Context: an optimization exercise on an open-source flow, tuned for small area, a short achievable clock period and few clock cycles. The choices shown serve that exercise and are no tape-out recipe. Only simulation tests tie the RTL to the original design; equivalence was not proved. Not every run is shown, and edits may drop behaviour that the tests do not exercise.

$ cat design/flow/run.sh
#!/bin/bash
# synth_recipe.tcl (not shown) runs the flow's synth.tcl, then flattens the netlist and writes it again
# the make line also repeats each setting of config.mk as NAME=value (left out here)
make -C /OpenROAD-flow-scripts/flow DESIGN_CONFIG=/design/flow/config.mk WORK_HOME=/design/flow/orfs CLKGATE_MAP_FILE= SYNTH_SCRIPT=/design/flow/synth_recipe.tcl finish
$ cat design/flow/config.mk
export PLATFORM = sky130hd
export DESIGN_NAME = top
export DESIGN_NICKNAME = top
export VERILOG_FILES = /design/flow/design.v
export SDC_FILE = /design/flow/constraint.sdc
export NUM_CORES = 4
export LEC_CHECK = 0
export CAP_MARGIN = 20
export CORE_MARGIN = 2
export CORE_UTILIZATION = 45
export PLACE_DENSITY = 0.6
export SLEW_MARGIN = 20
$ cat design/flow/design.v
module multiplier #(parameter n=32, 
                    parameter intbits=12,
                    parameter fracbits=20)
                    (input [n-1:0] a,b,
                    output [n-1:0] result,
                    output reg ovf);
        reg [2*n-1:0] inter_result;
        reg [n-1:0] o_result;
        assign result=o_result;
        always @(a,b) begin
            inter_result=a[n-2:0]*b[n-2:0];
            o_result={a[n-1]^b[n-1],inter_result[n+fracbits-2:fracbits]};
            ovf=(inter_result[2*n-1:n+fracbits-1]>0);
        end
endmodule
`timescale 1ns/1ns
module adder_tree #(parameter m=8,
                    parameter n=32,
                    parameter intbits=12,
                    parameter fracbits=20 )
                    (
                    input [n*m-1:0] operand,
                    output reg [n-1:0] result
                    );
    reg [n-1:0] o_result;
    reg sign;
    integer i;
    always @(operand) begin
        for(i=0;i<=m;i=i+1) begin
            if(i==0)begin
                o_result=0;
            end
            else begin
                o_result=sum(o_result,operand[n*i-1 -: n]);
            end
        end
        if(o_result[n-1])
            o_result = 0;
        else
            o_result = o_result;
        result<=o_result[n-1:0];
    end
function [n-1:0] sum;
    input[n-1:0] a,b;
    reg [n-1:0] res;
begin
    if(a[n-1] == b[n-1]) begin				
		res[n-2:0] = a[n-2:0] + b[n-2:0];	 	
		res[n-1] = a[n-1];				
	end												
	else if(a[n-1] == 0 && b[n-1] == 1) begin		
		if( a[n-2:0] > b[n-2:0] ) begin					
			res[n-2:0] = a[n-2:0] - b[n-2:0];			
			res[n-1] = 0;										
			end
		else begin												
			res[n-2:0] = b[n-2:0] - a[n-2:0];			
			if (res[n-2:0] == 0)
				res[n-1] = 0;										
			else
				res[n-1] = 1;										
			end
		end
	else begin												
		if( a[n-2:0] > b[n-2:0] ) begin					
			res[n-2:0] = a[n-2:0] - b[n-2:0];			
			if (res[n-2:0] == 0)
				res[n-1] = 0;										
			else
				res[n-1] = 1;										
			end
		else begin												
			res[n-2:0] = b[n-2:0] - a[n-2:0];			
			res[n-1] = 0;										
			end
		end
sum=res;
end
endfunction
endmodule
module s1neuron #(parameter M=8,           
                  parameter n=32,           
                  parameter intbits=12,
                  parameter fracbits=20)(
    input [M*n-1:0] X,
    input [M*n-1:0] W,
    output [n-1:0] H
);
    wire [M*n-1:0] WX;
    wire [M-1:0] ovf;
    genvar i;
    generate
        for (i=1;i<=M;i=i+1) begin:gen
            multiplier #(n,intbits,fracbits)mul(.a(X[n*i-1 -:n]),
                           .b(W[n*i-1 -:n]),
                           .result(WX[n*i-1 -:n]),
                           .ovf(ovf[i-1])
                            );
        end
    endgenerate
    adder_tree #(M,n,intbits,fracbits) adder(WX,H);
endmodule
module rmac#(parameter S=8,
            parameter  n=32,
            parameter intbits=12,
            parameter fracbits=20)
            (input [n-1:0] W,X,
            input clk,
            input reset,
            output reg [n-1:0] sum);
    wire [n-1:0] WX;
    wire ovf;
    reg [n-1:0] psum;
    integer cnt;
    multiplier #(n,intbits,fracbits) mult(W,X,WX,ovf);
    always @(posedge clk) begin
        if(reset)begin
            cnt<=0;
        end
        else begin
            if(cnt==0||cnt==1)begin
                psum<=0;
                cnt<=cnt+1;
            end
            else if(cnt<S+2) begin
                psum <= sum_of(WX,psum);
                cnt <= cnt+1;
            end
            else begin
                if(psum[n-1])
                    sum <= 'b0;
                else
                sum <= psum;
            end
        end
    end
    function [n-1:0] sum_of;
    input[n-1:0] a,b;
    reg [n-1:0] res;
    begin
    if(a[n-1] == b[n-1]) begin				
		res[n-2:0] = a[n-2:0] + b[n-2:0];	 	
		res[n-1] = a[n-1];				
	end												
	else if(a[n-1] == 0 && b[n-1] == 1) begin		
		if( a[n-2:0] > b[n-2:0] ) begin					
			res[n-2:0] = a[n-2:0] - b[n-2:0];			
			res[n-1] = 0;										
			end
		else begin												
			res[n-2:0] = b[n-2:0] - a[n-2:0];			
			if (res[n-2:0] == 0)
				res[n-1] = 0;										
			else
				res[n-1] = 1;										
			end
		end
	else begin												
		if( a[n-2:0] > b[n-2:0] ) begin					
			res[n-2:0] = a[n-2:0] - b[n-2:0];			
			if (res[n-2:0] == 0)
				res[n-1] = 0;										
			else
				res[n-1] = 1;										
			end
		else begin												
			res[n-2:0] = b[n-2:0] - a[n-2:0];			
			res[n-1] = 0;										
			end
		end
    sum_of=res;
    end
endfunction
endmodule
module s2neuron #(parameter N=8,
                parameter S=8,
                parameter n=32,
                parameter intbits=12,
                parameter fracbits=32)
                (
                input [n-1 : 0] H,
                input [N*n-1 : 0] W,
                input clk,
                input reset,
                output [N*n-1 : 0] Y
                );
    genvar i;
    generate
        for(i=1;i<=N;i=i+1) begin:gen
            rmac #(S,n,intbits,fracbits) mac (.W(W[n*i-1 -:n]),
                                              .X(H),
                                              .clk(clk),
                                              .reset(reset),
                                              .sum(Y[n*i-1 -:n]));
        end
    endgenerate
endmodule
module ctrl #(parameter S=8,
                parameter addrwidth=3)(
    input clk,
    input reset,
    output reg finished,
    output reg [addrwidth:0] addr_r,addr_c
);
    integer state;
    always @(posedge clk) begin
        if(reset) begin
            state<=0;
            finished <= 0;
        end
        else
            if(state <= S+2)begin
                state <= state + 1;
                if(state==S+2)
                    finished <= 1;
            end
    end
    always @(state) begin
        if(state==0)begin
            addr_r<=8;
            addr_c<=8;
        end
        else if(state==1)begin
            addr_r<=state-1;
            addr_c<=8;
        end
        else if(state<=S)begin
            addr_r<=state-1;
            addr_c<=state-2;
        end
        else if(state==S+1) begin
            addr_r <=8;
            addr_c <=state-2;
        end
        else begin
            addr_r<=8;
            addr_c<=8;
        end
    end
endmodule
module top(input clk,reset,
            input start,
            input [127 : 0] IN,
            output [3:0] addr_r,addr_c,
            input [127 : 0] Wr,
            input [127 : 0] Wc,
            output done,
            output [127: 0] Y);
    wire finished;
    wire restart;
    wire [15 : 0] H;
    reg [15 : 0] H1;
    always@(posedge clk)begin
        H1<=H;
    end
    assign restart = reset | start;
    assign done = finished;
    ctrl #(8,3) ctrl_path(clk,restart,finished,addr_r,addr_c);
    s1neuron #(8,16,6,10) s1n(IN,Wr,H);
    s2neuron #(8,8,16,6,10) s2n(H1,Wc,clk,restart,Y);
endmodule
$ cat design/flow/constraint.sdc
create_clock -name core_clock -period 35.0 [get_ports {clk}]
set_input_delay 7.0000 -clock core_clock [delete_from_list [all_inputs] [get_ports {clk}]]
set_output_delay 7.0000 -clock core_clock [all_outputs]
set_load 0.01 [all_outputs]
Fig. 1: run 1, the metal 2 layer
Scale bar: 200 um.
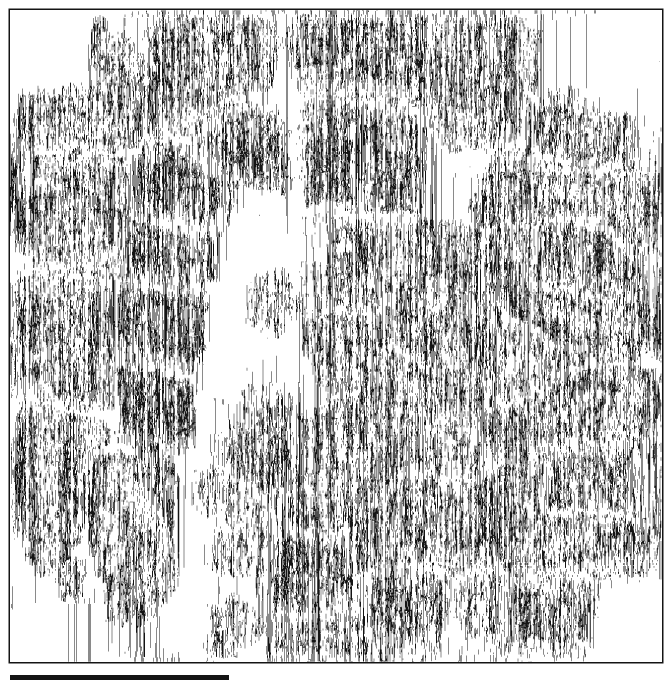
The layer carries 210 mm of wire. 19045 nets have wire on it. The wires run mostly vertical. The layer holds 48% of the routed length.
GR Util met2: 0.422
via count of the routed design: 123353
final WL: 440000 um

Fig. 2: run 1, layout detail
Region (437, 139) to (457, 159) um. Cells in grey, sequential cells in the stronger grey; small squares are vias.
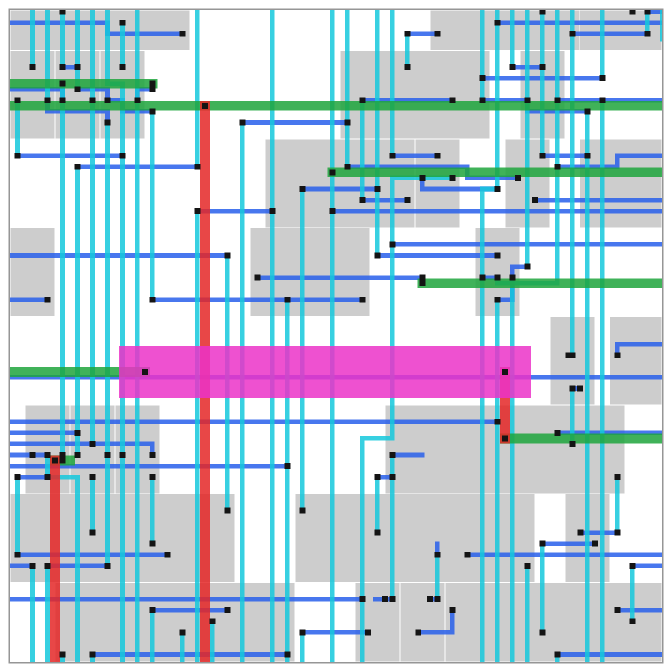
M1: shown in blue. M3: shown in green. M5: shown in magenta. M4: shown in red. M2: shown in cyan.
Sequential cells in the window: 0. 22 logic cells have their middle in the window. Most frequent: nand2_1 (9), inv_1 (5), fa_1 (5).

Fig. 3: run 1, the whole layout, all layers
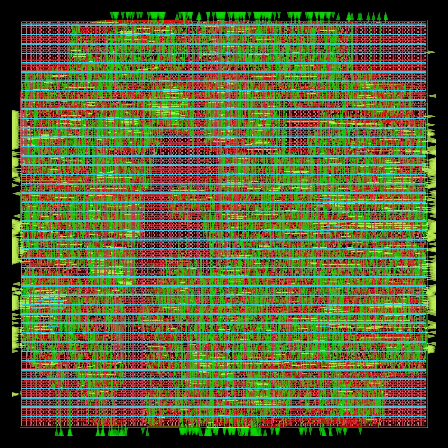
die area: 0.355 mm^2
row cnt: 217
Post-Layout Inst Area: 0.169 mm^2
Die Span X: 595 um

==> run_results.csv, run 1 <==
group,metric,value,unit
run_status,status,"complete, no violations",
cells_and_area,multi_input_gates,13941,
place,dpl_cell_area,0.167,mm^2
setup_path,cpLargestDelayFamily,"compound AO/OA/AOI/OAI gates",
routing,post-route-drc-count,0,
clocking,cts_resized,0,
clocking,cts_tree,"done",
logic_synthesis,ys_async_sr_fraction,0,
cells_and_area,layout.clock.cell_area_share,0.0148,
place,pre_cts_ws,0.664,ns
logic_synthesis,yosys.area_share.simple,0.191,
logic_synthesis,synth-seq-cells,552,
cells_and_area,multi_input_area_share,0.762,
logic_synthesis,ys_top_cells_by_area,"fa_1, ha_1, inv_1",
cells_and_area,seq_cell_count,552,
sta,timing.final.ws_setup,1.84,ns
grt,first_global_vias,127298,
routing,wl_met2,210000,um
grt,gr-usage-met3,0.0270,
setup_path,crit_buf_inv,19,
logic_synthesis,yosysSeqAreaShare,0.0860,
logic_synthesis,synth_xor_area_frac,0.0610,
cells_and_area,clkbuf_count,90,
cells_and_area,num-nonclk-inverters,3147,
clocking,clkSinkCount,552,
sta,whs,0.459,ns
min_path,min_to,"s2n.gen[5].mac.cnt[31]$_SDFFE_PP0P_",
cells_and_area,reg_top3,"s2n.gen.mac.cnt: 256 flops, s2n.gen.mac.psum: 128 flops, s2n.gen.mac.sum: 120 flops",
place,gp_congestion,0.959,
logic_synthesis,yosysMostFrequentCell,"inv_1",
grt,grt-busiest-layer,"met2",
clocking,root_buffer,"clkbuf_16",
routing,first_iter_violations,7742,
cells_and_area,largest_reg_flops,256,
floorplanning,ios,524,
logic_synthesis,synth.cell_area,0.157,mm^2
clocking,clk_latency,0.71,ns
sta,fin_worst_skew,0.0326,ns
floorplanning,taps,4599,
routing,vias_per_cell,5.34,
cells_and_area,stdcell_count,23111,
cells_and_area,nonClkBufAreaFrac,0.0389,
sta,finalCritPeriodShare,0.948,
setup_path,ff2ff_path_depth,29,
routing,top_layer,"met5",
cells_and_area,n_antenna_cell,40,
setup_path,crit_type,"input port to flop",
min_path,min_path_cells,2,
cells_and_area,fin_nets,23113,
setup_path,cp.depth,111,
place,io_buffer_count,515,
logic_synthesis,synth_cell_types,98,
setup_path,crit_path_start_kind,"input port",
cells_and_area,seq_area,0.0136,mm^2
logic_synthesis,synth_edf_count,248,
logic_synthesis,yosysWarnings,5,
logic_synthesis,synthAdderAreaFrac,0.465,
clocking,clk_pin_slew,0.06,ns
setup_path,timing.rr.end,"s2n.gen[7].mac.psum[3]$_SDFFCE_PP0P_",
setup_path,r2r-start,"H1[3]$_SDFF_PP0_",
grt,use_met1,0.345,
logic_synthesis,synth.area.mux_share,0.00997,
sta,timing.fmax,0.0302,GHz
logic_synthesis,synthCells,18518,
logic_synthesis,synthFlopType,"dfxtp_1",
cells_and_area,largest_register,"s2n.gen.mac.cnt",
cells_and_area,fin_util,0.485,
grt,antenna_found_initial,87,
logic_synthesis,synth_top_family_by_area,"adder cells",
cells_and_area,dominant-cell-class,"multi-input combinational cells",
sta,drv_slew,0,
clocking,clock_path_buffers,3,
cells_and_area,syn_to_final_growth,7.53,%
cells_and_area,seq_area_frac,0.0803,
cells_and_area,layout_common_cells,"inv_1, fa_1, nand2_1, ha_1, and2_1",
grt,grt_first_pass_wirelength,715000,um
cells_and_area,nFillCells,33947,
setup_path,critPathCaptureType,"flop",
cells_and_area,layout-drive-gt1-share,0.0273,
setup_path,cp_slowest_cell,"clkdlybuf4s50_1",
routing,met3WireLength,21000,um
setup_path,max_stage_delay,0.62,ns
logic_synthesis,syn_area_per_cell,8.50,um^2
cells_and_area,final_common_cell,"inv_1",
setup_path,required,35.60,ns
setup_path,crit_start,"IN[10]",
logic_synthesis,synth_top_area_frac,0.327,
floorplanning,core,0.349,mm^2
routing,drtAntennaViolNets,0,
sta,post-route-min-period,33.16,ns
clocking,htree_num_levels,3,
sta,hold_viol,0,
setup_path,cp.arrival,33.77,ns
clocking,post_cts_buffers,0,
grt,grt_max_degree,73,
clocking,cts_made_buffers,72,
clocking,hold_buffers,0,
logic_synthesis,synth_compound_area_frac,0.0900,
place,placedCellCount,22937,
setup_path,cp-endpoint,"H1[8]$_SDFF_PP0_",
Testbench counts for the RTL of run 1, summed over its fixed seeds: cycles 6,144.
--- run 2 (changed files replaced; the others as in run 1) ---
==> design/flow/design.v <==
module multiplier (
    input  [15:0] a,
    input  [15:0] b,
    output [15:0] p
);
    wire [24:0] full = a[14:0] * b[14:0];
    assign p = {a[15] ^ b[15], full[24:10]};
endmodule
module smacc (
    input  [15:0] acc,
    input  [15:0] p,
    output [15:0] res
);
    wire        az = ~(|acc[14:0]);
    wire        as = acc[15] & ~az;           
    wire        s  = p[15];
    wire [16:0] t  = {as, as, acc[14:0]} + {s, s, p[14:0] ^ {15{s}}} + {16'd0, s};
    assign res = {t[16], t[14:0]};
endmodule
module s1neuron #(parameter G = 2, parameter CW = 5) (
    input              clk,
    input  [CW-1:0]    cnt,
    input              busy,
    input  [127:0]     IN,
    input  [127:0]     Wr,
    output [3:0]       addr_r,
    output reg [15:0]  h
);
    localparam Q = 8 / G;
    localparam LG = (G <= 2) ? 1 : (G <= 4) ? 2 : 3;
    wire [CW-1:0] u = cnt;
    wire [LG-1:0] g = (G == 1) ? 0 : u[LG-1:0];
    assign addr_r = (u < 8*G) ? {1'b0, u[LG+2:LG]} : 4'd0;
    reg  [16*Q-1:0] opx, opw;
    reg  [16*Q-1:0] prod;
    wire [16*Q-1:0] pw;
    reg  [15:0] acc;
    genvar i;
    generate
        for (i = 0; i < Q; i = i + 1) begin : lane
            always @(posedge clk) begin
                opx[16*i +: 16] <= IN[16*(g*Q+i) +: 16];
                opw[16*i +: 16] <= Wr[16*(g*Q+i) +: 16];
            end
            multiplier mul (.a(opx[16*i +: 16]), .b(opw[16*i +: 16]), .p(pw[16*i +: 16]));
        end
    endgenerate
    always @(posedge clk) prod <= pw;
    wire [CW-1:0] u2 = cnt - 2;
    wire          act = (cnt >= 2) && (cnt < 8*G+2);
    wire          first = (G == 1) ? 1'b1 : (u2[LG-1:0] == 0);
    wire          last  = (G == 1) ? 1'b1 : (u2[LG-1:0] == G-1);
    wire [16*(Q+1)-1:0] chain;
    assign chain[15:0] = first ? 16'd0 : acc;
    generate
        for (i = 0; i < Q; i = i + 1) begin : fold
            smacc add (.acc(chain[16*i +: 16]), .p(prod[16*i +: 16]), .res(chain[16*(i+1) +: 16]));
        end
    endgenerate
    wire [15:0] s = chain[16*Q +: 16];
    always @(posedge clk) begin
        if (act) acc <= s;
        if (act && last) h <= s[15] ? 16'd0 : s;
    end
endmodule
module rmac #(parameter G = 2) (
    input              clk,
    input              act,
    input  [G-1:0]     sel,
    input              first,
    input  [15:0]      w,
    input  [15:0]      h,
    output reg [16*G-1:0] y
);
    wire [15:0] p, s;
    reg  [15:0] cur;
    integer k;
    always @* begin
        cur = 16'd0;
        for (k = 0; k < G; k = k + 1)
            if (sel[k]) cur = y[16*k +: 16];
    end
    multiplier mul (.a(w), .b(h), .p(p));
    smacc add (.acc(first ? 16'd0 : cur), .p(p), .res(s));
    always @(posedge clk)
        for (k = 0; k < G; k = k + 1)
            if (act && sel[k]) y[16*k +: 16] <= s;
endmodule
module s2neuron #(parameter G = 2, parameter CW = 5) (
    input              clk,
    input  [CW-1:0]    cnt,
    input  [127:0]     Wc,
    input  [15:0]      h,
    output [3:0]       addr_c,
    output [127:0]     Y
);
    localparam Q = 8 / G;
    localparam LG = (G <= 2) ? 1 : (G <= 4) ? 2 : 3;
    wire [CW-1:0] v = cnt - (G + 1);
    wire [LG-1:0] g = (G == 1) ? 0 : v[LG-1:0];
    assign addr_c = {1'b0, v[LG+2:LG]};
    wire [CW-1:0] v2 = cnt - (G + 2);
    wire          act = (cnt >= G+2) && (cnt < 9*G+2);
    wire [LG-1:0] g2 = (G == 1) ? 0 : v2[LG-1:0];
    wire          first = (v2 < G);
    wire [G-1:0]  sel = 1 << g2;
    reg  [16*Q-1:0] opw;
    wire [16*8-1:0] y;
    genvar i, k;
    generate
        for (i = 0; i < Q; i = i + 1) begin : lane
            wire [16*G-1:0] ly;
            always @(posedge clk) opw[16*i +: 16] <= Wc[16*(g*Q+i) +: 16];
            rmac #(G) mac (.clk(clk), .act(act), .sel(sel), .first(first),
                           .w(opw[16*i +: 16]), .h(h), .y(ly));
            for (k = 0; k < G; k = k + 1) begin : out
                assign y[16*(k*Q+i) +: 16] = ly[16*k +: 16];
            end
        end
        for (i = 0; i < 8; i = i + 1) begin : relu
            assign Y[16*i +: 16] = y[16*i+15] ? 16'd0 : y[16*i +: 16];
        end
    endgenerate
endmodule
module ctrl #(parameter G = 2, parameter CW = 5) (
    input               clk,
    input               reset,
    input               start,
    output reg          done,
    output reg [CW-1:0] cnt,
    output reg          busy
);
    localparam LAST = 9*G+1;
    always @(posedge clk) begin
        if (reset) begin
            busy <= 1'b0;
            cnt  <= 0;
            done <= 1'b0;
        end else if (start) begin
            busy <= 1'b1;
            cnt  <= busy ? 0 : 1;
            done <= 1'b0;
        end else if (busy) begin
            if (cnt == LAST) begin
                busy <= 1'b0;
                cnt  <= 0;
                done <= 1'b1;
            end else
                cnt <= cnt + 1'b1;
        end
    end
endmodule
module top (
    input          clk,
    input          reset,
    input          start,
    input  [127:0] IN,
    output [3:0]   addr_r,
    output [3:0]   addr_c,
    input  [127:0] Wr,
    input  [127:0] Wc,
    output         done,
    output [127:0] Y
);
    localparam G  = 2;
    localparam CW = 5;
    wire [CW-1:0] cnt;
    wire          busy;
    wire [15:0]   h;
    ctrl #(G, CW) ctrl_path (.clk(clk), .reset(reset), .start(start),
                             .done(done), .cnt(cnt), .busy(busy));
    s1neuron #(G, CW) s1n (.clk(clk), .cnt(cnt), .busy(busy), .IN(IN), .Wr(Wr),
                           .addr_r(addr_r), .h(h));
    s2neuron #(G, CW) s2n (.clk(clk), .cnt(cnt), .Wc(Wc), .h(h),
                           .addr_c(addr_c), .Y(Y));
endmodule
Fig. 4: run 2, layout detail
Region (292, 91) to (312, 111) um. Cells in grey, sequential cells in the stronger grey; small squares are vias.
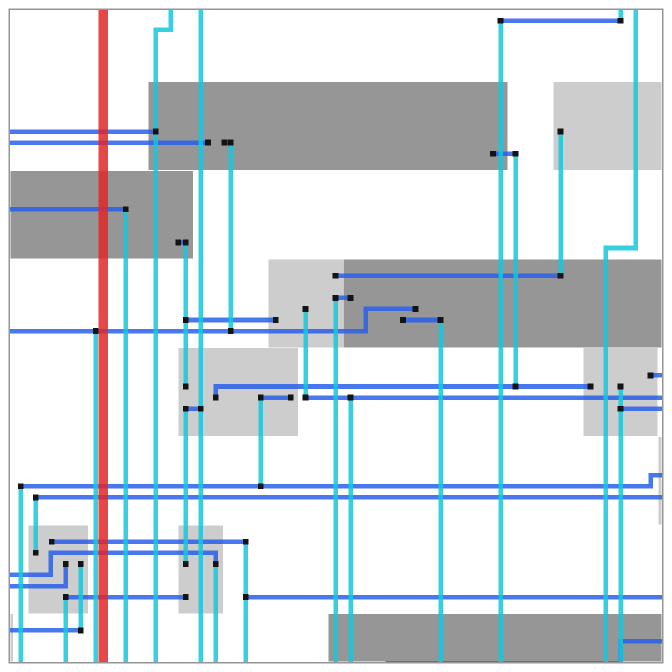

Fig. 5: run 2, the metal 2 layer
Scale bar: 100 um.
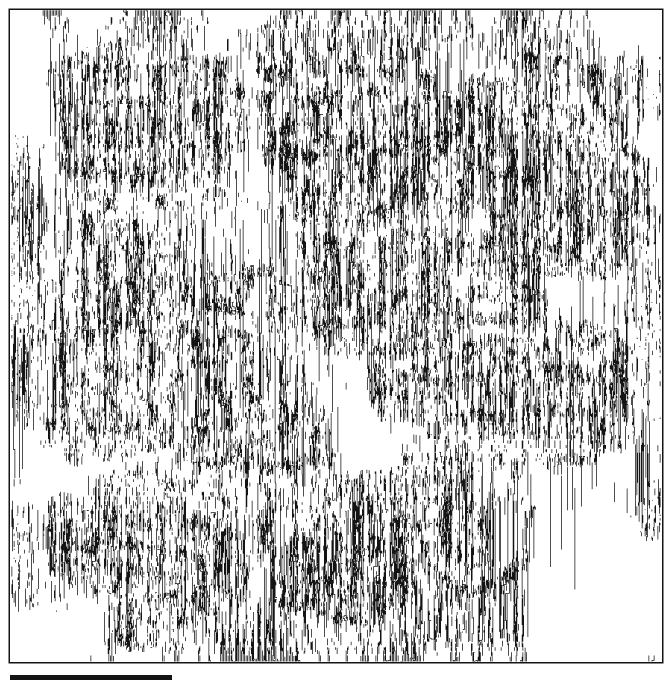
The layer carries 88.6 mm of wire. The longest straight run is 122 um. The layer holds 49% of the routed length.
GR Util met2: 0.399
via count of the routed design: 50686

Fig. 6: run 2, wires at chosen ports, followed through buffers
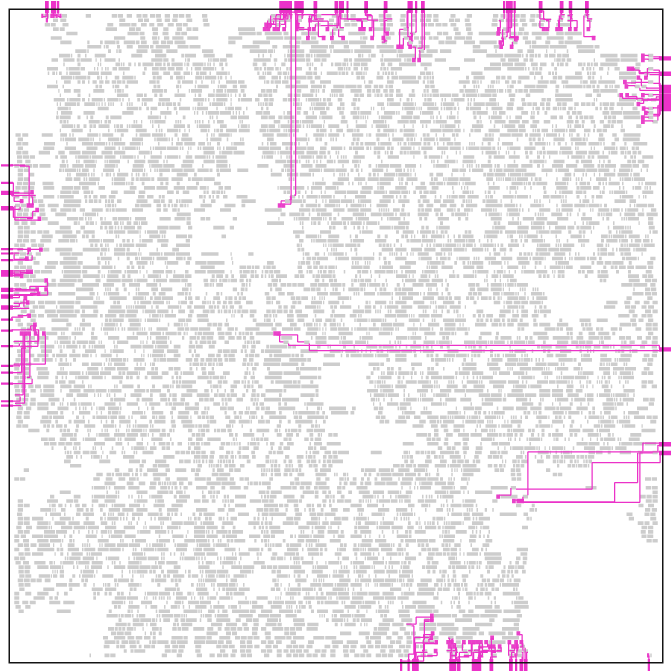
Y: shown in magenta, bits 128, direction output, edge 52 top, 28 bottom, 26 left, 22 right, end cells 128, buffers 120, wire 3560 um.
I/O Buffers: 513
I/O pin count: 524

==> run 2 against run 1 <==
  * Still clean on timing, DRC and antenna
  * Design area fell by 53%
  * Sequential share of layout area rose by 4.5 points
  * Register-to-register slack gained 2.2 ns
  * Synthesized cell count shrank 59%
  * Fmax grew to 3.3 times the previous value
  * Global-route usage fell by 1.9 points
  * Critical path depth fell by 108
  * Cell count fell by 57%
  * Synthesized area down 55%
  * Via count is 59% lower
  * Critical path type is now flop to output port
==> run_results.csv, run 2 <==
group,metric,value,unit
run_status,status,"complete, no violations",
cells_and_area,layout.clock.cell_area_share,0.0246,
logic_synthesis,ys_async_sr_fraction,0,
cells_and_area,seq_cell_count,422,
floorplanning,taps,2072,
setup_path,ff2ff_path_depth,29,
cells_and_area,layout-drive-gt1-share,0.0456,
routing,drtAntennaViolNets,0,
grt,first_global_vias,55846,
logic_synthesis,synthCells,7536,
cells_and_area,nonClkBufAreaFrac,0.0681,
sta,post-route-min-period,10.11,ns
cells_and_area,largest_register,"s2n.lane.mac.y",
logic_synthesis,yosysMostFrequentCell,"inv_1",
clocking,clkSinkCount,422,
logic_synthesis,synth_top_area_frac,0.357,
setup_path,timing.rr.end,"s2n.lane[2].mac.y[14]$_DFFE_PP_",
setup_path,required,28.00,ns
cells_and_area,fin_util,0.507,
cells_and_area,dominant-cell-class,"multi-input combinational cells",
clocking,htree_num_levels,2,
sta,fin_worst_skew,0.0413,ns
clocking,post_cts_buffers,0,
cells_and_area,multi_input_area_share,0.685,
cells_and_area,largest_reg_flops,128,
logic_synthesis,synth-seq-cells,422,
logic_synthesis,synth_xor_area_frac,0.0517,
cells_and_area,fin_nets,10109,
setup_path,cp.depth,3,
setup_path,crit_path_start_kind,"flop",
setup_path,cpLargestDelayFamily,"flip-flops",
logic_synthesis,synthFlopType,"dfxtp_1",
routing,first_iter_violations,2491,
place,placedCellCount,9819,
clocking,cts_tree,"done",
cells_and_area,final_common_cell,"inv_1",
setup_path,r2r-start,"s1n.h[5]$_SDFFCE_PP0P_",
floorplanning,rows,146,
cells_and_area,nFillCells,14678,
logic_synthesis,synth_top_family_by_area,"adder cells",
grt,grt-busiest-layer,"met2",
cells_and_area,clkbuf_count,72,
clocking,cts_resized,0,
sta,whs,0.477,ns
sta,hold_viol,0,
place,dpl_cell_area,0.0781,mm^2
routing,vias_per_cell,5.11,
grt,antenna_found_initial,4,
setup_path,max_stage_delay,0.94,ns
clocking,clk_latency,0.72,ns
logic_synthesis,synth_cell_types,79,
grt,grt_first_pass_wirelength,300000,um
logic_synthesis,yosys.area_share.simple,0.164,
setup_path,worstPathCellList,"a21oi_1 -> xnor2_1 -> clkdlybuf4s50_1",
cells_and_area,seq_area,0.0100,mm^2
setup_path,crit_start,"ctrl_path.cnt[0]$_SDFFE_PP0P_",
grt,use_met1,0.311,
grt,grt_max_degree,104,
cells_and_area,n_antenna_cell,1,
setup_path,crit_type,"flop to output port",
setup_path,critPathCaptureType,"output port",
cells_and_area,seq_area_frac,0.125,
logic_synthesis,yosysWarnings,4,
cells_and_area,stdcell_count,9925,
cells_and_area,multi_input_gates,5397,
logic_synthesis,synth.area.mux_share,0.0402,
place,gp_congestion,0.847,
logic_synthesis,ys_top_cells_by_area,"fa_1, ha_1, dfxtp_1",
routing,top_layer,"met5",
cells_and_area,num-nonclk-inverters,1375,
clocking,hold_buffers,0,
routing,met3WireLength,9540,um
setup_path,cp_slowest_cell,"dfxtp_4",
clocking,root_buffer,"clkbuf_16",
cells_and_area,syn_to_final_growth,12.2,%
floorplanning,core,0.158,mm^2
sta,drv_slew,0,
logic_synthesis,synth.cell_area,0.0713,mm^2
clocking,cts_made_buffers,56,
routing,post-route-drc-count,0,
min_path,min_to,"s1n.prod[15]$_DFF_P_",
min_path,min_path_cells,1,
logic_synthesis,synth_largest_area_cell,"fa_1",
place,pre_cts_ws,25.57,ns
cells_and_area,final_area,0.0800,mm^2
logic_synthesis,synthAdderAreaFrac,0.470,
clocking,clock_path_buffers,3,
clocking,clk_pin_slew,0.06,ns
Testbench counts for the RTL of run 2, summed over its fixed seeds: cycles 10,240.
--- run 3 (diff from run 2) ---
--- a/design/flow/design.v
+++ b/design/flow/design.v
@@ -23,14 +23,12 @@
     input              busy,
     input  [127:0]     IN,
     input  [127:0]     Wr,
-    output [3:0]       addr_r,
     output reg [15:0]  h
 );
     localparam Q = 8 / G;
     localparam LG = (G <= 2) ? 1 : (G <= 4) ? 2 : 3;
     wire [CW-1:0] u = cnt;
     wire [LG-1:0] g = (G == 1) ? 0 : u[LG-1:0];
-    assign addr_r = (u < 8*G) ? {1'b0, u[LG+2:LG]} : 4'd0;
     reg  [16*Q-1:0] opx, opw;
     reg  [16*Q-1:0] prod;
     wire [16*Q-1:0] pw;
@@ -91,14 +89,12 @@
     input  [CW-1:0]    cnt,
     input  [127:0]     Wc,
     input  [15:0]      h,
-    output [3:0]       addr_c,
     output [127:0]     Y
 );
     localparam Q = 8 / G;
     localparam LG = (G <= 2) ? 1 : (G <= 4) ? 2 : 3;
     wire [CW-1:0] v = cnt - (G + 1);
     wire [LG-1:0] g = (G == 1) ? 0 : v[LG-1:0];
-    assign addr_c = {1'b0, v[LG+2:LG]};
     wire [CW-1:0] v2 = cnt - (G + 2);
     wire          act = (cnt >= G+2) && (cnt < 9*G+2);
     wire [LG-1:0] g2 = (G == 1) ? 0 : v2[LG-1:0];
@@ -128,25 +124,37 @@
     input               start,
     output reg          done,
     output reg [CW-1:0] cnt,
-    output reg          busy
+    output reg          busy,
+    output reg [3:0]    addr_r,
+    output reg [3:0]    addr_c
 );
     localparam LAST = 9*G+1;
+    localparam LG = (G <= 2) ? 1 : (G <= 4) ? 2 : 3;
+    reg [CW-1:0] nxt;
+    reg [CW-1:0] vn;
+    always @* begin
+        nxt = cnt;
+        if (reset)
+            nxt = 0;
+        else if (start)
+            nxt = busy ? 0 : 1;
+        else if (busy)
+            nxt = (cnt == LAST) ? 0 : cnt + 1'b1;
+        vn = nxt - (G + 1);
+    end
     always @(posedge clk) begin
+        cnt    <= nxt;
+        addr_r <= (nxt < 8*G) ? {1'b0, nxt[LG+2:LG]} : 4'd0;
+        addr_c <= {1'b0, vn[LG+2:LG]};
         if (reset) begin
             busy <= 1'b0;
-            cnt  <= 0;
             done <= 1'b0;
         end else if (start) begin
             busy <= 1'b1;
-            cnt  <= busy ? 0 : 1;
             done <= 1'b0;
-        end else if (busy) begin
-            if (cnt == LAST) begin
-                busy <= 1'b0;
-                cnt  <= 0;
-                done <= 1'b1;
-            end else
-                cnt <= cnt + 1'b1;
+        end else if (busy && cnt == LAST) begin
+            busy <= 1'b0;
+            done <= 1'b1;
         end
     end
 endmodule
@@ -168,9 +176,10 @@
     wire          busy;
     wire [15:0]   h;
     ctrl #(G, CW) ctrl_path (.clk(clk), .reset(reset), .start(start),
-                             .done(done), .cnt(cnt), .busy(busy));
+                             .done(done), .cnt(cnt), .busy(busy),
+                             .addr_r(addr_r), .addr_c(addr_c));
     s1neuron #(G, CW) s1n (.clk(clk), .cnt(cnt), .busy(busy), .IN(IN), .Wr(Wr),
-                           .addr_r(addr_r), .h(h));
+                           .h(h));
     s2neuron #(G, CW) s2n (.clk(clk), .cnt(cnt), .Wc(Wc), .h(h),
-                           .addr_c(addr_c), .Y(Y));
+                           .Y(Y));
 endmodule
==> design/flow/flow/run.sh (new file) <==
#!/bin/bash
set -euo pipefail
bash standard.sh SETUP_SLACK_MARGIN=26.5 finish > standard_flow.log 2>&1
==> design/flow/standard.sh (new file) <==
#!/bin/bash
# synth_recipe.tcl (not shown) runs the flow's synth.tcl, then flattens the netlist and writes it again
# the make line also repeats each setting of config.mk as NAME=value (left out here)
make -C /OpenROAD-flow-scripts/flow DESIGN_CONFIG=/design/flow/config.mk WORK_HOME=/design/flow/orfs CLKGATE_MAP_FILE= SYNTH_SCRIPT=/design/flow/synth_recipe.tcl "${@:-finish}"
removed: design/flow/run.sh
Fig. 7: run 3, the whole layout, all layers
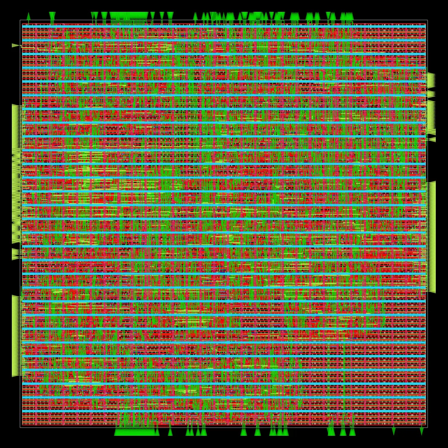
Final Util: 0.509
Chip Height: 404 um
Non-Filler Instances: 10025
Die Span X: 404 um
row cnt: 146

Fig. 8: run 3, signal routing as the flow saved it
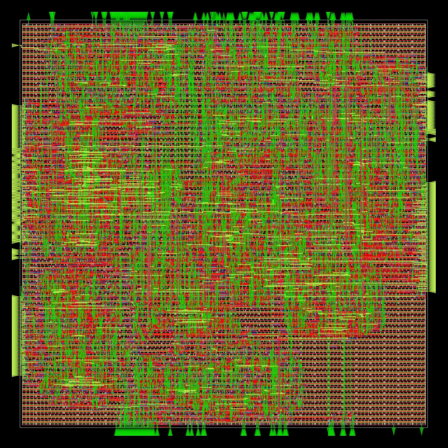
DR top layer: met4
via count of the routed design: 51473
Global Route Usage Sum: 0.235
WL met3: 9750 um
final WL: 186000 um

Fig. 9: run 3, wires at chosen ports, followed through buffers
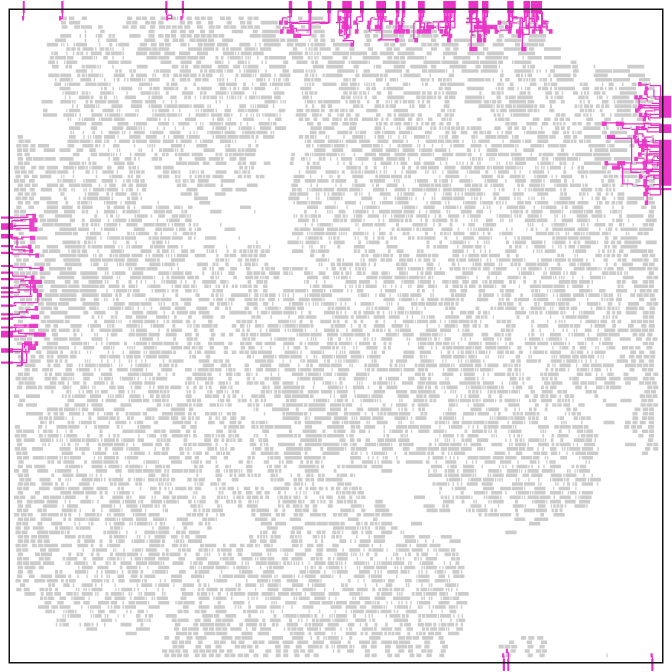
Y: shown in magenta, bits 128, direction output, edge 65 top, 36 right, 24 left, 3 bottom, end cells 128, buffers 120, wire 2220 um.

==> run 3 against run 2 <==
  * Largest cell class unchanged
  * Register-to-register slack improved by 0.85 ns
  * Design area up 0.79%
  * Critical path depth grew 1
==> run_results.csv, run 3 <==
group,metric,value,unit
floorplanning,ios,524,
clocking,clk_pin_slew,0.06,ns
cells_and_area,n_antenna_cell,1,
grt,grt-busiest-layer,"met2",
min_path,min_path_cells,1,
sta,slew_headroom,0.227,
routing,wl_met2,91000,um
logic_synthesis,yosysWarnings,4,
cells_and_area,layout_common_cells,"inv_1, fa_1, nand2_1, and2_1, ha_1",
cells_and_area,nFillCells,14794,
logic_synthesis,ys_async_sr_fraction,0,
setup_path,ff2ff_path_depth,30,
clocking,clk_latency,0.68,ns
logic_synthesis,synth_xor_area_frac,0.0508,
cells_and_area,syn_to_final_growth,12.3,%
logic_synthesis,synthAdderAreaFrac,0.467,
sta,fin_worst_skew,0.0393,ns
setup_path,required,28.00,ns
setup_path,critPathCaptureType,"output port",
grt,antenna_found_initial,3,
setup_path,crit_type,"flop to output port",
cells_and_area,layout-drive-gt1-share,0.0699,
cells_and_area,seq_area_frac,0.126,
logic_synthesis,synth-seq-cells,428,
cells_and_area,dominant-cell-class,"multi-input combinational cells",
logic_synthesis,synth.cell_area,0.0719,mm^2
clocking,post_cts_buffers,17,
cells_and_area,seq_area,0.0102,mm^2
logic_synthesis,synth_top_area_frac,0.354,
logic_synthesis,yosysSeqAreaShare,0.141,
grt,grt_first_pass_wirelength,304000,um
setup_path,timing.rr.end,"s2n.lane[2].mac.y[14]$_DFFE_PP_",
clocking,clock_path_buffers,3,
clocking,cts_tree,"done",
clocking,root_buffer,"clkbuf_16",
run_status,status,"complete, no violations",
clocking,htree_num_levels,2,
setup_path,r2r-start,"s1n.h[2]$_SDFFCE_PP0P_",
logic_synthesis,yosysMostFrequentCell,"inv_1",
cells_and_area,largest_reg_flops,128,
logic_synthesis,ys_top_cells_by_area,"fa_1, ha_1, dfxtp_1",
sta,whs,0.487,ns
sta,post-route-min-period,8.65,ns
cells_and_area,multi_input_area_share,0.685,
logic_synthesis,synth_edf_count,159,
setup_path,cp_slowest_cell,"edfxtp_1",
sta,hold_viol,0,
sta,finalCritPeriodShare,0.247,
clocking,hold_buffers,0,
logic_synthesis,synth_largest_area_cell,"fa_1",
grt,grt_max_degree,61,
logic_synthesis,synth_compound_area_frac,0.0428,
sta,timing.fmax,0.116,GHz
setup_path,crit_path_start_kind,"flop",
setup_path,cp-endpoint,"Y[107]",
cells_and_area,nonClkBufAreaFrac,0.0675,
logic_synthesis,synthFlopType,"dfxtp_1",
setup_path,cp.arrival,1.65,ns
setup_path,worstPathCellList,"buf_6 -> buf_12 -> nor2b_1 -> buf_2",
clocking,clkSinkCount,428,
cells_and_area,layout.clock.cell_area_share,0.0228,
place,gp_congestion,0.865,
setup_path,cp.depth,4,
logic_synthesis,syn_area_per_cell,9.44,um^2
routing,post-route-drc-count,0,
place,io_buffer_count,513,
floorplanning,dieArea,0.163,mm^2
setup_path,crit_start,"s2n.lane[2].mac.y[31]$_DFFE_PP_",
cells_and_area,final_common_cell,"inv_1",
logic_synthesis,synth_cell_types,82,
place,dpl_cell_area,0.0786,mm^2
setup_path,max_stage_delay,0.38,ns
logic_synthesis,synth_top_family_by_area,"adder cells",
grt,use_met1,0.310,
clocking,cts_resized,484,
min_path,min_to,"ctrl_path.done$_SDFFE_PP0P_",
place,pre_cts_ws,26.21,ns
place,placedCellCount,9896,
logic_synthesis,synth.area.mux_share,0.0399,
cells_and_area,fin_nets,10209,
cells_and_area,final_area,0.0807,mm^2
cells_and_area,clkbuf_count,75,
clocking,cts_made_buffers,55,
setup_path,crit_buf_inv,3,
Testbench counts for the RTL of run 3, summed over its fixed seeds: cycles 10,240.
--- run 4 (diff from run 3) ---
==> design/flow/run.sh (new file) <==
#!/bin/bash
# synth_recipe.tcl (not shown) runs the flow's synth.tcl, then flattens the netlist and writes it again
# the make line also repeats each setting of config.mk as NAME=value (left out here)
make -C /OpenROAD-flow-scripts/flow DESIGN_CONFIG=/design/flow/config.mk WORK_HOME=/design/flow/orfs CLKGATE_MAP_FILE= SYNTH_SCRIPT=/design/flow/synth_recipe.tcl finish
removed: design/flow/flow/run.sh
removed: design/flow/standard.sh
Fig. 10: run 4, layout detail
Region (293, 91) to (313, 111) um. Cells in grey, sequential cells in the stronger grey; small squares are vias.
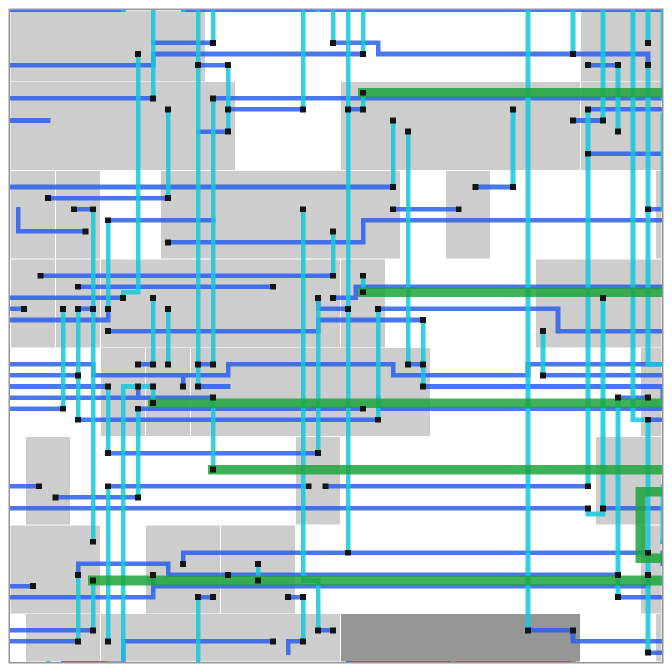
M2: shown in cyan. M3: shown in green. M1: shown in blue.
Sequential cells in the window: 1. Most frequent: fa_1 (8), inv_1 (5), nand2_1 (4). 21 logic cells have their middle in the window. Netlist names of flops here include s2n.opw (1).

Fig. 11: run 4, signal routing as the flow saved it
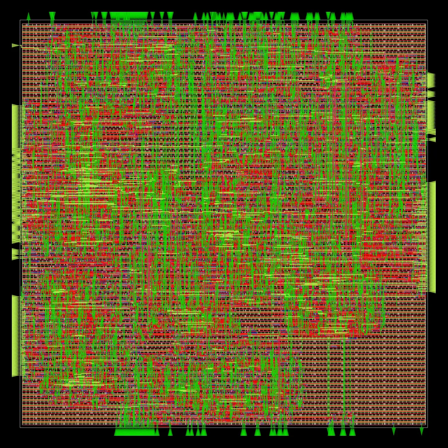
final WL: 185000 um
met1 WL: 79600 um
Avg WL per Cell: 18.5 um

Fig. 12: run 4, the whole layout, all layers
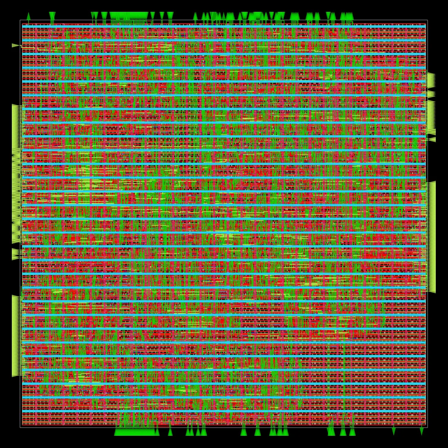
Post-Layout Inst Area: 0.0804 mm^2
die area: 0.163 mm^2
Final Util: 0.507

==> run 4 against run 3 <==
  * First-iteration DRC count shrank 0.51%
  * Non-clock buffer count shrank 24
  * Core utilization is 0.17 points lower
  * Clock skew down 0.0011 ns
  * Critical endpoint is now Y[99]
  * Still clean
  * Clock-buffer cell count unchanged
  * Synthesized area unchanged
  * Worst hold slack improved by 0.00083 ns
==> run_results.csv, run 4 <==
group,metric,value,unit
run_status,status,"complete, no violations",
sta,finalCritPeriodShare,0.266,
logic_synthesis,ys_async_sr_fraction,0,
setup_path,cp.depth,2,
floorplanning,dieHeight,404,um
setup_path,worstPathCellList,"nor2b_1 -> clkdlybuf4s50_1",
setup_path,timing.rr.end,"s2n.lane[0].mac.y[30]$_DFFE_PP_",
place,placedCellCount,9896,
logic_synthesis,synthFlopType,"dfxtp_1",
sta,hold_viol,0,
setup_path,crit_buf_inv,1,
cells_and_area,nonClkBufAreaFrac,0.0674,
logic_synthesis,yosys.area_share.simple,0.165,
clocking,htree_num_levels,2,
setup_path,crit_start,"s2n.lane[2].mac.y[31]$_DFFE_PP_",
floorplanning,ios,524,
place,gp_congestion,0.865,
clocking,clock_path_buffers,3,
min_path,worst_hold_path_type,"flop to flop",
setup_path,r2r_setup_slack,26.20,ns
logic_synthesis,yosysWarnings,4,
logic_synthesis,synth_edf_count,159,
floorplanning,rows,146,
place,dpl_cell_area,0.0786,mm^2
min_path,min_to,"ctrl_path.done$_SDFFE_PP0P_",
cells_and_area,seq_area,0.0102,mm^2
setup_path,required,28.00,ns
cells_and_area,n_antenna_cell,2,
setup_path,r2r-start,"s1n.h[3]$_SDFFCE_PP0P_",
logic_synthesis,synth_cell_types,82,
cells_and_area,layout-drive-gt1-share,0.0460,
clocking,clk_latency,0.68,ns
sta,slew_headroom,0.238,
clocking,post_cts_buffers,0,
clocking,clkSinkCount,428,
grt,grt_first_pass_wirelength,303000,um
routing,wl_met2,90900,um
cells_and_area,num-nonclk-inverters,1424,
cells_and_area,largest_register,"s2n.lane.mac.y",
grt,track_usage,0.234,
cells_and_area,dominant-cell-class,"multi-input combinational cells",
cells_and_area,stdcell_count,10002,
place,io_buffer_count,513,
setup_path,ff2ff_path_depth,29,
logic_synthesis,synthAdderAreaFrac,0.467,
logic_synthesis,synth.cell_area,0.0719,mm^2
setup_path,cp-endpoint,"Y[99]",
sta,timing.fmax,0.107,GHz
sta,post-route-min-period,9.31,ns
setup_path,crit_type,"flop to output port",
routing,vias_per_cell,5.13,
logic_synthesis,synth_top_area_frac,0.354,
floorplanning,core,0.159,mm^2
routing,met3WireLength,9310,um
cells_and_area,fin_nets,10185,
floorplanning,fp.dieW,404,um
clocking,clk_pin_slew,0.06,ns
floorplanning,taps,2072,
routing,drtAntennaViolNets,0,
logic_synthesis,synth_largest_area_cell,"fa_1",
cells_and_area,nFillCells,14797,
logic_synthesis,yosysMostFrequentCell,"inv_1",
sta,timing.setup.tns,0,ns
cells_and_area,seq_cell_count,428,
sta,fin_worst_skew,0.0381,ns
cells_and_area,largest_reg_flops,128,
grt,gr-usage-met3,0.0266,
setup_path,critPathCaptureType,"output port",
sta,drv_slew,0,
logic_synthesis,synth_compound_area_frac,0.0428,
setup_path,cp.arrival,2.31,ns
cells_and_area,multi_input_area_share,0.685,
cells_and_area,layout_common_cells,"inv_1, fa_1, nand2_1, and2_1, ha_1",
setup_path,cp_slowest_cell,"edfxtp_1",
sta,timing.final.ws_setup,25.69,ns
setup_path,crit_path_start_kind,"flop",
logic_synthesis,synth.area.mux_share,0.0399,
clocking,hold_buffers,0,
place,pre_cts_ws,26.21,ns
grt,grt_max_degree,61,
grt,grt-busiest-layer,"met2",
cells_and_area,seq_area_frac,0.126,
setup_path,max_stage_delay,0.97,ns
place,place_hpwl,147000,um
cells_and_area,final_common_cell,"inv_1",
sta,whs,0.488,ns
logic_synthesis,ys_top_cells_by_area,"fa_1, ha_1, dfxtp_1",
grt,antenna_found_initial,3,
cells_and_area,syn_to_final_growth,11.9,%
routing,first_iter_violations,2705,
logic_synthesis,yosysSeqAreaShare,0.141,
routing,route.vias.total,51354,
setup_path,cpLargestDelayFamily,"flip-flops",
routing,post-route-drc-count,0,
clocking,root_buffer,"clkbuf_16",
logic_synthesis,synth_top_family_by_area,"adder cells",
clocking,cts_resized,0,
routing,top_layer,"met4",
min_path,min_path_cells,1,
cells_and_area,layout.clock.cell_area_share,0.0229,
grt,use_met1,0.309,
grt,grt_util_met2,0.407,
clocking,cts_tree,"done",
cells_and_area,clkbuf_count,75,
logic_synthesis,synth_xor_area_frac,0.0508,
cells_and_area,multi_input_gates,5421,
logic_synthesis,syn_area_per_cell,9.44,um^2
logic_synthesis,synth-seq-cells,428,
--- run 5 (diff from run 4) ---
--- a/design/flow/design.v
+++ b/design/flow/design.v
@@ -66,9 +66,11 @@
     input              act,
     input  [G-1:0]     sel,
     input              first,
+    input              last,
     input  [15:0]      w,
     input  [15:0]      h,
-    output reg [16*G-1:0] y
+    output reg [16*G-1:0] y,
+    output reg [G-1:0] neg
 );
     wire [15:0] p, s;
     reg  [15:0] cur;
@@ -82,7 +84,10 @@
     smacc add (.acc(first ? 16'd0 : cur), .p(p), .res(s));
     always @(posedge clk)
         for (k = 0; k < G; k = k + 1)
-            if (act && sel[k]) y[16*k +: 16] <= s;
+            if (act && sel[k]) begin
+                y[16*k +: 16] <= s;
+                neg[k] <= last & s[15];
+            end
 endmodule
 module s2neuron #(parameter G = 2, parameter CW = 5) (
     input              clk,
@@ -99,22 +104,26 @@
     wire          act = (cnt >= G+2) && (cnt < 9*G+2);
     wire [LG-1:0] g2 = (G == 1) ? 0 : v2[LG-1:0];
     wire          first = (v2 < G);
+    wire          last  = (v2 >= 7*G);
     wire [G-1:0]  sel = 1 << g2;
     reg  [16*Q-1:0] opw;
     wire [16*8-1:0] y;
+    wire [7:0]      neg;
     genvar i, k;
     generate
         for (i = 0; i < Q; i = i + 1) begin : lane
             wire [16*G-1:0] ly;
+            wire [G-1:0]    lneg;
             always @(posedge clk) opw[16*i +: 16] <= Wc[16*(g*Q+i) +: 16];
-            rmac #(G) mac (.clk(clk), .act(act), .sel(sel), .first(first),
-                           .w(opw[16*i +: 16]), .h(h), .y(ly));
+            rmac #(G) mac (.clk(clk), .act(act), .sel(sel), .first(first), .last(last),
+                           .w(opw[16*i +: 16]), .h(h), .y(ly), .neg(lneg));
             for (k = 0; k < G; k = k + 1) begin : out
                 assign y[16*(k*Q+i) +: 16] = ly[16*k +: 16];
+                assign neg[k*Q+i] = lneg[k];
             end
         end
         for (i = 0; i < 8; i = i + 1) begin : relu
-            assign Y[16*i +: 16] = y[16*i+15] ? 16'd0 : y[16*i +: 16];
+            assign Y[16*i +: 16] = neg[i] ? 16'd0 : y[16*i +: 16];
         end
     endgenerate
 endmodule
==> design/flow/flow/run.sh (new file) <==
#!/bin/bash
set -euo pipefail
bash standard.sh SETUP_SLACK_MARGIN=26.8 finish > standard_flow.log 2>&1
==> design/flow/standard.sh (new file) <==
#!/bin/bash
# synth_recipe.tcl (not shown) runs the flow's synth.tcl, then flattens the netlist and writes it again
# the make line also repeats each setting of config.mk as NAME=value (left out here)
make -C /OpenROAD-flow-scripts/flow DESIGN_CONFIG=/design/flow/config.mk WORK_HOME=/design/flow/orfs CLKGATE_MAP_FILE= SYNTH_SCRIPT=/design/flow/synth_recipe.tcl "${@:-finish}"
removed: design/flow/run.sh
Fig. 13: run 5, the whole layout, all layers
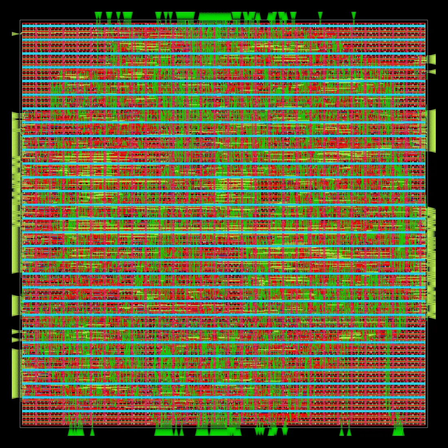
Post-Layout Inst Area: 0.0820 mm^2
Non-Filler Instances: 10002
Chip Height: 403 um
Final Util: 0.518

Fig. 14: run 5, signal routing as the flow saved it
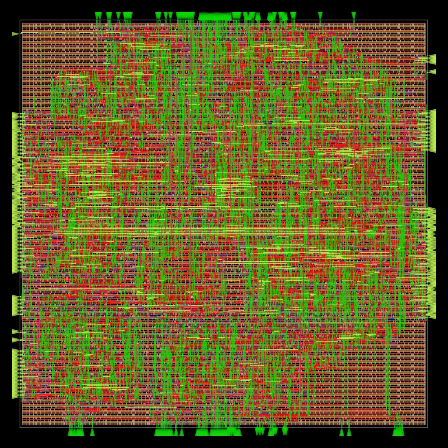
via count of the routed design: 51643
met1 WL: 84600 um
WL met3: 12100 um
DR WL met2: 91700 um
Global Route Usage Sum: 0.238

Fig. 15: run 5, the metal 2 layer
Scale bar: 100 um.
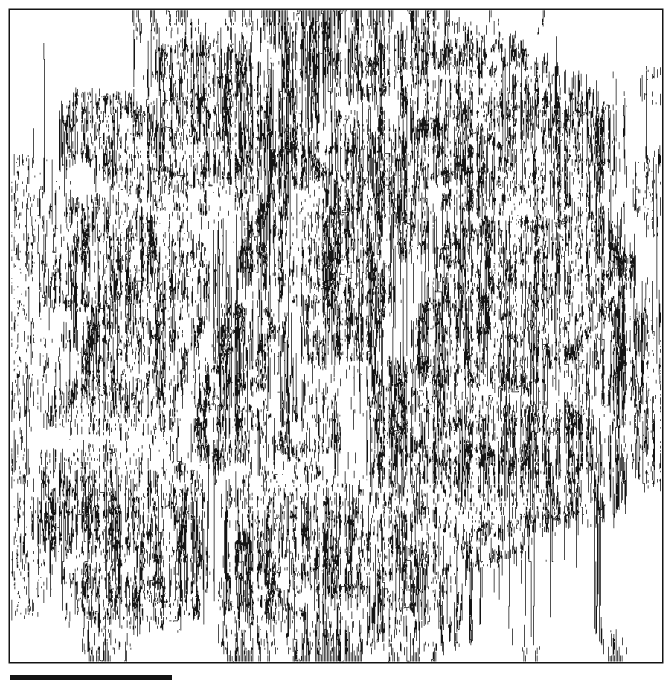
The longest straight run is 97.2 um. The wires run mostly vertical. The layer carries 91.7 mm of wire. 8801 nets have wire on it. The layer holds 48% of the routed length.
final WL: 193000 um
GR Util met2: 0.401

==> run 5 against run 4 <==
  * Worst hold slack barely moved
  * Design area rose by 2.0%
  * Core utilization rose by 1.1 points
  * Global-route usage rose by 0.42 points
  * Cell count did not move
  * Critical path depth rose by 2
  * Synthesized cell count fell by 1.4%
  * First-iteration DRC count rose by 4.5%
  * Highest routed layer unchanged
  * Still clean on timing, DRC and antenna
  * Sequential cell count rose by 8
==> run_results.csv, run 5 <==
group,metric,value,unit
run_status,status,"complete, no violations",
cells_and_area,final_common_cell,"inv_1",
cells_and_area,fin_nets,10188,
floorplanning,dieArea,0.162,mm^2
cells_and_area,layout-drive-gt1-share,0.0921,
setup_path,cp_slowest_cell,"edfxtp_1",
setup_path,worstPathCellList,"buf_6 -> buf_12 -> nor2b_1 -> buf_2",
cells_and_area,multi_input_area_share,0.678,
logic_synthesis,synth_top_family_by_area,"adder cells",
cells_and_area,largest_reg_flops,128,
clocking,root_buffer,"clkbuf_16",
sta,finalCritPeriodShare,0.248,
setup_path,crit_buf_inv,3,
logic_synthesis,synth.cell_area,0.0717,mm^2
logic_synthesis,synth_xor_area_frac,0.0522,
floorplanning,core,0.158,mm^2
grt,grt-busiest-layer,"met2",
routing,wl_per_cell,19.3,um
cells_and_area,num-nonclk-inverters,1347,
logic_synthesis,synthAdderAreaFrac,0.468,
logic_synthesis,synth.area.mux_share,0.0402,
grt,grt_first_pass_wirelength,306000,um
logic_synthesis,synth-seq-cells,436,
clocking,hold_buffers,0,
setup_path,timing.rr.end,"s2n.lane[1].mac.y[30]$_DFFE_PP_",
logic_synthesis,yosysSeqAreaShare,0.145,
cells_and_area,nonClkBufAreaFrac,0.0788,
setup_path,cp.depth,4,
logic_synthesis,synthFlopType,"dfxtp_1",
place,pre_cts_ws,26.12,ns
min_path,worst_hold_path_type,"flop to flop",
logic_synthesis,yosys.area_share.simple,0.163,
floorplanning,rows,146,
sta,post-route-min-period,8.68,ns
logic_synthesis,synthCells,7507,
cells_and_area,nFillCells,14551,
clocking,htree_num_levels,2,
logic_synthesis,syn_area_per_cell,9.55,um^2
place,io_buffer_count,521,
logic_synthesis,synth_compound_area_frac,0.0425,
logic_synthesis,synth_largest_area_cell,"fa_1",
sta,hold_viol,0,
sta,fin_worst_skew,0.0351,ns
routing,first_iter_violations,2827,
grt,use_met1,0.322,
clocking,cts_resized,541,
setup_path,r2r-start,"s1n.h[1]$_SDFFCE_PP0P_",
cells_and_area,seq_area_frac,0.127,
sta,timing.final.ws_setup,26.32,ns
grt,gr-usage-met3,0.0416,
routing,top_layer,"met4",
place,place_hpwl,147000,um
place,dpl_cell_area,0.0786,mm^2
cells_and_area,dominant-cell-class,"multi-input combinational cells",
setup_path,max_stage_delay,0.43,ns
place,gp_congestion,0.870,
clocking,clkSinkCount,436,
setup_path,crit_start,"s2n.lane[0].mac.neg[0]$_DFFE_PP_",
Testbench counts for the RTL of run 5, summed over its fixed seeds: cycles 10,240.
## Run 6: files that changed since run 5, shown whole
==> design/flow/design.v <==
module multiplier (
    input  [15:0] a,
    input  [15:0] b,
    output [15:0] p
);
    wire [14:0] m;
    umul15 mag (.a(a[14:0]), .b(b[14:0]), .p(m));
    assign p = {a[15] ^ b[15], m};
endmodule
module umul15 (
    input  [14:0] a,
    input  [14:0] b,
    output [14:0] p
);
    wire [224:0] pp;
    genvar i, j;
    generate
        for (i = 0; i < 15; i = i + 1) begin : row
            for (j = 0; j < 15; j = j + 1) begin : col
                assign pp[i*15+j] = ~(a[i] & b[j]);
            end
        end
    endgenerate
    wire n1, n2;
    fadd h0 (.a(pp[13]), .b(pp[27]), .c(1'b1), .s(n1), .co(n2));
    wire n3, n4;
    fadd f1 (.a(pp[14]), .b(pp[28]), .c(pp[42]), .s(n3), .co(n4));
    wire n5, n6;
    fadd h2 (.a(pp[56]), .b(pp[70]), .c(1'b1), .s(n5), .co(n6));
    wire n7, n8;
    fadd f3 (.a(pp[29]), .b(pp[43]), .c(pp[57]), .s(n7), .co(n8));
    wire n9, n10;
    fadd h4 (.a(pp[71]), .b(pp[85]), .c(1'b1), .s(n9), .co(n10));
    wire n11, n12;
    fadd f5 (.a(pp[44]), .b(pp[58]), .c(pp[72]), .s(n11), .co(n12));
    wire n13, n14;
    fadd h6 (.a(pp[9]), .b(pp[23]), .c(1'b1), .s(n13), .co(n14));
    wire n15, n16;
    fadd f7 (.a(pp[10]), .b(pp[24]), .c(pp[38]), .s(n15), .co(n16));
    wire n17, n18;
    fadd h8 (.a(pp[52]), .b(pp[66]), .c(1'b1), .s(n17), .co(n18));
    wire n19, n20;
    fadd f9 (.a(pp[11]), .b(pp[25]), .c(pp[39]), .s(n19), .co(n20));
    wire n21, n22;
    fadd f10 (.a(pp[53]), .b(pp[67]), .c(pp[81]), .s(n21), .co(n22));
    wire n23, n24;
    fadd h11 (.a(pp[95]), .b(pp[109]), .c(1'b1), .s(n23), .co(n24));
    wire n25, n26;
    fadd f12 (.a(pp[12]), .b(pp[26]), .c(pp[40]), .s(n25), .co(n26));
    wire n27, n28;
    fadd f13 (.a(pp[54]), .b(pp[68]), .c(pp[82]), .s(n27), .co(n28));
    wire n29, n30;
    fadd f14 (.a(pp[96]), .b(pp[110]), .c(pp[124]), .s(n29), .co(n30));
    wire n31, n32;
    fadd h15 (.a(pp[138]), .b(pp[152]), .c(1'b1), .s(n31), .co(n32));
    wire n33, n34;
    fadd f16 (.a(n1), .b(pp[41]), .c(pp[55]), .s(n33), .co(n34));
    wire n35, n36;
    fadd f17 (.a(pp[69]), .b(pp[83]), .c(pp[97]), .s(n35), .co(n36));
    wire n37, n38;
    fadd f18 (.a(pp[111]), .b(pp[125]), .c(pp[139]), .s(n37), .co(n38));
    wire n39, n40;
    fadd f19 (.a(pp[153]), .b(pp[167]), .c(pp[181]), .s(n39), .co(n40));
    wire n41, n42;
    fadd f20 (.a(n3), .b(n5), .c(pp[84]), .s(n41), .co(n42));
    wire n43, n44;
    fadd f21 (.a(pp[98]), .b(pp[112]), .c(pp[126]), .s(n43), .co(n44));
    wire n45, n46;
    fadd f22 (.a(pp[140]), .b(pp[154]), .c(pp[168]), .s(n45), .co(n46));
    wire n47, n48;
    fadd f23 (.a(pp[182]), .b(pp[196]), .c(pp[210]), .s(n47), .co(n48));
    wire n49, n50;
    fadd f24 (.a(n7), .b(n9), .c(pp[99]), .s(n49), .co(n50));
    wire n51, n52;
    fadd f25 (.a(pp[113]), .b(pp[127]), .c(pp[141]), .s(n51), .co(n52));
    wire n53, n54;
    fadd f26 (.a(pp[155]), .b(pp[169]), .c(pp[183]), .s(n53), .co(n54));
    wire n55, n56;
    fadd f27 (.a(pp[197]), .b(pp[211]), .c(n4), .s(n55), .co(n56));
    wire n57, n58;
    fadd f28 (.a(n11), .b(pp[86]), .c(pp[100]), .s(n57), .co(n58));
    wire n59, n60;
    fadd f29 (.a(pp[114]), .b(pp[128]), .c(pp[142]), .s(n59), .co(n60));
    wire n61, n62;
    fadd f30 (.a(pp[156]), .b(pp[170]), .c(pp[184]), .s(n61), .co(n62));
    wire n63, n64;
    fadd f31 (.a(pp[198]), .b(pp[212]), .c(n8), .s(n63), .co(n64));
    wire n65, n66;
    fadd f32 (.a(pp[59]), .b(pp[73]), .c(pp[87]), .s(n65), .co(n66));
    wire n67, n68;
    fadd f33 (.a(pp[101]), .b(pp[115]), .c(pp[129]), .s(n67), .co(n68));
    wire n69, n70;
    fadd f34 (.a(pp[143]), .b(pp[157]), .c(pp[171]), .s(n69), .co(n70));
    wire n71, n72;
    fadd f35 (.a(pp[185]), .b(pp[199]), .c(pp[213]), .s(n71), .co(n72));
    wire n73, n74;
    fadd f36 (.a(pp[74]), .b(pp[88]), .c(pp[102]), .s(n73), .co(n74));
    wire n75, n76;
    fadd f37 (.a(pp[116]), .b(pp[130]), .c(pp[144]), .s(n75), .co(n76));
    wire n77, n78;
    fadd f38 (.a(pp[158]), .b(pp[172]), .c(pp[186]), .s(n77), .co(n78));
    wire n79, n80;
    fadd f39 (.a(pp[89]), .b(pp[103]), .c(pp[117]), .s(n79), .co(n80));
    wire n81, n82;
    fadd f40 (.a(pp[131]), .b(pp[145]), .c(pp[159]), .s(n81), .co(n82));
    wire n83, n84;
    fadd f41 (.a(pp[104]), .b(pp[118]), .c(pp[132]), .s(n83), .co(n84));
    wire n85, n86;
    fadd h42 (.a(pp[6]), .b(pp[20]), .c(1'b1), .s(n85), .co(n86));
    wire n87, n88;
    fadd f43 (.a(pp[7]), .b(pp[21]), .c(pp[35]), .s(n87), .co(n88));
    wire n89, n90;
    fadd h44 (.a(pp[49]), .b(pp[63]), .c(1'b1), .s(n89), .co(n90));
    wire n91, n92;
    fadd f45 (.a(pp[8]), .b(pp[22]), .c(pp[36]), .s(n91), .co(n92));
    wire n93, n94;
    fadd f46 (.a(pp[50]), .b(pp[64]), .c(pp[78]), .s(n93), .co(n94));
    wire n95, n96;
    fadd h47 (.a(pp[92]), .b(pp[106]), .c(1'b1), .s(n95), .co(n96));
    wire n97, n98;
    fadd f48 (.a(n13), .b(pp[37]), .c(pp[51]), .s(n97), .co(n98));
    wire n99, n100;
    fadd f49 (.a(pp[65]), .b(pp[79]), .c(pp[93]), .s(n99), .co(n100));
    wire n101, n102;
    fadd f50 (.a(pp[107]), .b(pp[121]), .c(pp[135]), .s(n101), .co(n102));
    wire n103, n104;
    fadd f51 (.a(n15), .b(n17), .c(pp[80]), .s(n103), .co(n104));
    wire n105, n106;
    fadd f52 (.a(pp[94]), .b(pp[108]), .c(pp[122]), .s(n105), .co(n106));
    wire n107, n108;
    fadd f53 (.a(pp[136]), .b(pp[150]), .c(n14), .s(n107), .co(n108));
    wire n109, n110;
    fadd f54 (.a(n19), .b(n21), .c(n23), .s(n109), .co(n110));
    wire n111, n112;
    fadd f55 (.a(pp[123]), .b(pp[137]), .c(pp[151]), .s(n111), .co(n112));
    wire n113, n114;
    fadd f56 (.a(pp[165]), .b(n16), .c(n18), .s(n113), .co(n114));
    wire n115, n116;
    fadd f57 (.a(n25), .b(n27), .c(n29), .s(n115), .co(n116));
    wire n117, n118;
    fadd f58 (.a(n31), .b(pp[166]), .c(pp[180]), .s(n117), .co(n118));
    wire n119, n120;
    fadd f59 (.a(n20), .b(n22), .c(n24), .s(n119), .co(n120));
    wire n121, n122;
    fadd f60 (.a(n33), .b(n35), .c(n37), .s(n121), .co(n122));
    wire n123, n124;
    fadd f61 (.a(n39), .b(pp[195]), .c(n26), .s(n123), .co(n124));
    wire n125, n126;
    fadd f62 (.a(n28), .b(n30), .c(n32), .s(n125), .co(n126));
    wire n127, n128;
    fadd f63 (.a(n41), .b(n43), .c(n45), .s(n127), .co(n128));
    wire n129, n130;
    fadd f64 (.a(n47), .b(n2), .c(n34), .s(n129), .co(n130));
    wire n131, n132;
    fadd f65 (.a(n36), .b(n38), .c(n40), .s(n131), .co(n132));
    wire n133, n134;
    fadd f66 (.a(n49), .b(n51), .c(n53), .s(n133), .co(n134));
    wire n135, n136;
    fadd f67 (.a(n55), .b(n6), .c(n42), .s(n135), .co(n136));
    wire n137, n138;
    fadd f68 (.a(n44), .b(n46), .c(n48), .s(n137), .co(n138));
    wire n139, n140;
    fadd f69 (.a(n57), .b(n59), .c(n61), .s(n139), .co(n140));
    wire n141, n142;
    fadd f70 (.a(n63), .b(n10), .c(n50), .s(n141), .co(n142));
    wire n143, n144;
    fadd f71 (.a(n52), .b(n54), .c(n56), .s(n143), .co(n144));
    wire n145, n146;
    fadd f72 (.a(n65), .b(n67), .c(n69), .s(n145), .co(n146));
    wire n147, n148;
    fadd f73 (.a(n71), .b(n12), .c(n58), .s(n147), .co(n148));
    wire n149, n150;
    fadd f74 (.a(n60), .b(n62), .c(n64), .s(n149), .co(n150));
    wire n151, n152;
    fadd f75 (.a(n73), .b(n75), .c(n77), .s(n151), .co(n152));
    wire n153, n154;
    fadd f76 (.a(pp[200]), .b(pp[214]), .c(n66), .s(n153), .co(n154));
    wire n155, n156;
    fadd f77 (.a(n68), .b(n70), .c(n72), .s(n155), .co(n156));
    wire n157, n158;
    fadd f78 (.a(n79), .b(n81), .c(pp[173]), .s(n157), .co(n158));
    wire n159, n160;
    fadd f79 (.a(pp[187]), .b(pp[201]), .c(pp[215]), .s(n159), .co(n160));
    wire n161, n162;
    fadd f80 (.a(n74), .b(n76), .c(n78), .s(n161), .co(n162));
    wire n163, n164;
    fadd f81 (.a(n83), .b(pp[146]), .c(pp[160]), .s(n163), .co(n164));
    wire n165, n166;
    fadd f82 (.a(pp[174]), .b(pp[188]), .c(pp[202]), .s(n165), .co(n166));
    wire n167, n168;
    fadd f83 (.a(pp[216]), .b(n80), .c(n82), .s(n167), .co(n168));
    wire n169, n170;
    fadd f84 (.a(pp[119]), .b(pp[133]), .c(pp[147]), .s(n169), .co(n170));
    wire n171, n172;
    fadd f85 (.a(pp[161]), .b(pp[175]), .c(pp[189]), .s(n171), .co(n172));
    wire n173, n174;
    fadd f86 (.a(pp[203]), .b(pp[217]), .c(n84), .s(n173), .co(n174));
    wire n175, n176;
    fadd f87 (.a(pp[134]), .b(pp[148]), .c(pp[162]), .s(n175), .co(n176));
    wire n177, n178;
    fadd f88 (.a(pp[176]), .b(pp[190]), .c(pp[204]), .s(n177), .co(n178));
    wire n179, n180;
    fadd f89 (.a(pp[149]), .b(pp[163]), .c(pp[177]), .s(n179), .co(n180));
    wire n181, n182;
    fadd h90 (.a(pp[4]), .b(pp[18]), .c(1'b1), .s(n181), .co(n182));
    wire n183, n184;
    fadd f91 (.a(pp[5]), .b(pp[19]), .c(pp[33]), .s(n183), .co(n184));
    wire n185, n186;
    fadd h92 (.a(pp[47]), .b(pp[61]), .c(1'b1), .s(n185), .co(n186));
    wire n187, n188;
    fadd f93 (.a(n85), .b(pp[34]), .c(pp[48]), .s(n187), .co(n188));
    wire n189, n190;
    fadd f94 (.a(pp[62]), .b(pp[76]), .c(pp[90]), .s(n189), .co(n190));
    wire n191, n192;
    fadd f95 (.a(n87), .b(n89), .c(pp[77]), .s(n191), .co(n192));
    wire n193, n194;
    fadd f96 (.a(pp[91]), .b(pp[105]), .c(n86), .s(n193), .co(n194));
    wire n195, n196;
    fadd f97 (.a(n91), .b(n93), .c(n95), .s(n195), .co(n196));
    wire n197, n198;
    fadd f98 (.a(pp[120]), .b(n88), .c(n90), .s(n197), .co(n198));
    wire n199, n200;
    fadd f99 (.a(n97), .b(n99), .c(n101), .s(n199), .co(n200));
    wire n201, n202;
    fadd f100 (.a(n92), .b(n94), .c(n96), .s(n201), .co(n202));
    wire n203, n204;
    fadd f101 (.a(n103), .b(n105), .c(n107), .s(n203), .co(n204));
    wire n205, n206;
    fadd f102 (.a(n98), .b(n100), .c(n102), .s(n205), .co(n206));
    wire n207, n208;
    fadd f103 (.a(n109), .b(n111), .c(n113), .s(n207), .co(n208));
    wire n209, n210;
    fadd f104 (.a(n104), .b(n106), .c(n108), .s(n209), .co(n210));
    wire n211, n212;
    fadd f105 (.a(n115), .b(n117), .c(n119), .s(n211), .co(n212));
    wire n213, n214;
    fadd f106 (.a(n110), .b(n112), .c(n114), .s(n213), .co(n214));
    wire n215, n216;
    fadd f107 (.a(n121), .b(n123), .c(n125), .s(n215), .co(n216));
    wire n217, n218;
    fadd f108 (.a(n116), .b(n118), .c(n120), .s(n217), .co(n218));
    wire n219, n220;
    fadd f109 (.a(n127), .b(n129), .c(n131), .s(n219), .co(n220));
    wire n221, n222;
    fadd f110 (.a(n122), .b(n124), .c(n126), .s(n221), .co(n222));
    wire n223, n224;
    fadd f111 (.a(n133), .b(n135), .c(n137), .s(n223), .co(n224));
    wire n225, n226;
    fadd f112 (.a(n128), .b(n130), .c(n132), .s(n225), .co(n226));
    wire n227, n228;
    fadd f113 (.a(n139), .b(n141), .c(n143), .s(n227), .co(n228));
    wire n229, n230;
    fadd f114 (.a(n134), .b(n136), .c(n138), .s(n229), .co(n230));
    wire n231, n232;
    fadd f115 (.a(n145), .b(n147), .c(n149), .s(n231), .co(n232));
    wire n233, n234;
    fadd f116 (.a(n140), .b(n142), .c(n144), .s(n233), .co(n234));
    wire n235, n236;
    fadd f117 (.a(n151), .b(n153), .c(n155), .s(n235), .co(n236));
    wire n237, n238;
    fadd f118 (.a(n146), .b(n148), .c(n150), .s(n237), .co(n238));
    wire n239, n240;
    fadd f119 (.a(n157), .b(n159), .c(n161), .s(n239), .co(n240));
    wire n241, n242;
    fadd f120 (.a(n152), .b(n154), .c(n156), .s(n241), .co(n242));
    wire n243, n244;
    fadd f121 (.a(n163), .b(n165), .c(n167), .s(n243), .co(n244));
    wire n245, n246;
    fadd f122 (.a(n158), .b(n160), .c(n162), .s(n245), .co(n246));
    wire n247, n248;
    fadd f123 (.a(n169), .b(n171), .c(n173), .s(n247), .co(n248));
    wire n249, n250;
    fadd f124 (.a(n164), .b(n166), .c(n168), .s(n249), .co(n250));
    wire n251, n252;
    fadd f125 (.a(n175), .b(n177), .c(pp[218]), .s(n251), .co(n252));
    wire n253, n254;
    fadd f126 (.a(n170), .b(n172), .c(n174), .s(n253), .co(n254));
    wire n255, n256;
    fadd f127 (.a(n179), .b(pp[191]), .c(pp[205]), .s(n255), .co(n256));
    wire n257, n258;
    fadd f128 (.a(pp[219]), .b(n176), .c(n178), .s(n257), .co(n258));
    wire n259, n260;
    fadd f129 (.a(pp[164]), .b(pp[178]), .c(pp[192]), .s(n259), .co(n260));
    wire n261, n262;
    fadd f130 (.a(pp[206]), .b(pp[220]), .c(n180), .s(n261), .co(n262));
    wire n263, n264;
    fadd h131 (.a(pp[3]), .b(pp[17]), .c(1'b1), .s(n263), .co(n264));
    wire n265, n266;
    fadd f132 (.a(n181), .b(pp[32]), .c(pp[46]), .s(n265), .co(n266));
    wire n267, n268;
    fadd f133 (.a(n183), .b(n185), .c(pp[75]), .s(n267), .co(n268));
    wire n269, n270;
    fadd f134 (.a(n187), .b(n189), .c(n184), .s(n269), .co(n270));
    wire n271, n272;
    fadd f135 (.a(n191), .b(n193), .c(n188), .s(n271), .co(n272));
    wire n273, n274;
    fadd f136 (.a(n195), .b(n197), .c(n192), .s(n273), .co(n274));
    wire n275, n276;
    fadd f137 (.a(n199), .b(n201), .c(n196), .s(n275), .co(n276));
    wire n277, n278;
    fadd f138 (.a(n203), .b(n205), .c(n200), .s(n277), .co(n278));
    wire n279, n280;
    fadd f139 (.a(n207), .b(n209), .c(n204), .s(n279), .co(n280));
    wire n281, n282;
    fadd f140 (.a(n211), .b(n213), .c(n208), .s(n281), .co(n282));
    wire n283, n284;
    fadd f141 (.a(n215), .b(n217), .c(n212), .s(n283), .co(n284));
    wire n285, n286;
    fadd f142 (.a(n219), .b(n221), .c(n216), .s(n285), .co(n286));
    wire n287, n288;
    fadd f143 (.a(n223), .b(n225), .c(n220), .s(n287), .co(n288));
    wire n289, n290;
    fadd f144 (.a(n227), .b(n229), .c(n224), .s(n289), .co(n290));
    wire n291, n292;
    fadd f145 (.a(n231), .b(n233), .c(n228), .s(n291), .co(n292));
    wire n293, n294;
    fadd f146 (.a(n235), .b(n237), .c(n232), .s(n293), .co(n294));
    wire n295, n296;
    fadd f147 (.a(n239), .b(n241), .c(n236), .s(n295), .co(n296));
    wire n297, n298;
    fadd f148 (.a(n243), .b(n245), .c(n240), .s(n297), .co(n298));
    wire n299, n300;
    fadd f149 (.a(n247), .b(n249), .c(n244), .s(n299), .co(n300));
    wire n301, n302;
    fadd f150 (.a(n251), .b(n253), .c(n248), .s(n301), .co(n302));
    wire n303, n304;
    fadd f151 (.a(n255), .b(n257), .c(n252), .s(n303), .co(n304));
    wire n305, n306;
    fadd f152 (.a(n259), .b(n261), .c(n256), .s(n305), .co(n306));
    wire n307, n308;
    fadd h153 (.a(pp[2]), .b(pp[16]), .c(1'b1), .s(n307), .co(n308));
    wire n309, n310;
    fadd f154 (.a(n263), .b(pp[31]), .c(pp[45]), .s(n309), .co(n310));
    wire n311, n312;
    fadd f155 (.a(n265), .b(pp[60]), .c(n264), .s(n311), .co(n312));
    wire n313, n314;
    fadd f156 (.a(n267), .b(n182), .c(n266), .s(n313), .co(n314));
    wire n315, n316;
    fadd f157 (.a(n269), .b(n186), .c(n268), .s(n315), .co(n316));
    wire n317, n318;
    fadd f158 (.a(n271), .b(n190), .c(n270), .s(n317), .co(n318));
    wire n319, n320;
    fadd f159 (.a(n273), .b(n194), .c(n272), .s(n319), .co(n320));
    wire n321, n322;
    fadd f160 (.a(n275), .b(n198), .c(n274), .s(n321), .co(n322));
    wire n323, n324;
    fadd f161 (.a(n277), .b(n202), .c(n276), .s(n323), .co(n324));
    wire n325, n326;
    fadd f162 (.a(n279), .b(n206), .c(n278), .s(n325), .co(n326));
    wire n327, n328;
    fadd f163 (.a(n281), .b(n210), .c(n280), .s(n327), .co(n328));
    wire n329, n330;
    fadd f164 (.a(n283), .b(n214), .c(n282), .s(n329), .co(n330));
    wire n331, n332;
    fadd f165 (.a(n285), .b(n218), .c(n284), .s(n331), .co(n332));
    wire n333, n334;
    fadd f166 (.a(n287), .b(n222), .c(n286), .s(n333), .co(n334));
    wire n335, n336;
    fadd f167 (.a(n289), .b(n226), .c(n288), .s(n335), .co(n336));
    wire n337, n338;
    fadd f168 (.a(n291), .b(n230), .c(n290), .s(n337), .co(n338));
    wire n339, n340;
    fadd f169 (.a(n293), .b(n234), .c(n292), .s(n339), .co(n340));
    wire n341, n342;
    fadd f170 (.a(n295), .b(n238), .c(n294), .s(n341), .co(n342));
    wire n343, n344;
    fadd f171 (.a(n297), .b(n242), .c(n296), .s(n343), .co(n344));
    wire n345, n346;
    fadd f172 (.a(n299), .b(n246), .c(n298), .s(n345), .co(n346));
    wire n347, n348;
    fadd f173 (.a(n301), .b(n250), .c(n300), .s(n347), .co(n348));
    wire n349, n350;
    fadd f174 (.a(n303), .b(n254), .c(n302), .s(n349), .co(n350));
    wire n351, n352;
    fadd f175 (.a(n305), .b(n258), .c(n304), .s(n351), .co(n352));
    wire [24:0] x = ~{n351, n349, n347, n345, n343, n341, n339, n337, n335, n333, n331, n329, n327, n325, n323, n321, n319, n317, n315, n313, n311, n309, n307, pp[1], pp[0]};
    wire [24:0] y = ~{n350, n348, n346, n344, n342, n340, n338, n336, n334, n332, n330, n328, n326, n324, n322, n320, n318, n316, n314, n312, n310, n308, pp[30], pp[15], 1'b1};
    wire [10:0] lo = x[9:0] + y[9:0];
    assign p = x[24:10] + y[24:10] + lo[10];
endmodule
module fadd (
    input  a,
    input  b,
    input  c,
    output s,
    output co
);
    assign s  = a ^ b ^ c;
    assign co = (a & b) | (a & c) | (b & c);
endmodule
module hadd_n (
    input  a,
    input  b,
    output s,
    output co
);
    assign s  = ~(a ^ b);
    assign co = a | b;
endmodule
module smacc (
    input  [15:0] acc,
    input  [15:0] p,
    output [15:0] res
);
    wire        az = ~(|acc[14:0]);
    wire        as = acc[15] & ~az;           
    wire        s  = p[15];
    wire [16:0] t  = {as, as, acc[14:0]} + {s, s, p[14:0] ^ {15{s}}} + {16'd0, s};
    assign res = {t[16], t[14:0]};
endmodule
module s1neuron #(parameter G = 2, parameter CW = 5) (
    input              clk,
    input  [CW-1:0]    cnt,
    input              busy,
    input  [127:0]     IN,
    input  [127:0]     Wr,
    output reg [15:0]  h
);
    localparam Q = 8 / G;
    localparam LG = (G <= 2) ? 1 : (G <= 4) ? 2 : 3;
    wire [CW-1:0] u = cnt;
    wire [LG-1:0] g = (G == 1) ? 0 : u[LG-1:0];
    reg  [16*Q-1:0] opx, opw;
    reg  [16*Q-1:0] prod;
    wire [16*Q-1:0] pw;
    reg  [15:0] acc;
    genvar i;
    generate
        for (i = 0; i < Q; i = i + 1) begin : lane
            always @(posedge clk) begin
                opx[16*i +: 16] <= IN[16*(g*Q+i) +: 16];
                opw[16*i +: 16] <= Wr[16*(g*Q+i) +: 16];
            end
            multiplier mul (.a(opx[16*i +: 16]), .b(opw[16*i +: 16]), .p(pw[16*i +: 16]));
        end
    endgenerate
    always @(posedge clk) prod <= pw;
    wire [CW-1:0] u2 = cnt - 2;
    wire          act = (cnt >= 2) && (cnt < 8*G+2);
    wire          first = (G == 1) ? 1'b1 : (u2[LG-1:0] == 0);
    wire          last  = (G == 1) ? 1'b1 : (u2[LG-1:0] == G-1);
    wire [16*(Q+1)-1:0] chain;
    assign chain[15:0] = first ? 16'd0 : acc;
    generate
        for (i = 0; i < Q; i = i + 1) begin : fold
            smacc add (.acc(chain[16*i +: 16]), .p(prod[16*i +: 16]), .res(chain[16*(i+1) +: 16]));
        end
    endgenerate
    wire [15:0] s = chain[16*Q +: 16];
    always @(posedge clk) begin
        if (act) acc <= s;
        if (act && last) h <= s[15] ? 16'd0 : s;
    end
endmodule
module rmac #(parameter G = 2) (
    input              clk,
    input              act,
    input  [G-1:0]     sel,
    input              first,
    input              last,
    input  [15:0]      w,
    input  [15:0]      h,
    output reg [16*G-1:0] y,
    output reg [G-1:0] neg
);
    wire [15:0] p, s;
    reg  [15:0] cur;
    integer k;
    always @* begin
        cur = 16'd0;
        for (k = 0; k < G; k = k + 1)
            if (sel[k]) cur = y[16*k +: 16];
    end
    multiplier mul (.a(w), .b(h), .p(p));
    smacc add (.acc(first ? 16'd0 : cur), .p(p), .res(s));
    always @(posedge clk)
        for (k = 0; k < G; k = k + 1)
            if (act && sel[k]) begin
                y[16*k +: 16] <= s;
                neg[k] <= last & s[15];
            end
endmodule
module s2neuron #(parameter G = 2, parameter CW = 5) (
    input              clk,
    input  [CW-1:0]    cnt,
    input  [127:0]     Wc,
    input  [15:0]      h,
    output [127:0]     Y
);
    localparam Q = 8 / G;
    localparam LG = (G <= 2) ? 1 : (G <= 4) ? 2 : 3;
    wire [CW-1:0] v = cnt - (G + 1);
    wire [LG-1:0] g = (G == 1) ? 0 : v[LG-1:0];
    wire [CW-1:0] v2 = cnt - (G + 2);
    wire          act = (cnt >= G+2) && (cnt < 9*G+2);
    wire [LG-1:0] g2 = (G == 1) ? 0 : v2[LG-1:0];
    wire          first = (v2 < G);
    wire          last  = (v2 >= 7*G);
    wire [G-1:0]  sel = 1 << g2;
    reg  [16*Q-1:0] opw;
    wire [16*8-1:0] y;
    wire [7:0]      neg;
    genvar i, k;
    generate
        for (i = 0; i < Q; i = i + 1) begin : lane
            wire [16*G-1:0] ly;
            wire [G-1:0]    lneg;
            always @(posedge clk) opw[16*i +: 16] <= Wc[16*(g*Q+i) +: 16];
            rmac #(G) mac (.clk(clk), .act(act), .sel(sel), .first(first), .last(last),
                           .w(opw[16*i +: 16]), .h(h), .y(ly), .neg(lneg));
            for (k = 0; k < G; k = k + 1) begin : out
                assign y[16*(k*Q+i) +: 16] = ly[16*k +: 16];
                assign neg[k*Q+i] = lneg[k];
            end
        end
        for (i = 0; i < 8; i = i + 1) begin : relu
            assign Y[16*i +: 16] = neg[i] ? 16'd0 : y[16*i +: 16];
        end
    endgenerate
endmodule
module ctrl #(parameter G = 2, parameter CW = 5) (
    input               clk,
    input               reset,
    input               start,
    output reg          done,
    output reg [CW-1:0] cnt,
    output reg          busy,
    output reg [3:0]    addr_r,
    output reg [3:0]    addr_c
);
    localparam LAST = 9*G+1;
    localparam LG = (G <= 2) ? 1 : (G <= 4) ? 2 : 3;
    reg [CW-1:0] nxt;
    reg [CW-1:0] vn;
    always @* begin
        nxt = cnt;
        if (reset)
            nxt = 0;
        else if (start)
            nxt = busy ? 0 : 1;
        else if (busy)
            nxt = (cnt == LAST) ? 0 : cnt + 1'b1;
        vn = nxt - (G + 1);
    end
    always @(posedge clk) begin
        cnt    <= nxt;
        addr_r <= (nxt < 8*G) ? {1'b0, nxt[LG+2:LG]} : 4'd0;
        addr_c <= {1'b0, vn[LG+2:LG]};
        if (reset) begin
            busy <= 1'b0;
            done <= 1'b0;
        end else if (start) begin
            busy <= 1'b1;
            done <= 1'b0;
        end else if (busy && cnt == LAST) begin
            busy <= 1'b0;
            done <= 1'b1;
        end
    end
endmodule
module top (
    input          clk,
    input          reset,
    input          start,
    input  [127:0] IN,
    output [3:0]   addr_r,
    output [3:0]   addr_c,
    input  [127:0] Wr,
    input  [127:0] Wc,
    output         done,
    output [127:0] Y
);
    localparam G  = 2;
    localparam CW = 5;
    wire [CW-1:0] cnt;
    wire          busy;
    wire [15:0]   h;
    ctrl #(G, CW) ctrl_path (.clk(clk), .reset(reset), .start(start),
                             .done(done), .cnt(cnt), .busy(busy),
                             .addr_r(addr_r), .addr_c(addr_c));
    s1neuron #(G, CW) s1n (.clk(clk), .cnt(cnt), .busy(busy), .IN(IN), .Wr(Wr),
                           .h(h));
    s2neuron #(G, CW) s2n (.clk(clk), .cnt(cnt), .Wc(Wc), .h(h),
                           .Y(Y));
endmodule
==> design/flow/config.mk <==
export PLATFORM = sky130hd
export DESIGN_NAME = top
export DESIGN_NICKNAME = top
export VERILOG_FILES = /design/flow/design.v
export SDC_FILE = /design/flow/constraint.sdc
export NUM_CORES = 4
export LEC_CHECK = 0
export CAP_MARGIN = 20
export CORE_MARGIN = 2
export CORE_UTILIZATION = 45
export PLACE_DENSITY = 0.6
export SLEW_MARGIN = 20
export SYNTH_HIERARCHICAL = 1
export SYNTH_MINIMUM_KEEP_SIZE = 0
Fig. 16: run 6, wires at chosen ports, followed through buffers
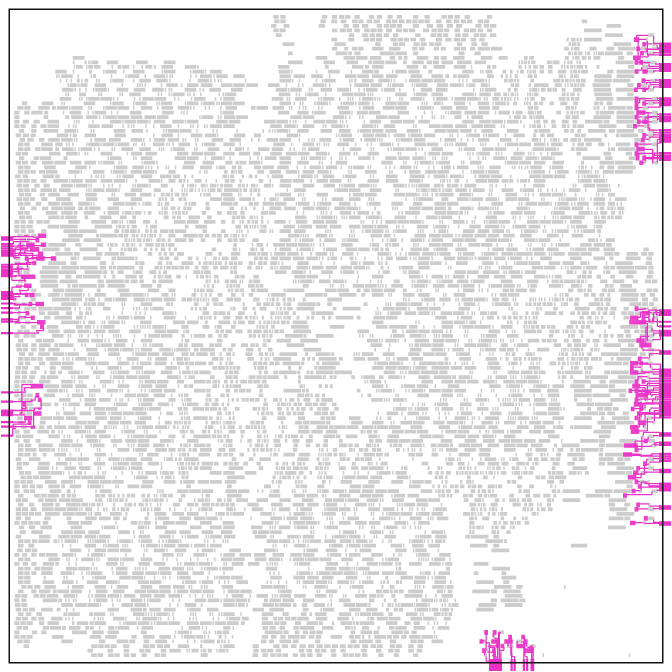
Y: shown in magenta, bits 128, direction output, edge 82 right, 32 left, 14 bottom, end cells 128, buffers 128, wire 2060 um.
I/O Buffers: 521

Fig. 17: run 6, the whole layout, all layers
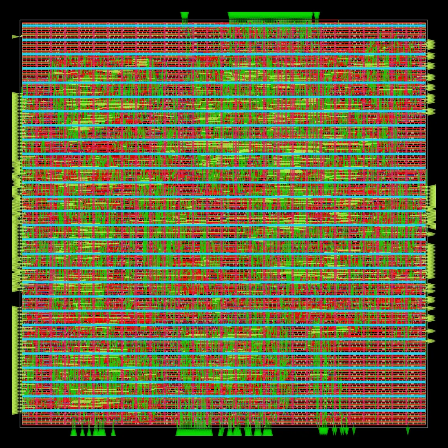
Post-Layout Inst Area: 0.0766 mm^2
Non-Filler Instances: 9099

Fig. 18: run 6, the metal 2 layer
Scale bar: 100 um.
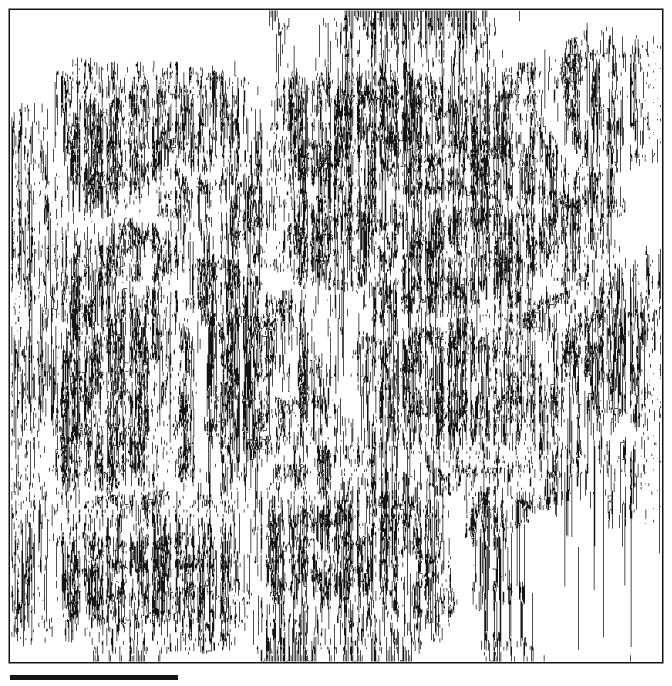
The wires run mostly vertical. 8046 nets have wire on it. The layer carries 91.9 mm of wire.
via count of the routed design: 50866
GR Util met2: 0.427
final WL: 192000 um

==> run 6 against run 5 <==
  * Core utilization up 0.074 points
  * Critical path depth fell by 1
  * Highest routed layer is now met5
  * Still clean on timing, DRC and antenna
  * Clock-buffer cell count is 7 lower
==> run_results.csv, run 6 <==
group,metric,value,unit
run_status,status,"complete, no violations",
grt,grt_first_pass_wirelength,305000,um
setup_path,required,28.00,ns
cells_and_area,largest_reg_flops,128,
clocking,htree_num_levels,2,
sta,slew_headroom,0.274,
logic_synthesis,yosysWarnings,10,
logic_synthesis,synthFlopType,"dfxtp_1",
clocking,post_cts_buffers,16,
floorplanning,fp.dieW,389,um
logic_synthesis,synthAdderAreaFrac,0.485,
floorplanning,core,0.147,mm^2
cells_and_area,num-nonclk-inverters,415,
routing,post-route-drc-count,0,
routing,drtAntennaViolNets,0,
setup_path,cp-endpoint,"Y[11]",
floorplanning,dieHeight,389,um
floorplanning,taps,1930,
place,dpl_cell_area,0.0740,mm^2
cells_and_area,multi_input_area_share,0.705,
logic_synthesis,yosys.area_share.simple,0.167,
cells_and_area,n_antenna_cell,0,
logic_synthesis,synth_compound_area_frac,0.0715,
grt,track_usage,0.256,
setup_path,max_stage_delay,0.47,ns
cells_and_area,fin_util,0.519,
grt,use_met1,0.340,
sta,drv_slew,0,
sta,hold_viol,0,
logic_synthesis,synth_largest_area_cell,"fa_1",
setup_path,crit_buf_inv,2,
logic_synthesis,synth-seq-cells,436,
clocking,cts_tree,"done",
cells_and_area,fin_nets,9232,
logic_synthesis,synth_xor_area_frac,0.0386,
setup_path,cp_slowest_cell,"edfxtp_1",
cells_and_area,seq_area,0.0104,mm^2
min_path,worst_hold_path_type,"flop to flop",
cells_and_area,seq_cell_count,436,
cells_and_area,layout.clock.cell_area_share,0.0258,
place,placedCellCount,8965,
sta,timing.final.ws_setup,26.38,ns
place,place_hpwl,143000,um
sta,fin_worst_skew,0.0470,ns
setup_path,worstPathCellList,"buf_6 -> nor2b_1 -> buf_2",
clocking,clk_latency,0.70,ns
setup_path,cp.arrival,1.62,ns
routing,wl_met1,78800,um
floorplanning,dieArea,0.151,mm^2
logic_synthesis,synth_top_area_frac,0.430,
clocking,cts_made_buffers,57,
sta,post-route-min-period,8.62,ns
min_path,min_path_cells,2,
cells_and_area,syn_to_final_growth,14.8,%
routing,first_iter_violations,3488,
routing,vias_per_cell,5.59,
setup_path,ff2ff_path_depth,28,
logic_synthesis,ys_async_sr_fraction,0,
sta,whs,0.486,ns
logic_synthesis,syn_area_per_cell,10.1,um^2
routing,met3WireLength,15000,um
grt,antenna_found_initial,1,
cells_and_area,final_common_cell,"nand2_1",
sta,timing.setup.tns,0,ns
cells_and_area,largest_register,"s2n.lane.mac.y",
min_path,min_to,"ctrl_path.done$_SDFFE_PP0P_",
floorplanning,rows,141,
sta,timing.fmax,0.116,GHz
cells_and_area,multi_input_gates,5570,
grt,gr-usage-met3,0.0406,
clocking,root_buffer,"clkbuf_16",
setup_path,crit_type,"flop to output port",
clocking,clock_path_buffers,3,
logic_synthesis,synth.cell_area,0.0667,mm^2
cells_and_area,layout-drive-gt1-share,0.104,
sta,finalCritPeriodShare,0.246,
setup_path,cpLargestDelayFamily,"flip-flops",
logic_synthesis,ys_top_cells_by_area,"fa_1, nand2_1, dfxtp_1",
logic_synthesis,synth.area.mux_share,0.0365,
cells_and_area,seq_area_frac,0.136,
clocking,cts_resized,490,
grt,grt-busiest-layer,"met2",
logic_synthesis,synth_top_family_by_area,"adder cells",
clocking,hold_buffers,0,
clocking,clkSinkCount,436,
logic_synthesis,yosysSeqAreaShare,0.156,
place,pre_cts_ws,26.48,ns
routing,drtPass1Iterations,6,
logic_synthesis,yosysMostFrequentCell,"nand2_1",
clocking,clk_pin_slew,0.06,ns
Testbench counts for the RTL of run 6, summed over its fixed seeds: cycles 10,240.
--- run 7 (diff from run 6) ---
--- a/design/flow/design.v
+++ b/design/flow/design.v
@@ -460,8 +460,7 @@
     input              last,
     input  [15:0]      w,
     input  [15:0]      h,
-    output reg [16*G-1:0] y,
-    output reg [G-1:0] neg
+    output reg [16*G-1:0] y
 );
     wire [15:0] p, s;
     reg  [15:0] cur;
@@ -476,8 +475,7 @@
     always @(posedge clk)
         for (k = 0; k < G; k = k + 1)
             if (act && sel[k]) begin
-                y[16*k +: 16] <= s;
-                neg[k] <= last & s[15];
+                y[16*k +: 16] <= (last && s[15]) ? 16'd0 : s;
             end
 endmodule
 module s2neuron #(parameter G = 2, parameter CW = 5) (
@@ -498,24 +496,17 @@
     wire          last  = (v2 >= 7*G);
     wire [G-1:0]  sel = 1 << g2;
     reg  [16*Q-1:0] opw;
-    wire [16*8-1:0] y;
-    wire [7:0]      neg;
     genvar i, k;
     generate
         for (i = 0; i < Q; i = i + 1) begin : lane
             wire [16*G-1:0] ly;
-            wire [G-1:0]    lneg;
             always @(posedge clk) opw[16*i +: 16] <= Wc[16*(g*Q+i) +: 16];
             rmac #(G) mac (.clk(clk), .act(act), .sel(sel), .first(first), .last(last),
-                           .w(opw[16*i +: 16]), .h(h), .y(ly), .neg(lneg));
+                           .w(opw[16*i +: 16]), .h(h), .y(ly));
             for (k = 0; k < G; k = k + 1) begin : out
-                assign y[16*(k*Q+i) +: 16] = ly[16*k +: 16];
-                assign neg[k*Q+i] = lneg[k];
+                assign Y[16*(k*Q+i) +: 16] = ly[16*k +: 16];
             end
         end
-        for (i = 0; i < 8; i = i + 1) begin : relu
-            assign Y[16*i +: 16] = neg[i] ? 16'd0 : y[16*i +: 16];
-        end
     endgenerate
 endmodule
 module ctrl #(parameter G = 2, parameter CW = 5) (
@@ -530,31 +521,26 @@
 );
     localparam LAST = 9*G+1;
     localparam LG = (G <= 2) ? 1 : (G <= 4) ? 2 : 3;
-    reg [CW-1:0] nxt;
-    reg [CW-1:0] vn;
-    always @* begin
-        nxt = cnt;
-        if (reset)
-            nxt = 0;
-        else if (start)
-            nxt = busy ? 0 : 1;
-        else if (busy)
-            nxt = (cnt == LAST) ? 0 : cnt + 1'b1;
-        vn = nxt - (G + 1);
-    end
+    wire [CW-1:0] inc = cnt + 1'b1;
+    wire [CW-1:0] vn  = inc - (G + 1);
     always @(posedge clk) begin
-        cnt    <= nxt;
-        addr_r <= (nxt < 8*G) ? {1'b0, nxt[LG+2:LG]} : 4'd0;
+        addr_r <= (reset || !busy || inc >= 8*G) ? 4'd0 : {1'b0, inc[LG+2:LG]};
         addr_c <= {1'b0, vn[LG+2:LG]};
         if (reset) begin
             busy <= 1'b0;
+            cnt  <= 0;
             done <= 1'b0;
         end else if (start) begin
             busy <= 1'b1;
+            cnt  <= busy ? {CW{1'b1}} : 1;
             done <= 1'b0;
-        end else if (busy && cnt == LAST) begin
-            busy <= 1'b0;
-            done <= 1'b1;
+        end else if (busy) begin
+            if (cnt == LAST) begin
+                busy <= 1'b0;
+                cnt  <= 0;
+                done <= 1'b1;
+            end else
+                cnt <= inc;
         end
     end
 endmodule
Fig. 19: run 7, layout detail
Region (280, 87) to (300, 107) um. Cells in grey, sequential cells in the stronger grey; small squares are vias.
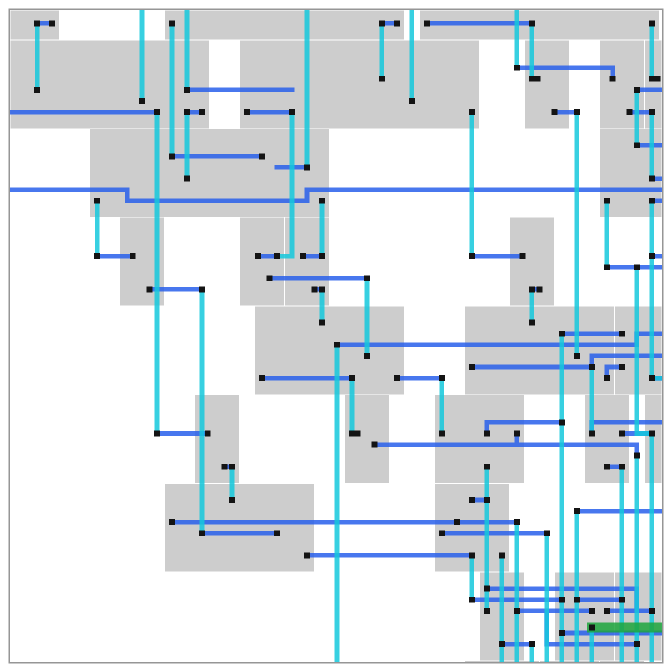
M1: shown in blue. M2: shown in cyan. M3: shown in green.
21 logic cells have their middle in the window. Sequential cells in the window: 0. Most frequent: inv_1 (8), ha_1 (3), fa_1 (3).

Fig. 20: run 7, the metal 2 layer
Scale bar: 100 um.
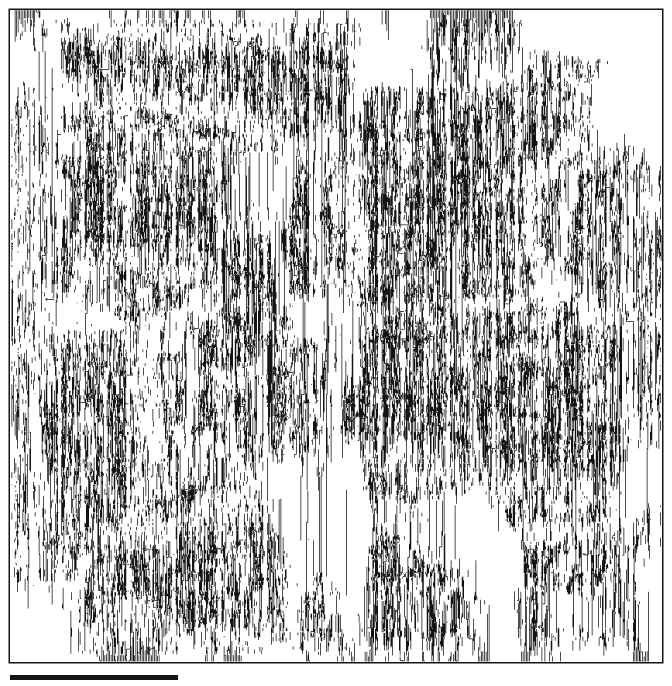
The longest straight run is 158 um. The layer carries 92.9 mm of wire. The wires run mostly vertical. The layer holds 49% of the routed length.
GR Util met2: 0.435
via count of the routed design: 50534
final WL: 190000 um

Fig. 21: run 7, the whole layout, all layers
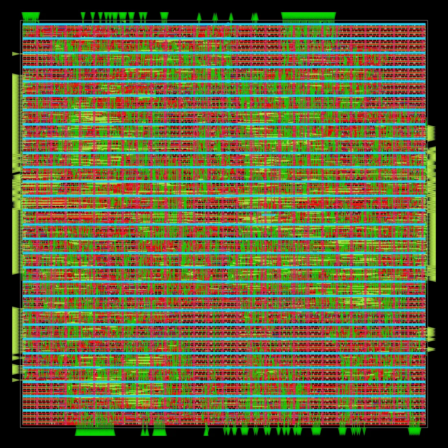
Post-Layout Inst Area: 0.0756 mm^2
Chip Height: 387 um

==> run 7 against run 6 <==
  * Setup slack improved by 0.27 ns
  * Clock skew decreased by 0.0075 ns
  * Die area decreased by 0.92%
  * Register-to-register slack got worse by 0.03 ns
  * Core utilization decreased by 0.053 points
  * Fmax increased by 3.3%
  * Synthesized area decreased by 0.93%
  * Non-clock buffer count increased by 46
  * Sequential share of layout area decreased by 0.15 points
  * Cell count decreased by 0.43%
==> run_results.csv, run 7 <==
group,metric,value,unit
logic_synthesis,ys_top_cells_by_area,"fa_1, nand2_1, dfxtp_1",
setup_path,r2r-start,"s1n.h[10]$_SDFFCE_PP0P_",
cells_and_area,nonClkBufAreaFrac,0.0818,
cells_and_area,fin_util,0.519,
floorplanning,ios,524,
clocking,clkSinkCount,428,
setup_path,cp.depth,1,
logic_synthesis,synth.cell_area,0.0661,mm^2
place,io_buffer_count,521,
logic_synthesis,ys_async_sr_fraction,0,
logic_synthesis,yosysWarnings,10,
sta,drv_slew,0,
cells_and_area,clkbuf_count,62,
grt,gr-usage-met3,0.0417,
logic_synthesis,yosys.area_share.simple,0.162,
place,placedCellCount,8861,
clocking,htree_num_levels,2,
cells_and_area,layout-drive-gt1-share,0.0956,
cells_and_area,layout_common_cells,"nand2_1, fa_1, inv_1, clkdlybuf4s50_1, ha_1",
routing,wl_met1,77400,um
cells_and_area,seq_area_frac,0.135,
clocking,post_cts_buffers,52,
logic_synthesis,synth_xor_area_frac,0.0392,
logic_synthesis,synth_edf_count,159,
place,place_hpwl,142000,um
cells_and_area,stdcell_count,9060,
grt,grt_first_pass_wirelength,302000,um
cells_and_area,n_antenna_cell,0,
routing,post-route-drc-count,0,
clocking,cts_resized,574,
setup_path,required,28.00,ns
setup_path,cp_slowest_cell,"edfxtp_1",
clocking,cts_made_buffers,54,
logic_synthesis,synth-seq-cells,428,
grt,first_global_vias,54770,
min_path,min_path_cells,1,
setup_path,crit_type,"flop to output port",
sta,fin_worst_skew,0.0394,ns
place,gp_congestion,0.889,
sta,slew_headroom,0.348,
cells_and_area,multi_input_gates,5508,
logic_synthesis,yosysMostFrequentCell,"nand2_1",
min_path,worst_hold_path_type,"flop to flop",
grt,track_usage,0.255,
floorplanning,start_util,0.453,
sta,finalCritPeriodShare,0.239,
run_status,status,"complete, no violations",
grt,grt-busiest-layer,"met2",
floorplanning,core,0.146,mm^2
cells_and_area,dominant-cell-class,"multi-input combinational cells",
setup_path,max_stage_delay,0.46,ns
setup_path,crit_start,"s2n.lane[3].mac.y[29]$_DFFE_PP_",
setup_path,crit_fanout,2,
sta,rsz0062_at_grt,"true",
setup_path,crit_buf_inv,1,
routing,met3WireLength,13800,um
clocking,hold_buffers,0,
setup_path,cpLargestDelayFamily,"flip-flops",
setup_path,worstPathCellList,"buf_2",
clocking,root_buffer,"clkbuf_16",
place,pre_cts_ws,26.24,ns
logic_synthesis,synth_compound_area_frac,0.0718,
cells_and_area,largest_reg_flops,128,
cells_and_area,syn_to_final_growth,14.4,%
routing,wl_met2,92900,um
floorplanning,taps,1917,
cells_and_area,multi_input_area_share,0.706,
floorplanning,fp.dieW,387,um
cells_and_area,largest_register,"s2n.lane.mac.y",
clocking,clk_pin_slew,0.06,ns
floorplanning,dieArea,0.150,mm^2
sta,whs,0.457,ns
routing,drtAntennaViolNets,0,
cells_and_area,nFillCells,13301,
grt,antenna_found_initial,3,
place,dpl_cell_area,0.0731,mm^2
floorplanning,rows,140,
logic_synthesis,yosys-top-cells-count,"nand2_1, fa_1, inv_1, ha_1, dfxtp_1",
grt,grt_max_degree,68,
setup_path,crit_path_start_kind,"flop",
routing,top_layer,"met5",
cells_and_area,seq_cell_count,428,
logic_synthesis,synthCells,6564,
clocking,clock_path_buffers,3,
routing,first_iter_violations,3422,
sta,worst_pin_slew,0.977,ns
routing,vias_per_cell,5.58,
sta,timing.final.ws_setup,26.65,ns
logic_synthesis,synth_top_family_by_area,"adder cells",
cells_and_area,seq_area,0.0102,mm^2
grt,use_met1,0.332,
logic_synthesis,synth_largest_area_cell,"fa_1",
clocking,cts_tree,"done",
logic_synthesis,synth.area.mux_share,0.0367,
cells_and_area,fin_nets,9208,
cells_and_area,final_common_cell,"nand2_1",
setup_path,timing.rr.end,"s2n.lane[3].mac.y[13]$_DFFE_PP_",
logic_synthesis,syn_area_per_cell,10.1,um^2
setup_path,critPathCaptureType,"output port",
setup_path,r2r_setup_slack,27.10,ns
logic_synthesis,synthFlopType,"dfxtp_1",
cells_and_area,num-nonclk-inverters,418,
setup_path,ff2ff_path_depth,24,
logic_synthesis,synth_top_area_frac,0.434,
setup_path,cp.arrival,1.35,ns
setup_path,cp-endpoint,"Y[125]",
routing,drtPass1Iterations,6,
routing,wl_per_cell,21.0,um
cells_and_area,layout.clock.cell_area_share,0.0249,
logic_synthesis,yosysSeqAreaShare,0.154,
clocking,clk_latency,0.71,ns
sta,timing.fmax,0.120,GHz
min_path,min_to,"s1n.prod[63]$_DFF_P_",
logic_synthesis,synthAdderAreaFrac,0.489,
sta,post-route-min-period,8.35,ns
sta,timing.setup.tns,0,ns
sta,hold_viol,0,
logic_synthesis,synth_cell_types,73,
Testbench counts for the RTL of run 7, summed over its fixed seeds: cycles 10,240.
--- run 8 (diff from run 7) ---
--- a/design/flow/design.v
+++ b/design/flow/design.v
@@ -388,26 +388,6 @@
     assign s  = a ^ b ^ c;
     assign co = (a & b) | (a & c) | (b & c);
 endmodule
-module hadd_n (
-    input  a,
-    input  b,
-    output s,
-    output co
-);
-    assign s  = ~(a ^ b);
-    assign co = a | b;
-endmodule
-module smacc (
-    input  [15:0] acc,
-    input  [15:0] p,
-    output [15:0] res
-);
-    wire        az = ~(|acc[14:0]);
-    wire        as = acc[15] & ~az;           
-    wire        s  = p[15];
-    wire [16:0] t  = {as, as, acc[14:0]} + {s, s, p[14:0] ^ {15{s}}} + {16'd0, s};
-    assign res = {t[16], t[14:0]};
-endmodule
 module s1neuron #(parameter G = 2, parameter CW = 5) (
     input              clk,
     input  [CW-1:0]    cnt,
@@ -424,6 +404,17 @@
     reg  [16*Q-1:0] prod;
     wire [16*Q-1:0] pw;
     reg  [15:0] acc;
+    function [15:0] smacc;
+        input [15:0] acc;
+        input [15:0] p;
+        reg         as;
+        reg  [16:0] t;
+        begin
+            as = acc[15] & (|acc[14:0]);       
+            t  = {as, as, acc[14:0]} + {p[15], p[15], p[14:0] ^ {15{p[15]}}} + {16'd0, p[15]};
+            smacc = {t[16], t[14:0]};
+        end
+    endfunction
     genvar i;
     generate
         for (i = 0; i < Q; i = i + 1) begin : lane
@@ -443,7 +434,7 @@
     assign chain[15:0] = first ? 16'd0 : acc;
     generate
         for (i = 0; i < Q; i = i + 1) begin : fold
-            smacc add (.acc(chain[16*i +: 16]), .p(prod[16*i +: 16]), .res(chain[16*(i+1) +: 16]));
+            assign chain[16*(i+1) +: 16] = smacc(chain[16*i +: 16], prod[16*i +: 16]);
         end
     endgenerate
     wire [15:0] s = chain[16*Q +: 16];
@@ -465,13 +456,24 @@
     wire [15:0] p, s;
     reg  [15:0] cur;
     integer k;
+    function [15:0] smacc;
+        input [15:0] acc;
+        input [15:0] p;
+        reg         as;
+        reg  [16:0] t;
+        begin
+            as = acc[15] & (|acc[14:0]);       
+            t  = {as, as, acc[14:0]} + {p[15], p[15], p[14:0] ^ {15{p[15]}}} + {16'd0, p[15]};
+            smacc = {t[16], t[14:0]};
+        end
+    endfunction
     always @* begin
         cur = 16'd0;
         for (k = 0; k < G; k = k + 1)
             if (sel[k]) cur = y[16*k +: 16];
     end
     multiplier mul (.a(w), .b(h), .p(p));
-    smacc add (.acc(first ? 16'd0 : cur), .p(p), .res(s));
+    assign s = smacc(first ? 16'd0 : cur, p);
     always @(posedge clk)
         for (k = 0; k < G; k = k + 1)
             if (act && sel[k]) begin
Fig. 22: run 8, wires at chosen ports, followed through buffers
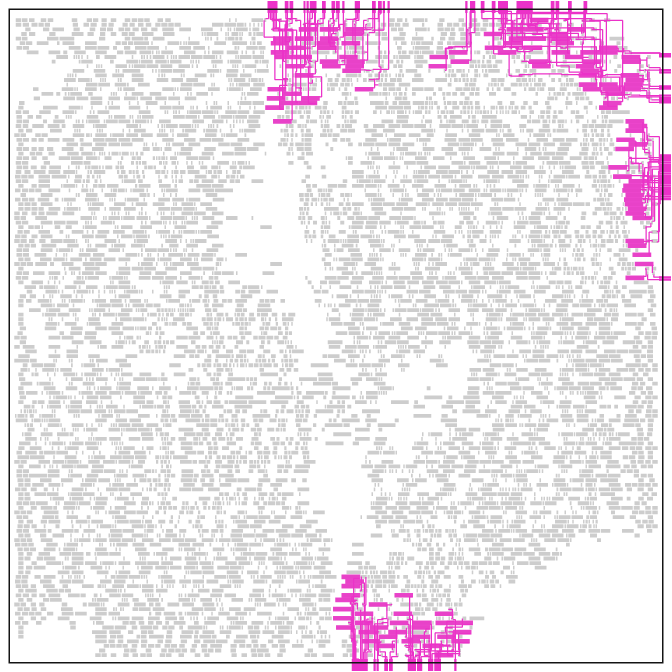

Fig. 23: run 8, signal routing as the flow saved it
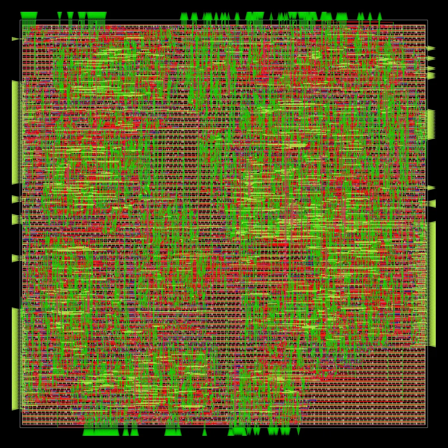
via count of the routed design: 49688
final WL: 186000 um
met1 WL: 75500 um
Global Route Usage Sum: 0.251

Fig. 24: run 8, layout detail
Region (279, 86) to (299, 106) um. Cells in grey, sequential cells in the stronger grey; small squares are vias.
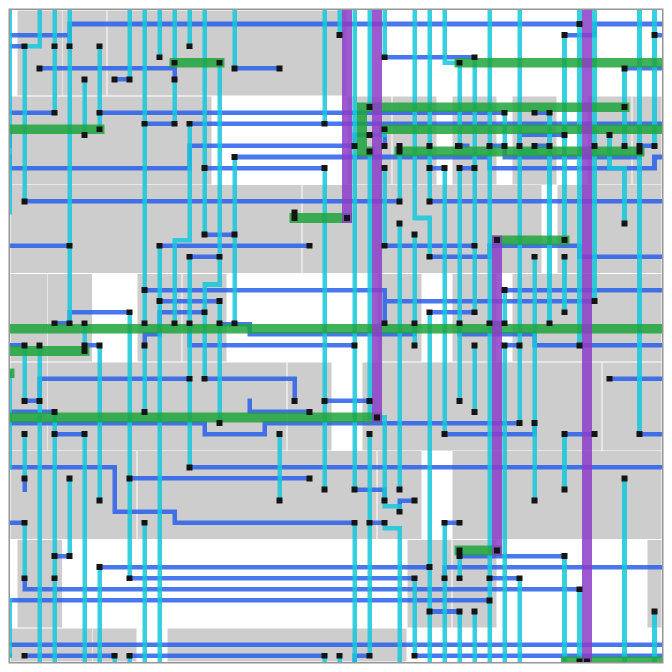
M2: shown in cyan. M4: shown in purple. M1: shown in blue. M3: shown in green.
Most frequent: nand2_1 (19), fa_1 (9), clkbuf_16 (1). Sequential cells in the window: 0. 29 logic cells have their middle in the window.

==> run 8 against run 7 <==
  * Wire length decreased by 2.1%
  * Via count decreased by 1.7%
  * Clock-buffer cell count increased by 7
  * Global-route usage decreased by 0.36 points
  * Synthesized area decreased by 0.88%
  * Synthesized cell count about the same
  * Critical path type unchanged
==> run_results.csv, run 8 <==
group,metric,value,unit
logic_synthesis,ys_async_sr_fraction,0,
clocking,clock_path_buffers,3,
sta,timing.setup.tns,0,ns
cells_and_area,stdcell_count,9043,
clocking,cts_made_buffers,54,
logic_synthesis,synth_edf_count,159,
setup_path,cp_slowest_cell,"edfxtp_1",
logic_synthesis,synthCells,6562,
logic_synthesis,synth_largest_area_cell,"fa_1",
routing,wl_per_cell,20.6,um
logic_synthesis,synth_compound_area_frac,0.0683,
cells_and_area,multi_input_gates,5503,
cells_and_area,fin_nets,9205,
floorplanning,ios,524,
run_status,status,"complete, no violations",
setup_path,crit_buf_inv,1,
setup_path,cpLargestDelayFamily,"flip-flops",
clocking,htree_num_levels,2,
logic_synthesis,synth_cell_types,89,
sta,hold_viol,0,
setup_path,critPathCaptureType,"output port",
place,gp_congestion,0.880,
setup_path,cp.arrival,1.32,ns
cells_and_area,final_common_cell,"nand2_1",
cells_and_area,syn_to_final_growth,15.1,%
min_path,min_to,"s1n.prod[63]$_DFF_P_",
setup_path,required,28.00,ns
grt,grt-busiest-layer,"met2",
clocking,post_cts_buffers,49,
clocking,cts_tree,"done",
sta,timing.final.ws_setup,26.68,ns
logic_synthesis,synth.area.mux_share,0.0356,
sta,timing.fmax,0.120,GHz
min_path,min_path_cells,1,
floorplanning,fp.dieW,385,um
cells_and_area,seq_cell_count,428,
sta,fin_worst_skew,0.0387,ns
cells_and_area,layout_common_cells,"nand2_1, fa_1, inv_1, clkdlybuf4s50_1, ha_1",
setup_path,cp.depth,1,
cells_and_area,layout.clock.cell_area_share,0.0268,
clocking,hold_buffers,0,
sta,slew_headroom,0.255,
grt,use_met1,0.329,
clocking,clk_pin_slew,0.07,ns
cells_and_area,fin_util,0.524,
setup_path,crit_fanout,2,
logic_synthesis,synth.cell_area,0.0655,mm^2
logic_synthesis,synth_top_family_by_area,"adder cells",
logic_synthesis,ys_top_cells_by_area,"fa_1, nand2_1, dfxtp_1",
setup_path,crit_path_start_kind,"flop",
cells_and_area,largest_reg_flops,128,
setup_path,max_stage_delay,0.47,ns
routing,met3WireLength,12700,um
cells_and_area,final_area,0.0754,mm^2
sta,post-route-min-period,8.32,ns
cells_and_area,largest_register,"s2n.lane.mac.y",
logic_synthesis,synthFlopType,"dfxtp_1",
routing,vias_per_cell,5.49,
cells_and_area,nFillCells,13192,
routing,top_layer,"met4",
grt,grt_util_met2,0.438,
clocking,clk_latency,0.68,ns
sta,rsz0062_at_grt,"true",
floorplanning,rows,139,
logic_synthesis,synth_xor_area_frac,0.0417,
cells_and_area,num-nonclk-inverters,420,
min_path,worst_hold_path_type,"flop to flop",
place,dpl_cell_area,0.0728,mm^2
cells_and_area,multi_input_area_share,0.703,
grt,first_global_vias,54226,
place,pre_cts_ws,26.55,ns
cells_and_area,dominant-cell-class,"multi-input combinational cells",
place,placedCellCount,8857,
cells_and_area,seq_area_frac,0.135,
sta,finalCritPeriodShare,0.238,
grt,grt_max_degree,66,
logic_synthesis,yosysMostFrequentCell,"nand2_1",
setup_path,r2r_setup_slack,27.10,ns
place,place_hpwl,137000,um
clocking,root_buffer,"clkbuf_16",
floorplanning,start_util,0.455,
setup_path,ff2ff_path_depth,23,
clocking,clkSinkCount,428,
floorplanning,dieHeight,385,um
logic_synthesis,yosys-top-cells-count,"nand2_1, fa_1, inv_1, ha_1, clkbuf_1",
logic_synthesis,synth_top_area_frac,0.438,
cells_and_area,seq_area,0.0102,mm^2
cells_and_area,clkbuf_count,69,
cells_and_area,n_antenna_cell,0,
setup_path,worstPathCellList,"buf_6",
grt,gr-usage-met3,0.0324,
sta,whs,0.491,ns
routing,drtPass1Iterations,5,
Testbench counts for the RTL of run 8, summed over its fixed seeds: cycles 10,240.
--- run 9 (diff from run 8) ---
==> design/flow/flow/run.sh (replaced) <==
#!/bin/bash
set -euo pipefail
bash standard.sh "BUFFER_PORTS_ARGS=-buffer_cell sky130_fd_sc_hd__buf_1" \
    SETUP_SLACK_MARGIN=26.8 finish > standard_flow.log 2>&1
Fig. 25: run 9, signal routing as the flow saved it
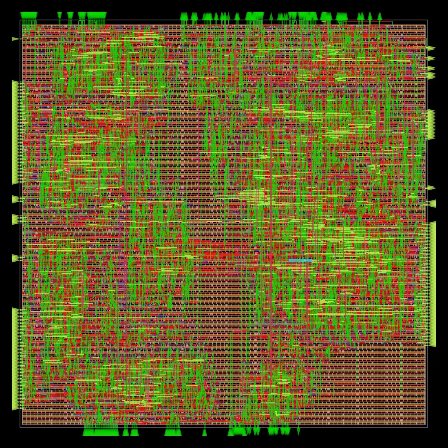
DR WL met2: 89600 um
met1 WL: 73200 um
Avg WL per Cell: 20.1 um
DR top layer: met5
WL met3: 13000 um

Fig. 26: run 9, layout detail
Region (279, 86) to (299, 106) um. Cells in grey, sequential cells in the stronger grey; small squares are vias.
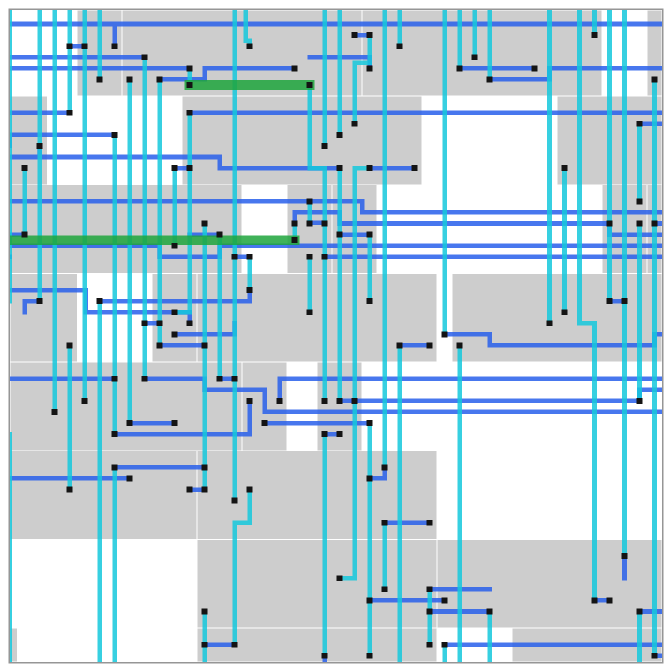

Fig. 27: run 9, the metal 2 layer
Scale bar: 100 um.
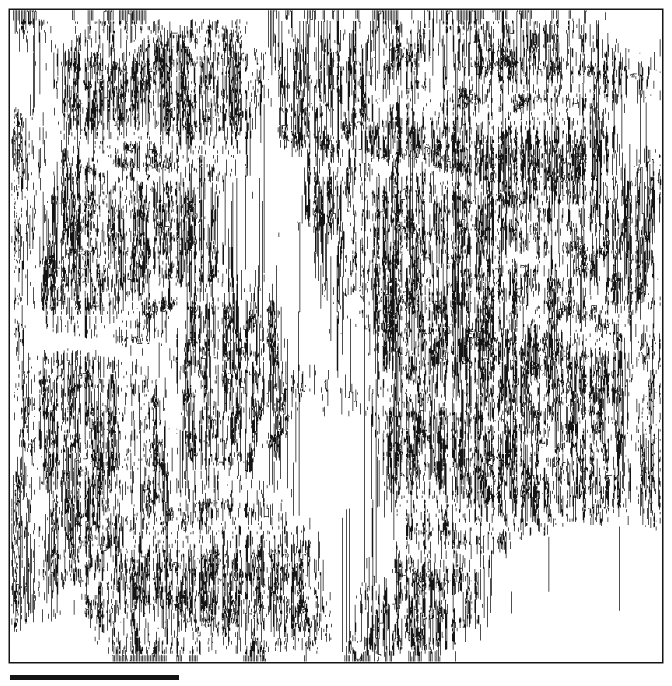
GR Util met2: 0.421
via count of the routed design: 49337
final WL: 181000 um

==> run 9 against run 8 <==
  * Sequential share of layout area up 0.55 points
  * Highest routed layer is now met5
  * Sequential cell count stayed put
  * Critical path depth is the same
  * Synthesized area did not move
  * Still clean
  * Fmax decreased by 0.81%
  * Die area is the same
==> run_results.csv, run 9 <==
group,metric,value,unit
run_status,status,"complete, no violations",
setup_path,r2r_setup_slack,27.12,ns
sta,timing.final.ws_setup,26.61,ns
logic_synthesis,synth_compound_area_frac,0.0683,
place,dpl_cell_area,0.0695,mm^2
logic_synthesis,yosys-top-cells-count,"nand2_1, fa_1, inv_1, ha_1, clkbuf_1",
logic_synthesis,yosys.area_share.simple,0.161,
grt,track_usage,0.245,
setup_path,cp-endpoint,"Y[109]",
setup_path,crit_fanout,2,
logic_synthesis,synth_largest_area_cell,"fa_1",
logic_synthesis,synthAdderAreaFrac,0.494,
setup_path,cp_slowest_cell,"edfxtp_1",
cells_and_area,final_common_cell,"nand2_1",
logic_synthesis,yosysSeqAreaShare,0.155,
cells_and_area,stdcell_count,9004,
clocking,clock_path_buffers,3,
logic_synthesis,synth_top_family_by_area,"adder cells",
sta,post-route-min-period,8.39,ns
sta,hold_viol,0,
cells_and_area,multi_input_area_share,0.731,
routing,drtAntennaViolNets,0,
floorplanning,start_util,0.455,
sta,fin_worst_skew,0.0320,ns
cells_and_area,syn_to_final_growth,10.7,%
clocking,root_buffer,"clkbuf_16",
setup_path,timing.rr.end,"s2n.lane[0].mac.y[13]$_DFFE_PP_",
clocking,hold_buffers,0,
grt,gr-usage-met3,0.0341,
sta,slew_headroom,0.269,
setup_path,crit_path_start_kind,"flop",
setup_path,cp.arrival,1.39,ns
floorplanning,fp.dieW,385,um
logic_synthesis,synthFlopType,"dfxtp_1",
clocking,htree_num_levels,2,
logic_synthesis,synth.area.mux_share,0.0356,
place,pre_cts_ws,26.58,ns
sta,timing.fmax,0.119,GHz
clocking,cts_resized,57,
clocking,post_cts_buffers,24,
cells_and_area,largest_register,"s2n.lane.mac.y",
sta,rsz0062_at_grt,"true",
cells_and_area,dominant-cell-class,"multi-input combinational cells",
logic_synthesis,synth_cell_types,89,
routing,drtPass1Iterations,5,
grt,grt_first_pass_wirelength,286000,um
grt,grt-busiest-layer,"met2",
clocking,clkSinkCount,428,
cells_and_area,layout-drive-gt1-share,0.0893,
logic_synthesis,yosysMostFrequentCell,"nand2_1",
setup_path,critPathCaptureType,"output port",
cells_and_area,nonClkBufAreaFrac,0.0486,
cells_and_area,fin_util,0.503,
cells_and_area,layout_common_cells,"nand2_1, fa_1, inv_1, buf_1, ha_1",
cells_and_area,seq_area_frac,0.141,
setup_path,required,28.00,ns
place,placedCellCount,8843,
clocking,cts_tree,"done",
logic_synthesis,synth.cell_area,0.0655,mm^2
setup_path,ff2ff_path_depth,28,
grt,antenna_found_initial,2,
setup_path,crit_start,"s2n.lane[2].mac.y[29]$_DFFE_PP_",
clocking,clk_pin_slew,0.07,ns
logic_synthesis,synth_edf_count,159,
routing,post-route-drc-count,0,
setup_path,cp.depth,1,
logic_synthesis,syn_area_per_cell,9.98,um^2
setup_path,r2r-start,"s1n.h[4]$_SDFFCE_PP0P_",
sta,whs,0.504,ns
cells_and_area,clkbuf_count,61,
routing,first_iter_violations,3268,
cells_and_area,seq_area,0.0102,mm^2
place,place_hpwl,135000,um
setup_path,cpLargestDelayFamily,"flip-flops",
setup_path,crit_type,"flop to output port",
cells_and_area,multi_input_gates,5503,
sta,timing.setup.tns,0,ns
sta,drv_slew,0,
floorplanning,dieArea,0.149,mm^2
floorplanning,taps,1903,
cells_and_area,layout.clock.cell_area_share,0.0253,
cells_and_area,seq_cell_count,428,
min_path,worst_hold_path_type,"flop to flop",
logic_synthesis,ys_async_sr_fraction,0,
floorplanning,rows,139,
min_path,min_path_cells,1,
--- run 10 (diff from run 9) ---
--- a/design/flow/design.v
+++ b/design/flow/design.v
@@ -376,7 +376,55 @@
     wire [24:0] x = ~{n351, n349, n347, n345, n343, n341, n339, n337, n335, n333, n331, n329, n327, n325, n323, n321, n319, n317, n315, n313, n311, n309, n307, pp[1], pp[0]};
     wire [24:0] y = ~{n350, n348, n346, n344, n342, n340, n338, n336, n334, n332, n330, n328, n326, n324, n322, n320, n318, n316, n314, n312, n310, n308, pp[30], pp[15], 1'b1};
     wire [10:0] lo = x[9:0] + y[9:0];
-    assign p = x[24:10] + y[24:10] + lo[10];
+    wire [14:0] hg = x[24:10] & y[24:10];
+    wire [14:0] hp = x[24:10] ^ y[24:10];
+    wire bg0 = hg[0] | (hp[0] & lo[10]);
+    wire bg1 = hg[1] | (hp[1] & bg0);
+    wire bp1 = hp[1] & hp[0];
+    wire bg2 = hg[3] | (hp[3] & hg[2]);
+    wire bp2 = hp[3] & hp[2];
+    wire bg3 = hg[5] | (hp[5] & hg[4]);
+    wire bp3 = hp[5] & hp[4];
+    wire bg4 = hg[7] | (hp[7] & hg[6]);
+    wire bp4 = hp[7] & hp[6];
+    wire bg5 = hg[9] | (hp[9] & hg[8]);
+    wire bp5 = hp[9] & hp[8];
+    wire bg6 = hg[11] | (hp[11] & hg[10]);
+    wire bp6 = hp[11] & hp[10];
+    wire bg7 = hg[13] | (hp[13] & hg[12]);
+    wire bp7 = hp[13] & hp[12];
+    wire bg8 = bg2 | (bp2 & bg1);
+    wire bp8 = bp2 & bp1;
+    wire bg9 = bg4 | (bp4 & bg3);
+    wire bp9 = bp4 & bp3;
+    wire bg10 = bg6 | (bp6 & bg5);
+    wire bp10 = bp6 & bp5;
+    wire bg11 = bg9 | (bp9 & bg8);
+    wire bp11 = bp9 & bp8;
+    wire bg12 = bg10 | (bp10 & bg11);
+    wire bp12 = bp10 & bp11;
+    wire bg13 = bg3 | (bp3 & bg8);
+    wire bp13 = bp3 & bp8;
+    wire bg14 = bg5 | (bp5 & bg11);
+    wire bp14 = bp5 & bp11;
+    wire bg15 = bg7 | (bp7 & bg12);
+    wire bp15 = bp7 & bp12;
+    wire bg16 = hg[2] | (hp[2] & bg1);
+    wire bp16 = hp[2] & bp1;
+    wire bg17 = hg[4] | (hp[4] & bg8);
+    wire bp17 = hp[4] & bp8;
+    wire bg18 = hg[6] | (hp[6] & bg13);
+    wire bp18 = hp[6] & bp13;
+    wire bg19 = hg[8] | (hp[8] & bg11);
+    wire bp19 = hp[8] & bp11;
+    wire bg20 = hg[10] | (hp[10] & bg14);
+    wire bp20 = hp[10] & bp14;
+    wire bg21 = hg[12] | (hp[12] & bg12);
+    wire bp21 = hp[12] & bp12;
+    wire bg22 = hg[14] | (hp[14] & bg15);
+    wire bp22 = hp[14] & bp15;
+    wire [14:0] cy = {bg22, bg15, bg21, bg12, bg20, bg14, bg19, bg11, bg18, bg13, bg17, bg8, bg16, bg1, bg0};
+    assign p = hp ^ {cy[13:0], lo[10]};
 endmodule
 module fadd (
     input  a,
Fig. 28: run 10, the metal 2 layer
Scale bar: 100 um.
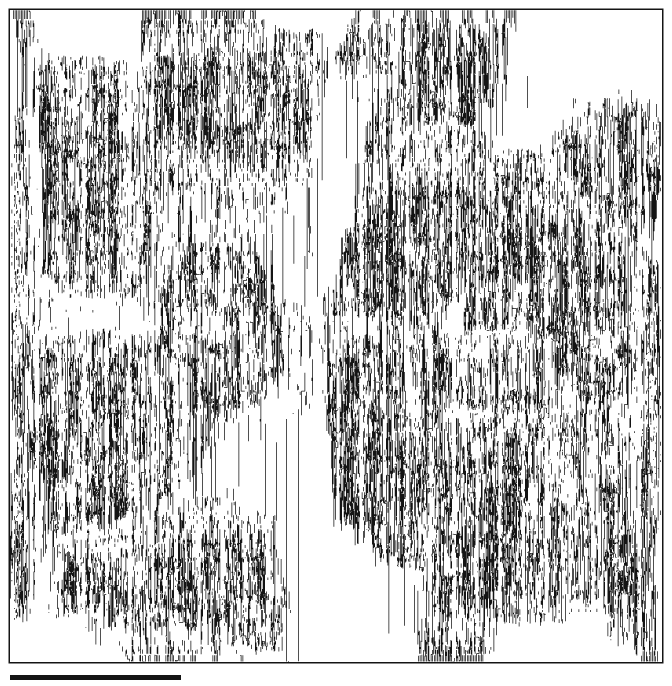
7818 nets have wire on it. The wires run mostly vertical. The layer carries 88.0 mm of wire.
final WL: 180000 um
via count of the routed design: 47531

Fig. 29: run 10, signal routing as the flow saved it
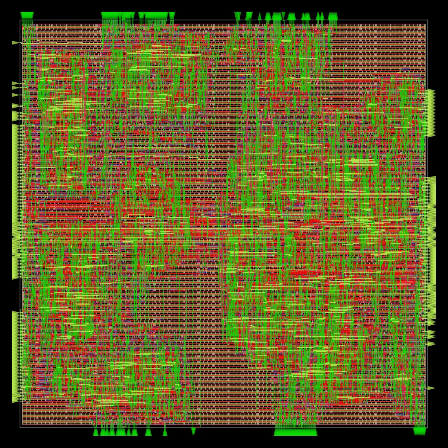
DR WL met2: 88000 um
WL met3: 13500 um

Fig. 30: run 10, layout detail
Region (277, 86) to (297, 106) um. Cells in grey, sequential cells in the stronger grey; small squares are vias.
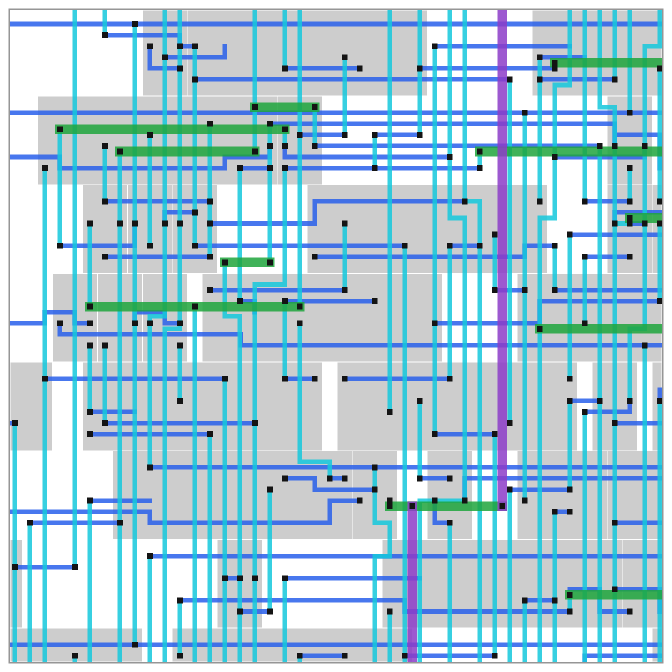

==> run 10 against run 9 <==
  * Still clean on timing, DRC and antenna
  * Wire length down 0.92%
  * Via count is 3.7% lower
  * Global-route usage is 0.45 points higher
  * Non-clock buffer count rose by 20
  * Fmax grew 0.23%
  * Critical path depth is the same
  * Synthesized cell count fell by 4.1%
  * Design area is 1.2% lower
  * Sequential cell count is the same
  * Critical path type unchanged
  * Largest cell class unchanged
==> run_results.csv, run 10 <==
group,metric,value,unit
cells_and_area,seq_area_frac,0.142,
cells_and_area,largest_reg_flops,128,
routing,drtAntennaViolNets,0,
grt,gr-usage-met3,0.0438,
setup_path,ff2ff_path_depth,25,
logic_synthesis,synth_cell_types,86,
clocking,post_cts_buffers,24,
logic_synthesis,yosys-top-cells-count,"nand2_1, fa_1, inv_1, ha_1, clkbuf_1",
grt,grt_first_pass_wirelength,287000,um
place,placedCellCount,8544,
logic_synthesis,synth_xor_area_frac,0.0397,
routing,first_iter_violations,3201,
place,io_buffer_count,521,
setup_path,cp_slowest_cell,"edfxtp_1",
clocking,clk_latency,0.67,ns
logic_synthesis,yosysSeqAreaShare,0.158,
run_status,status,"complete, no violations",
cells_and_area,largest_register,"s2n.lane.mac.y",
cells_and_area,multi_input_area_share,0.727,
sta,drv_slew,0,
sta,timing.setup.tns,0,ns
grt,first_global_vias,52543,
Testbench counts for the RTL of run 10, summed over its fixed seeds: cycles 10,240.

what the ideal ports hide:
The results above use ideal ports. As a check the final layouts listed here were re-extracted and re-timed, cells and wires unchanged. Step 1, drivers: a clkbuf_16 drives clk and a buf_2 each remaining input, both assumed. Step 2 also shifts input and output timing later by t, the mid clock arrival at the registers, as if the neighbouring blocks saw the same clock. Slacks: no drivers / after step 1 / after step 2; pairs: no drivers / after step 1.
run | t (ns) | setup slack, ns | slew at the worst register clock pin (ns) | worst slew at a driven data input, ns | cell pins on the clock port's net
run 1 | 0.788 | 1.837 / 1.841 / 1.053 | 0.07 / 0.07 | 0.36 | 1
run 2 | 0.786 | 24.891 / 24.801 / 25.586 | 0.07 / 0.07 | 0.08 | 1
run 3 | 0.745 | 26.348 / 26.267 / 26.573 | 0.07 / 0.07 | 0.05 | 1
run 4 | 0.744 | 25.689 / 25.607 / 26.195 | 0.07 / 0.07 | 0.05 | 1
run 5 | 0.748 | 26.319 / 26.239 / 26.396 | 0.07 / 0.07 | 0.08 | 1
run 6 | 0.750 | 26.378 / 26.305 / 26.592 | 0.07 / 0.07 | 0.09 | 1
run 7 | 0.767 | 26.650 / 26.576 / 26.836 | 0.07 / 0.07 | 0.21 | 1
run 8 | 0.737 | 26.682 / 26.602 / 26.798 | 0.08 / 0.08 | 0.10 | 1
run 9 | 0.745 | 26.615 / 26.538 / 27.124 | 0.07 / 0.07 | 0.11 | 1
run 10 | 0.724 | 26.634 / 26.561 / 27.067 | 0.07 / 0.07 | 0.06 | 1
After both steps setup and hold are still met in every run listed. The setup slack of run 1, which loses most, moves by +0.004 ns with the drivers and by -0.784 ns with both steps.
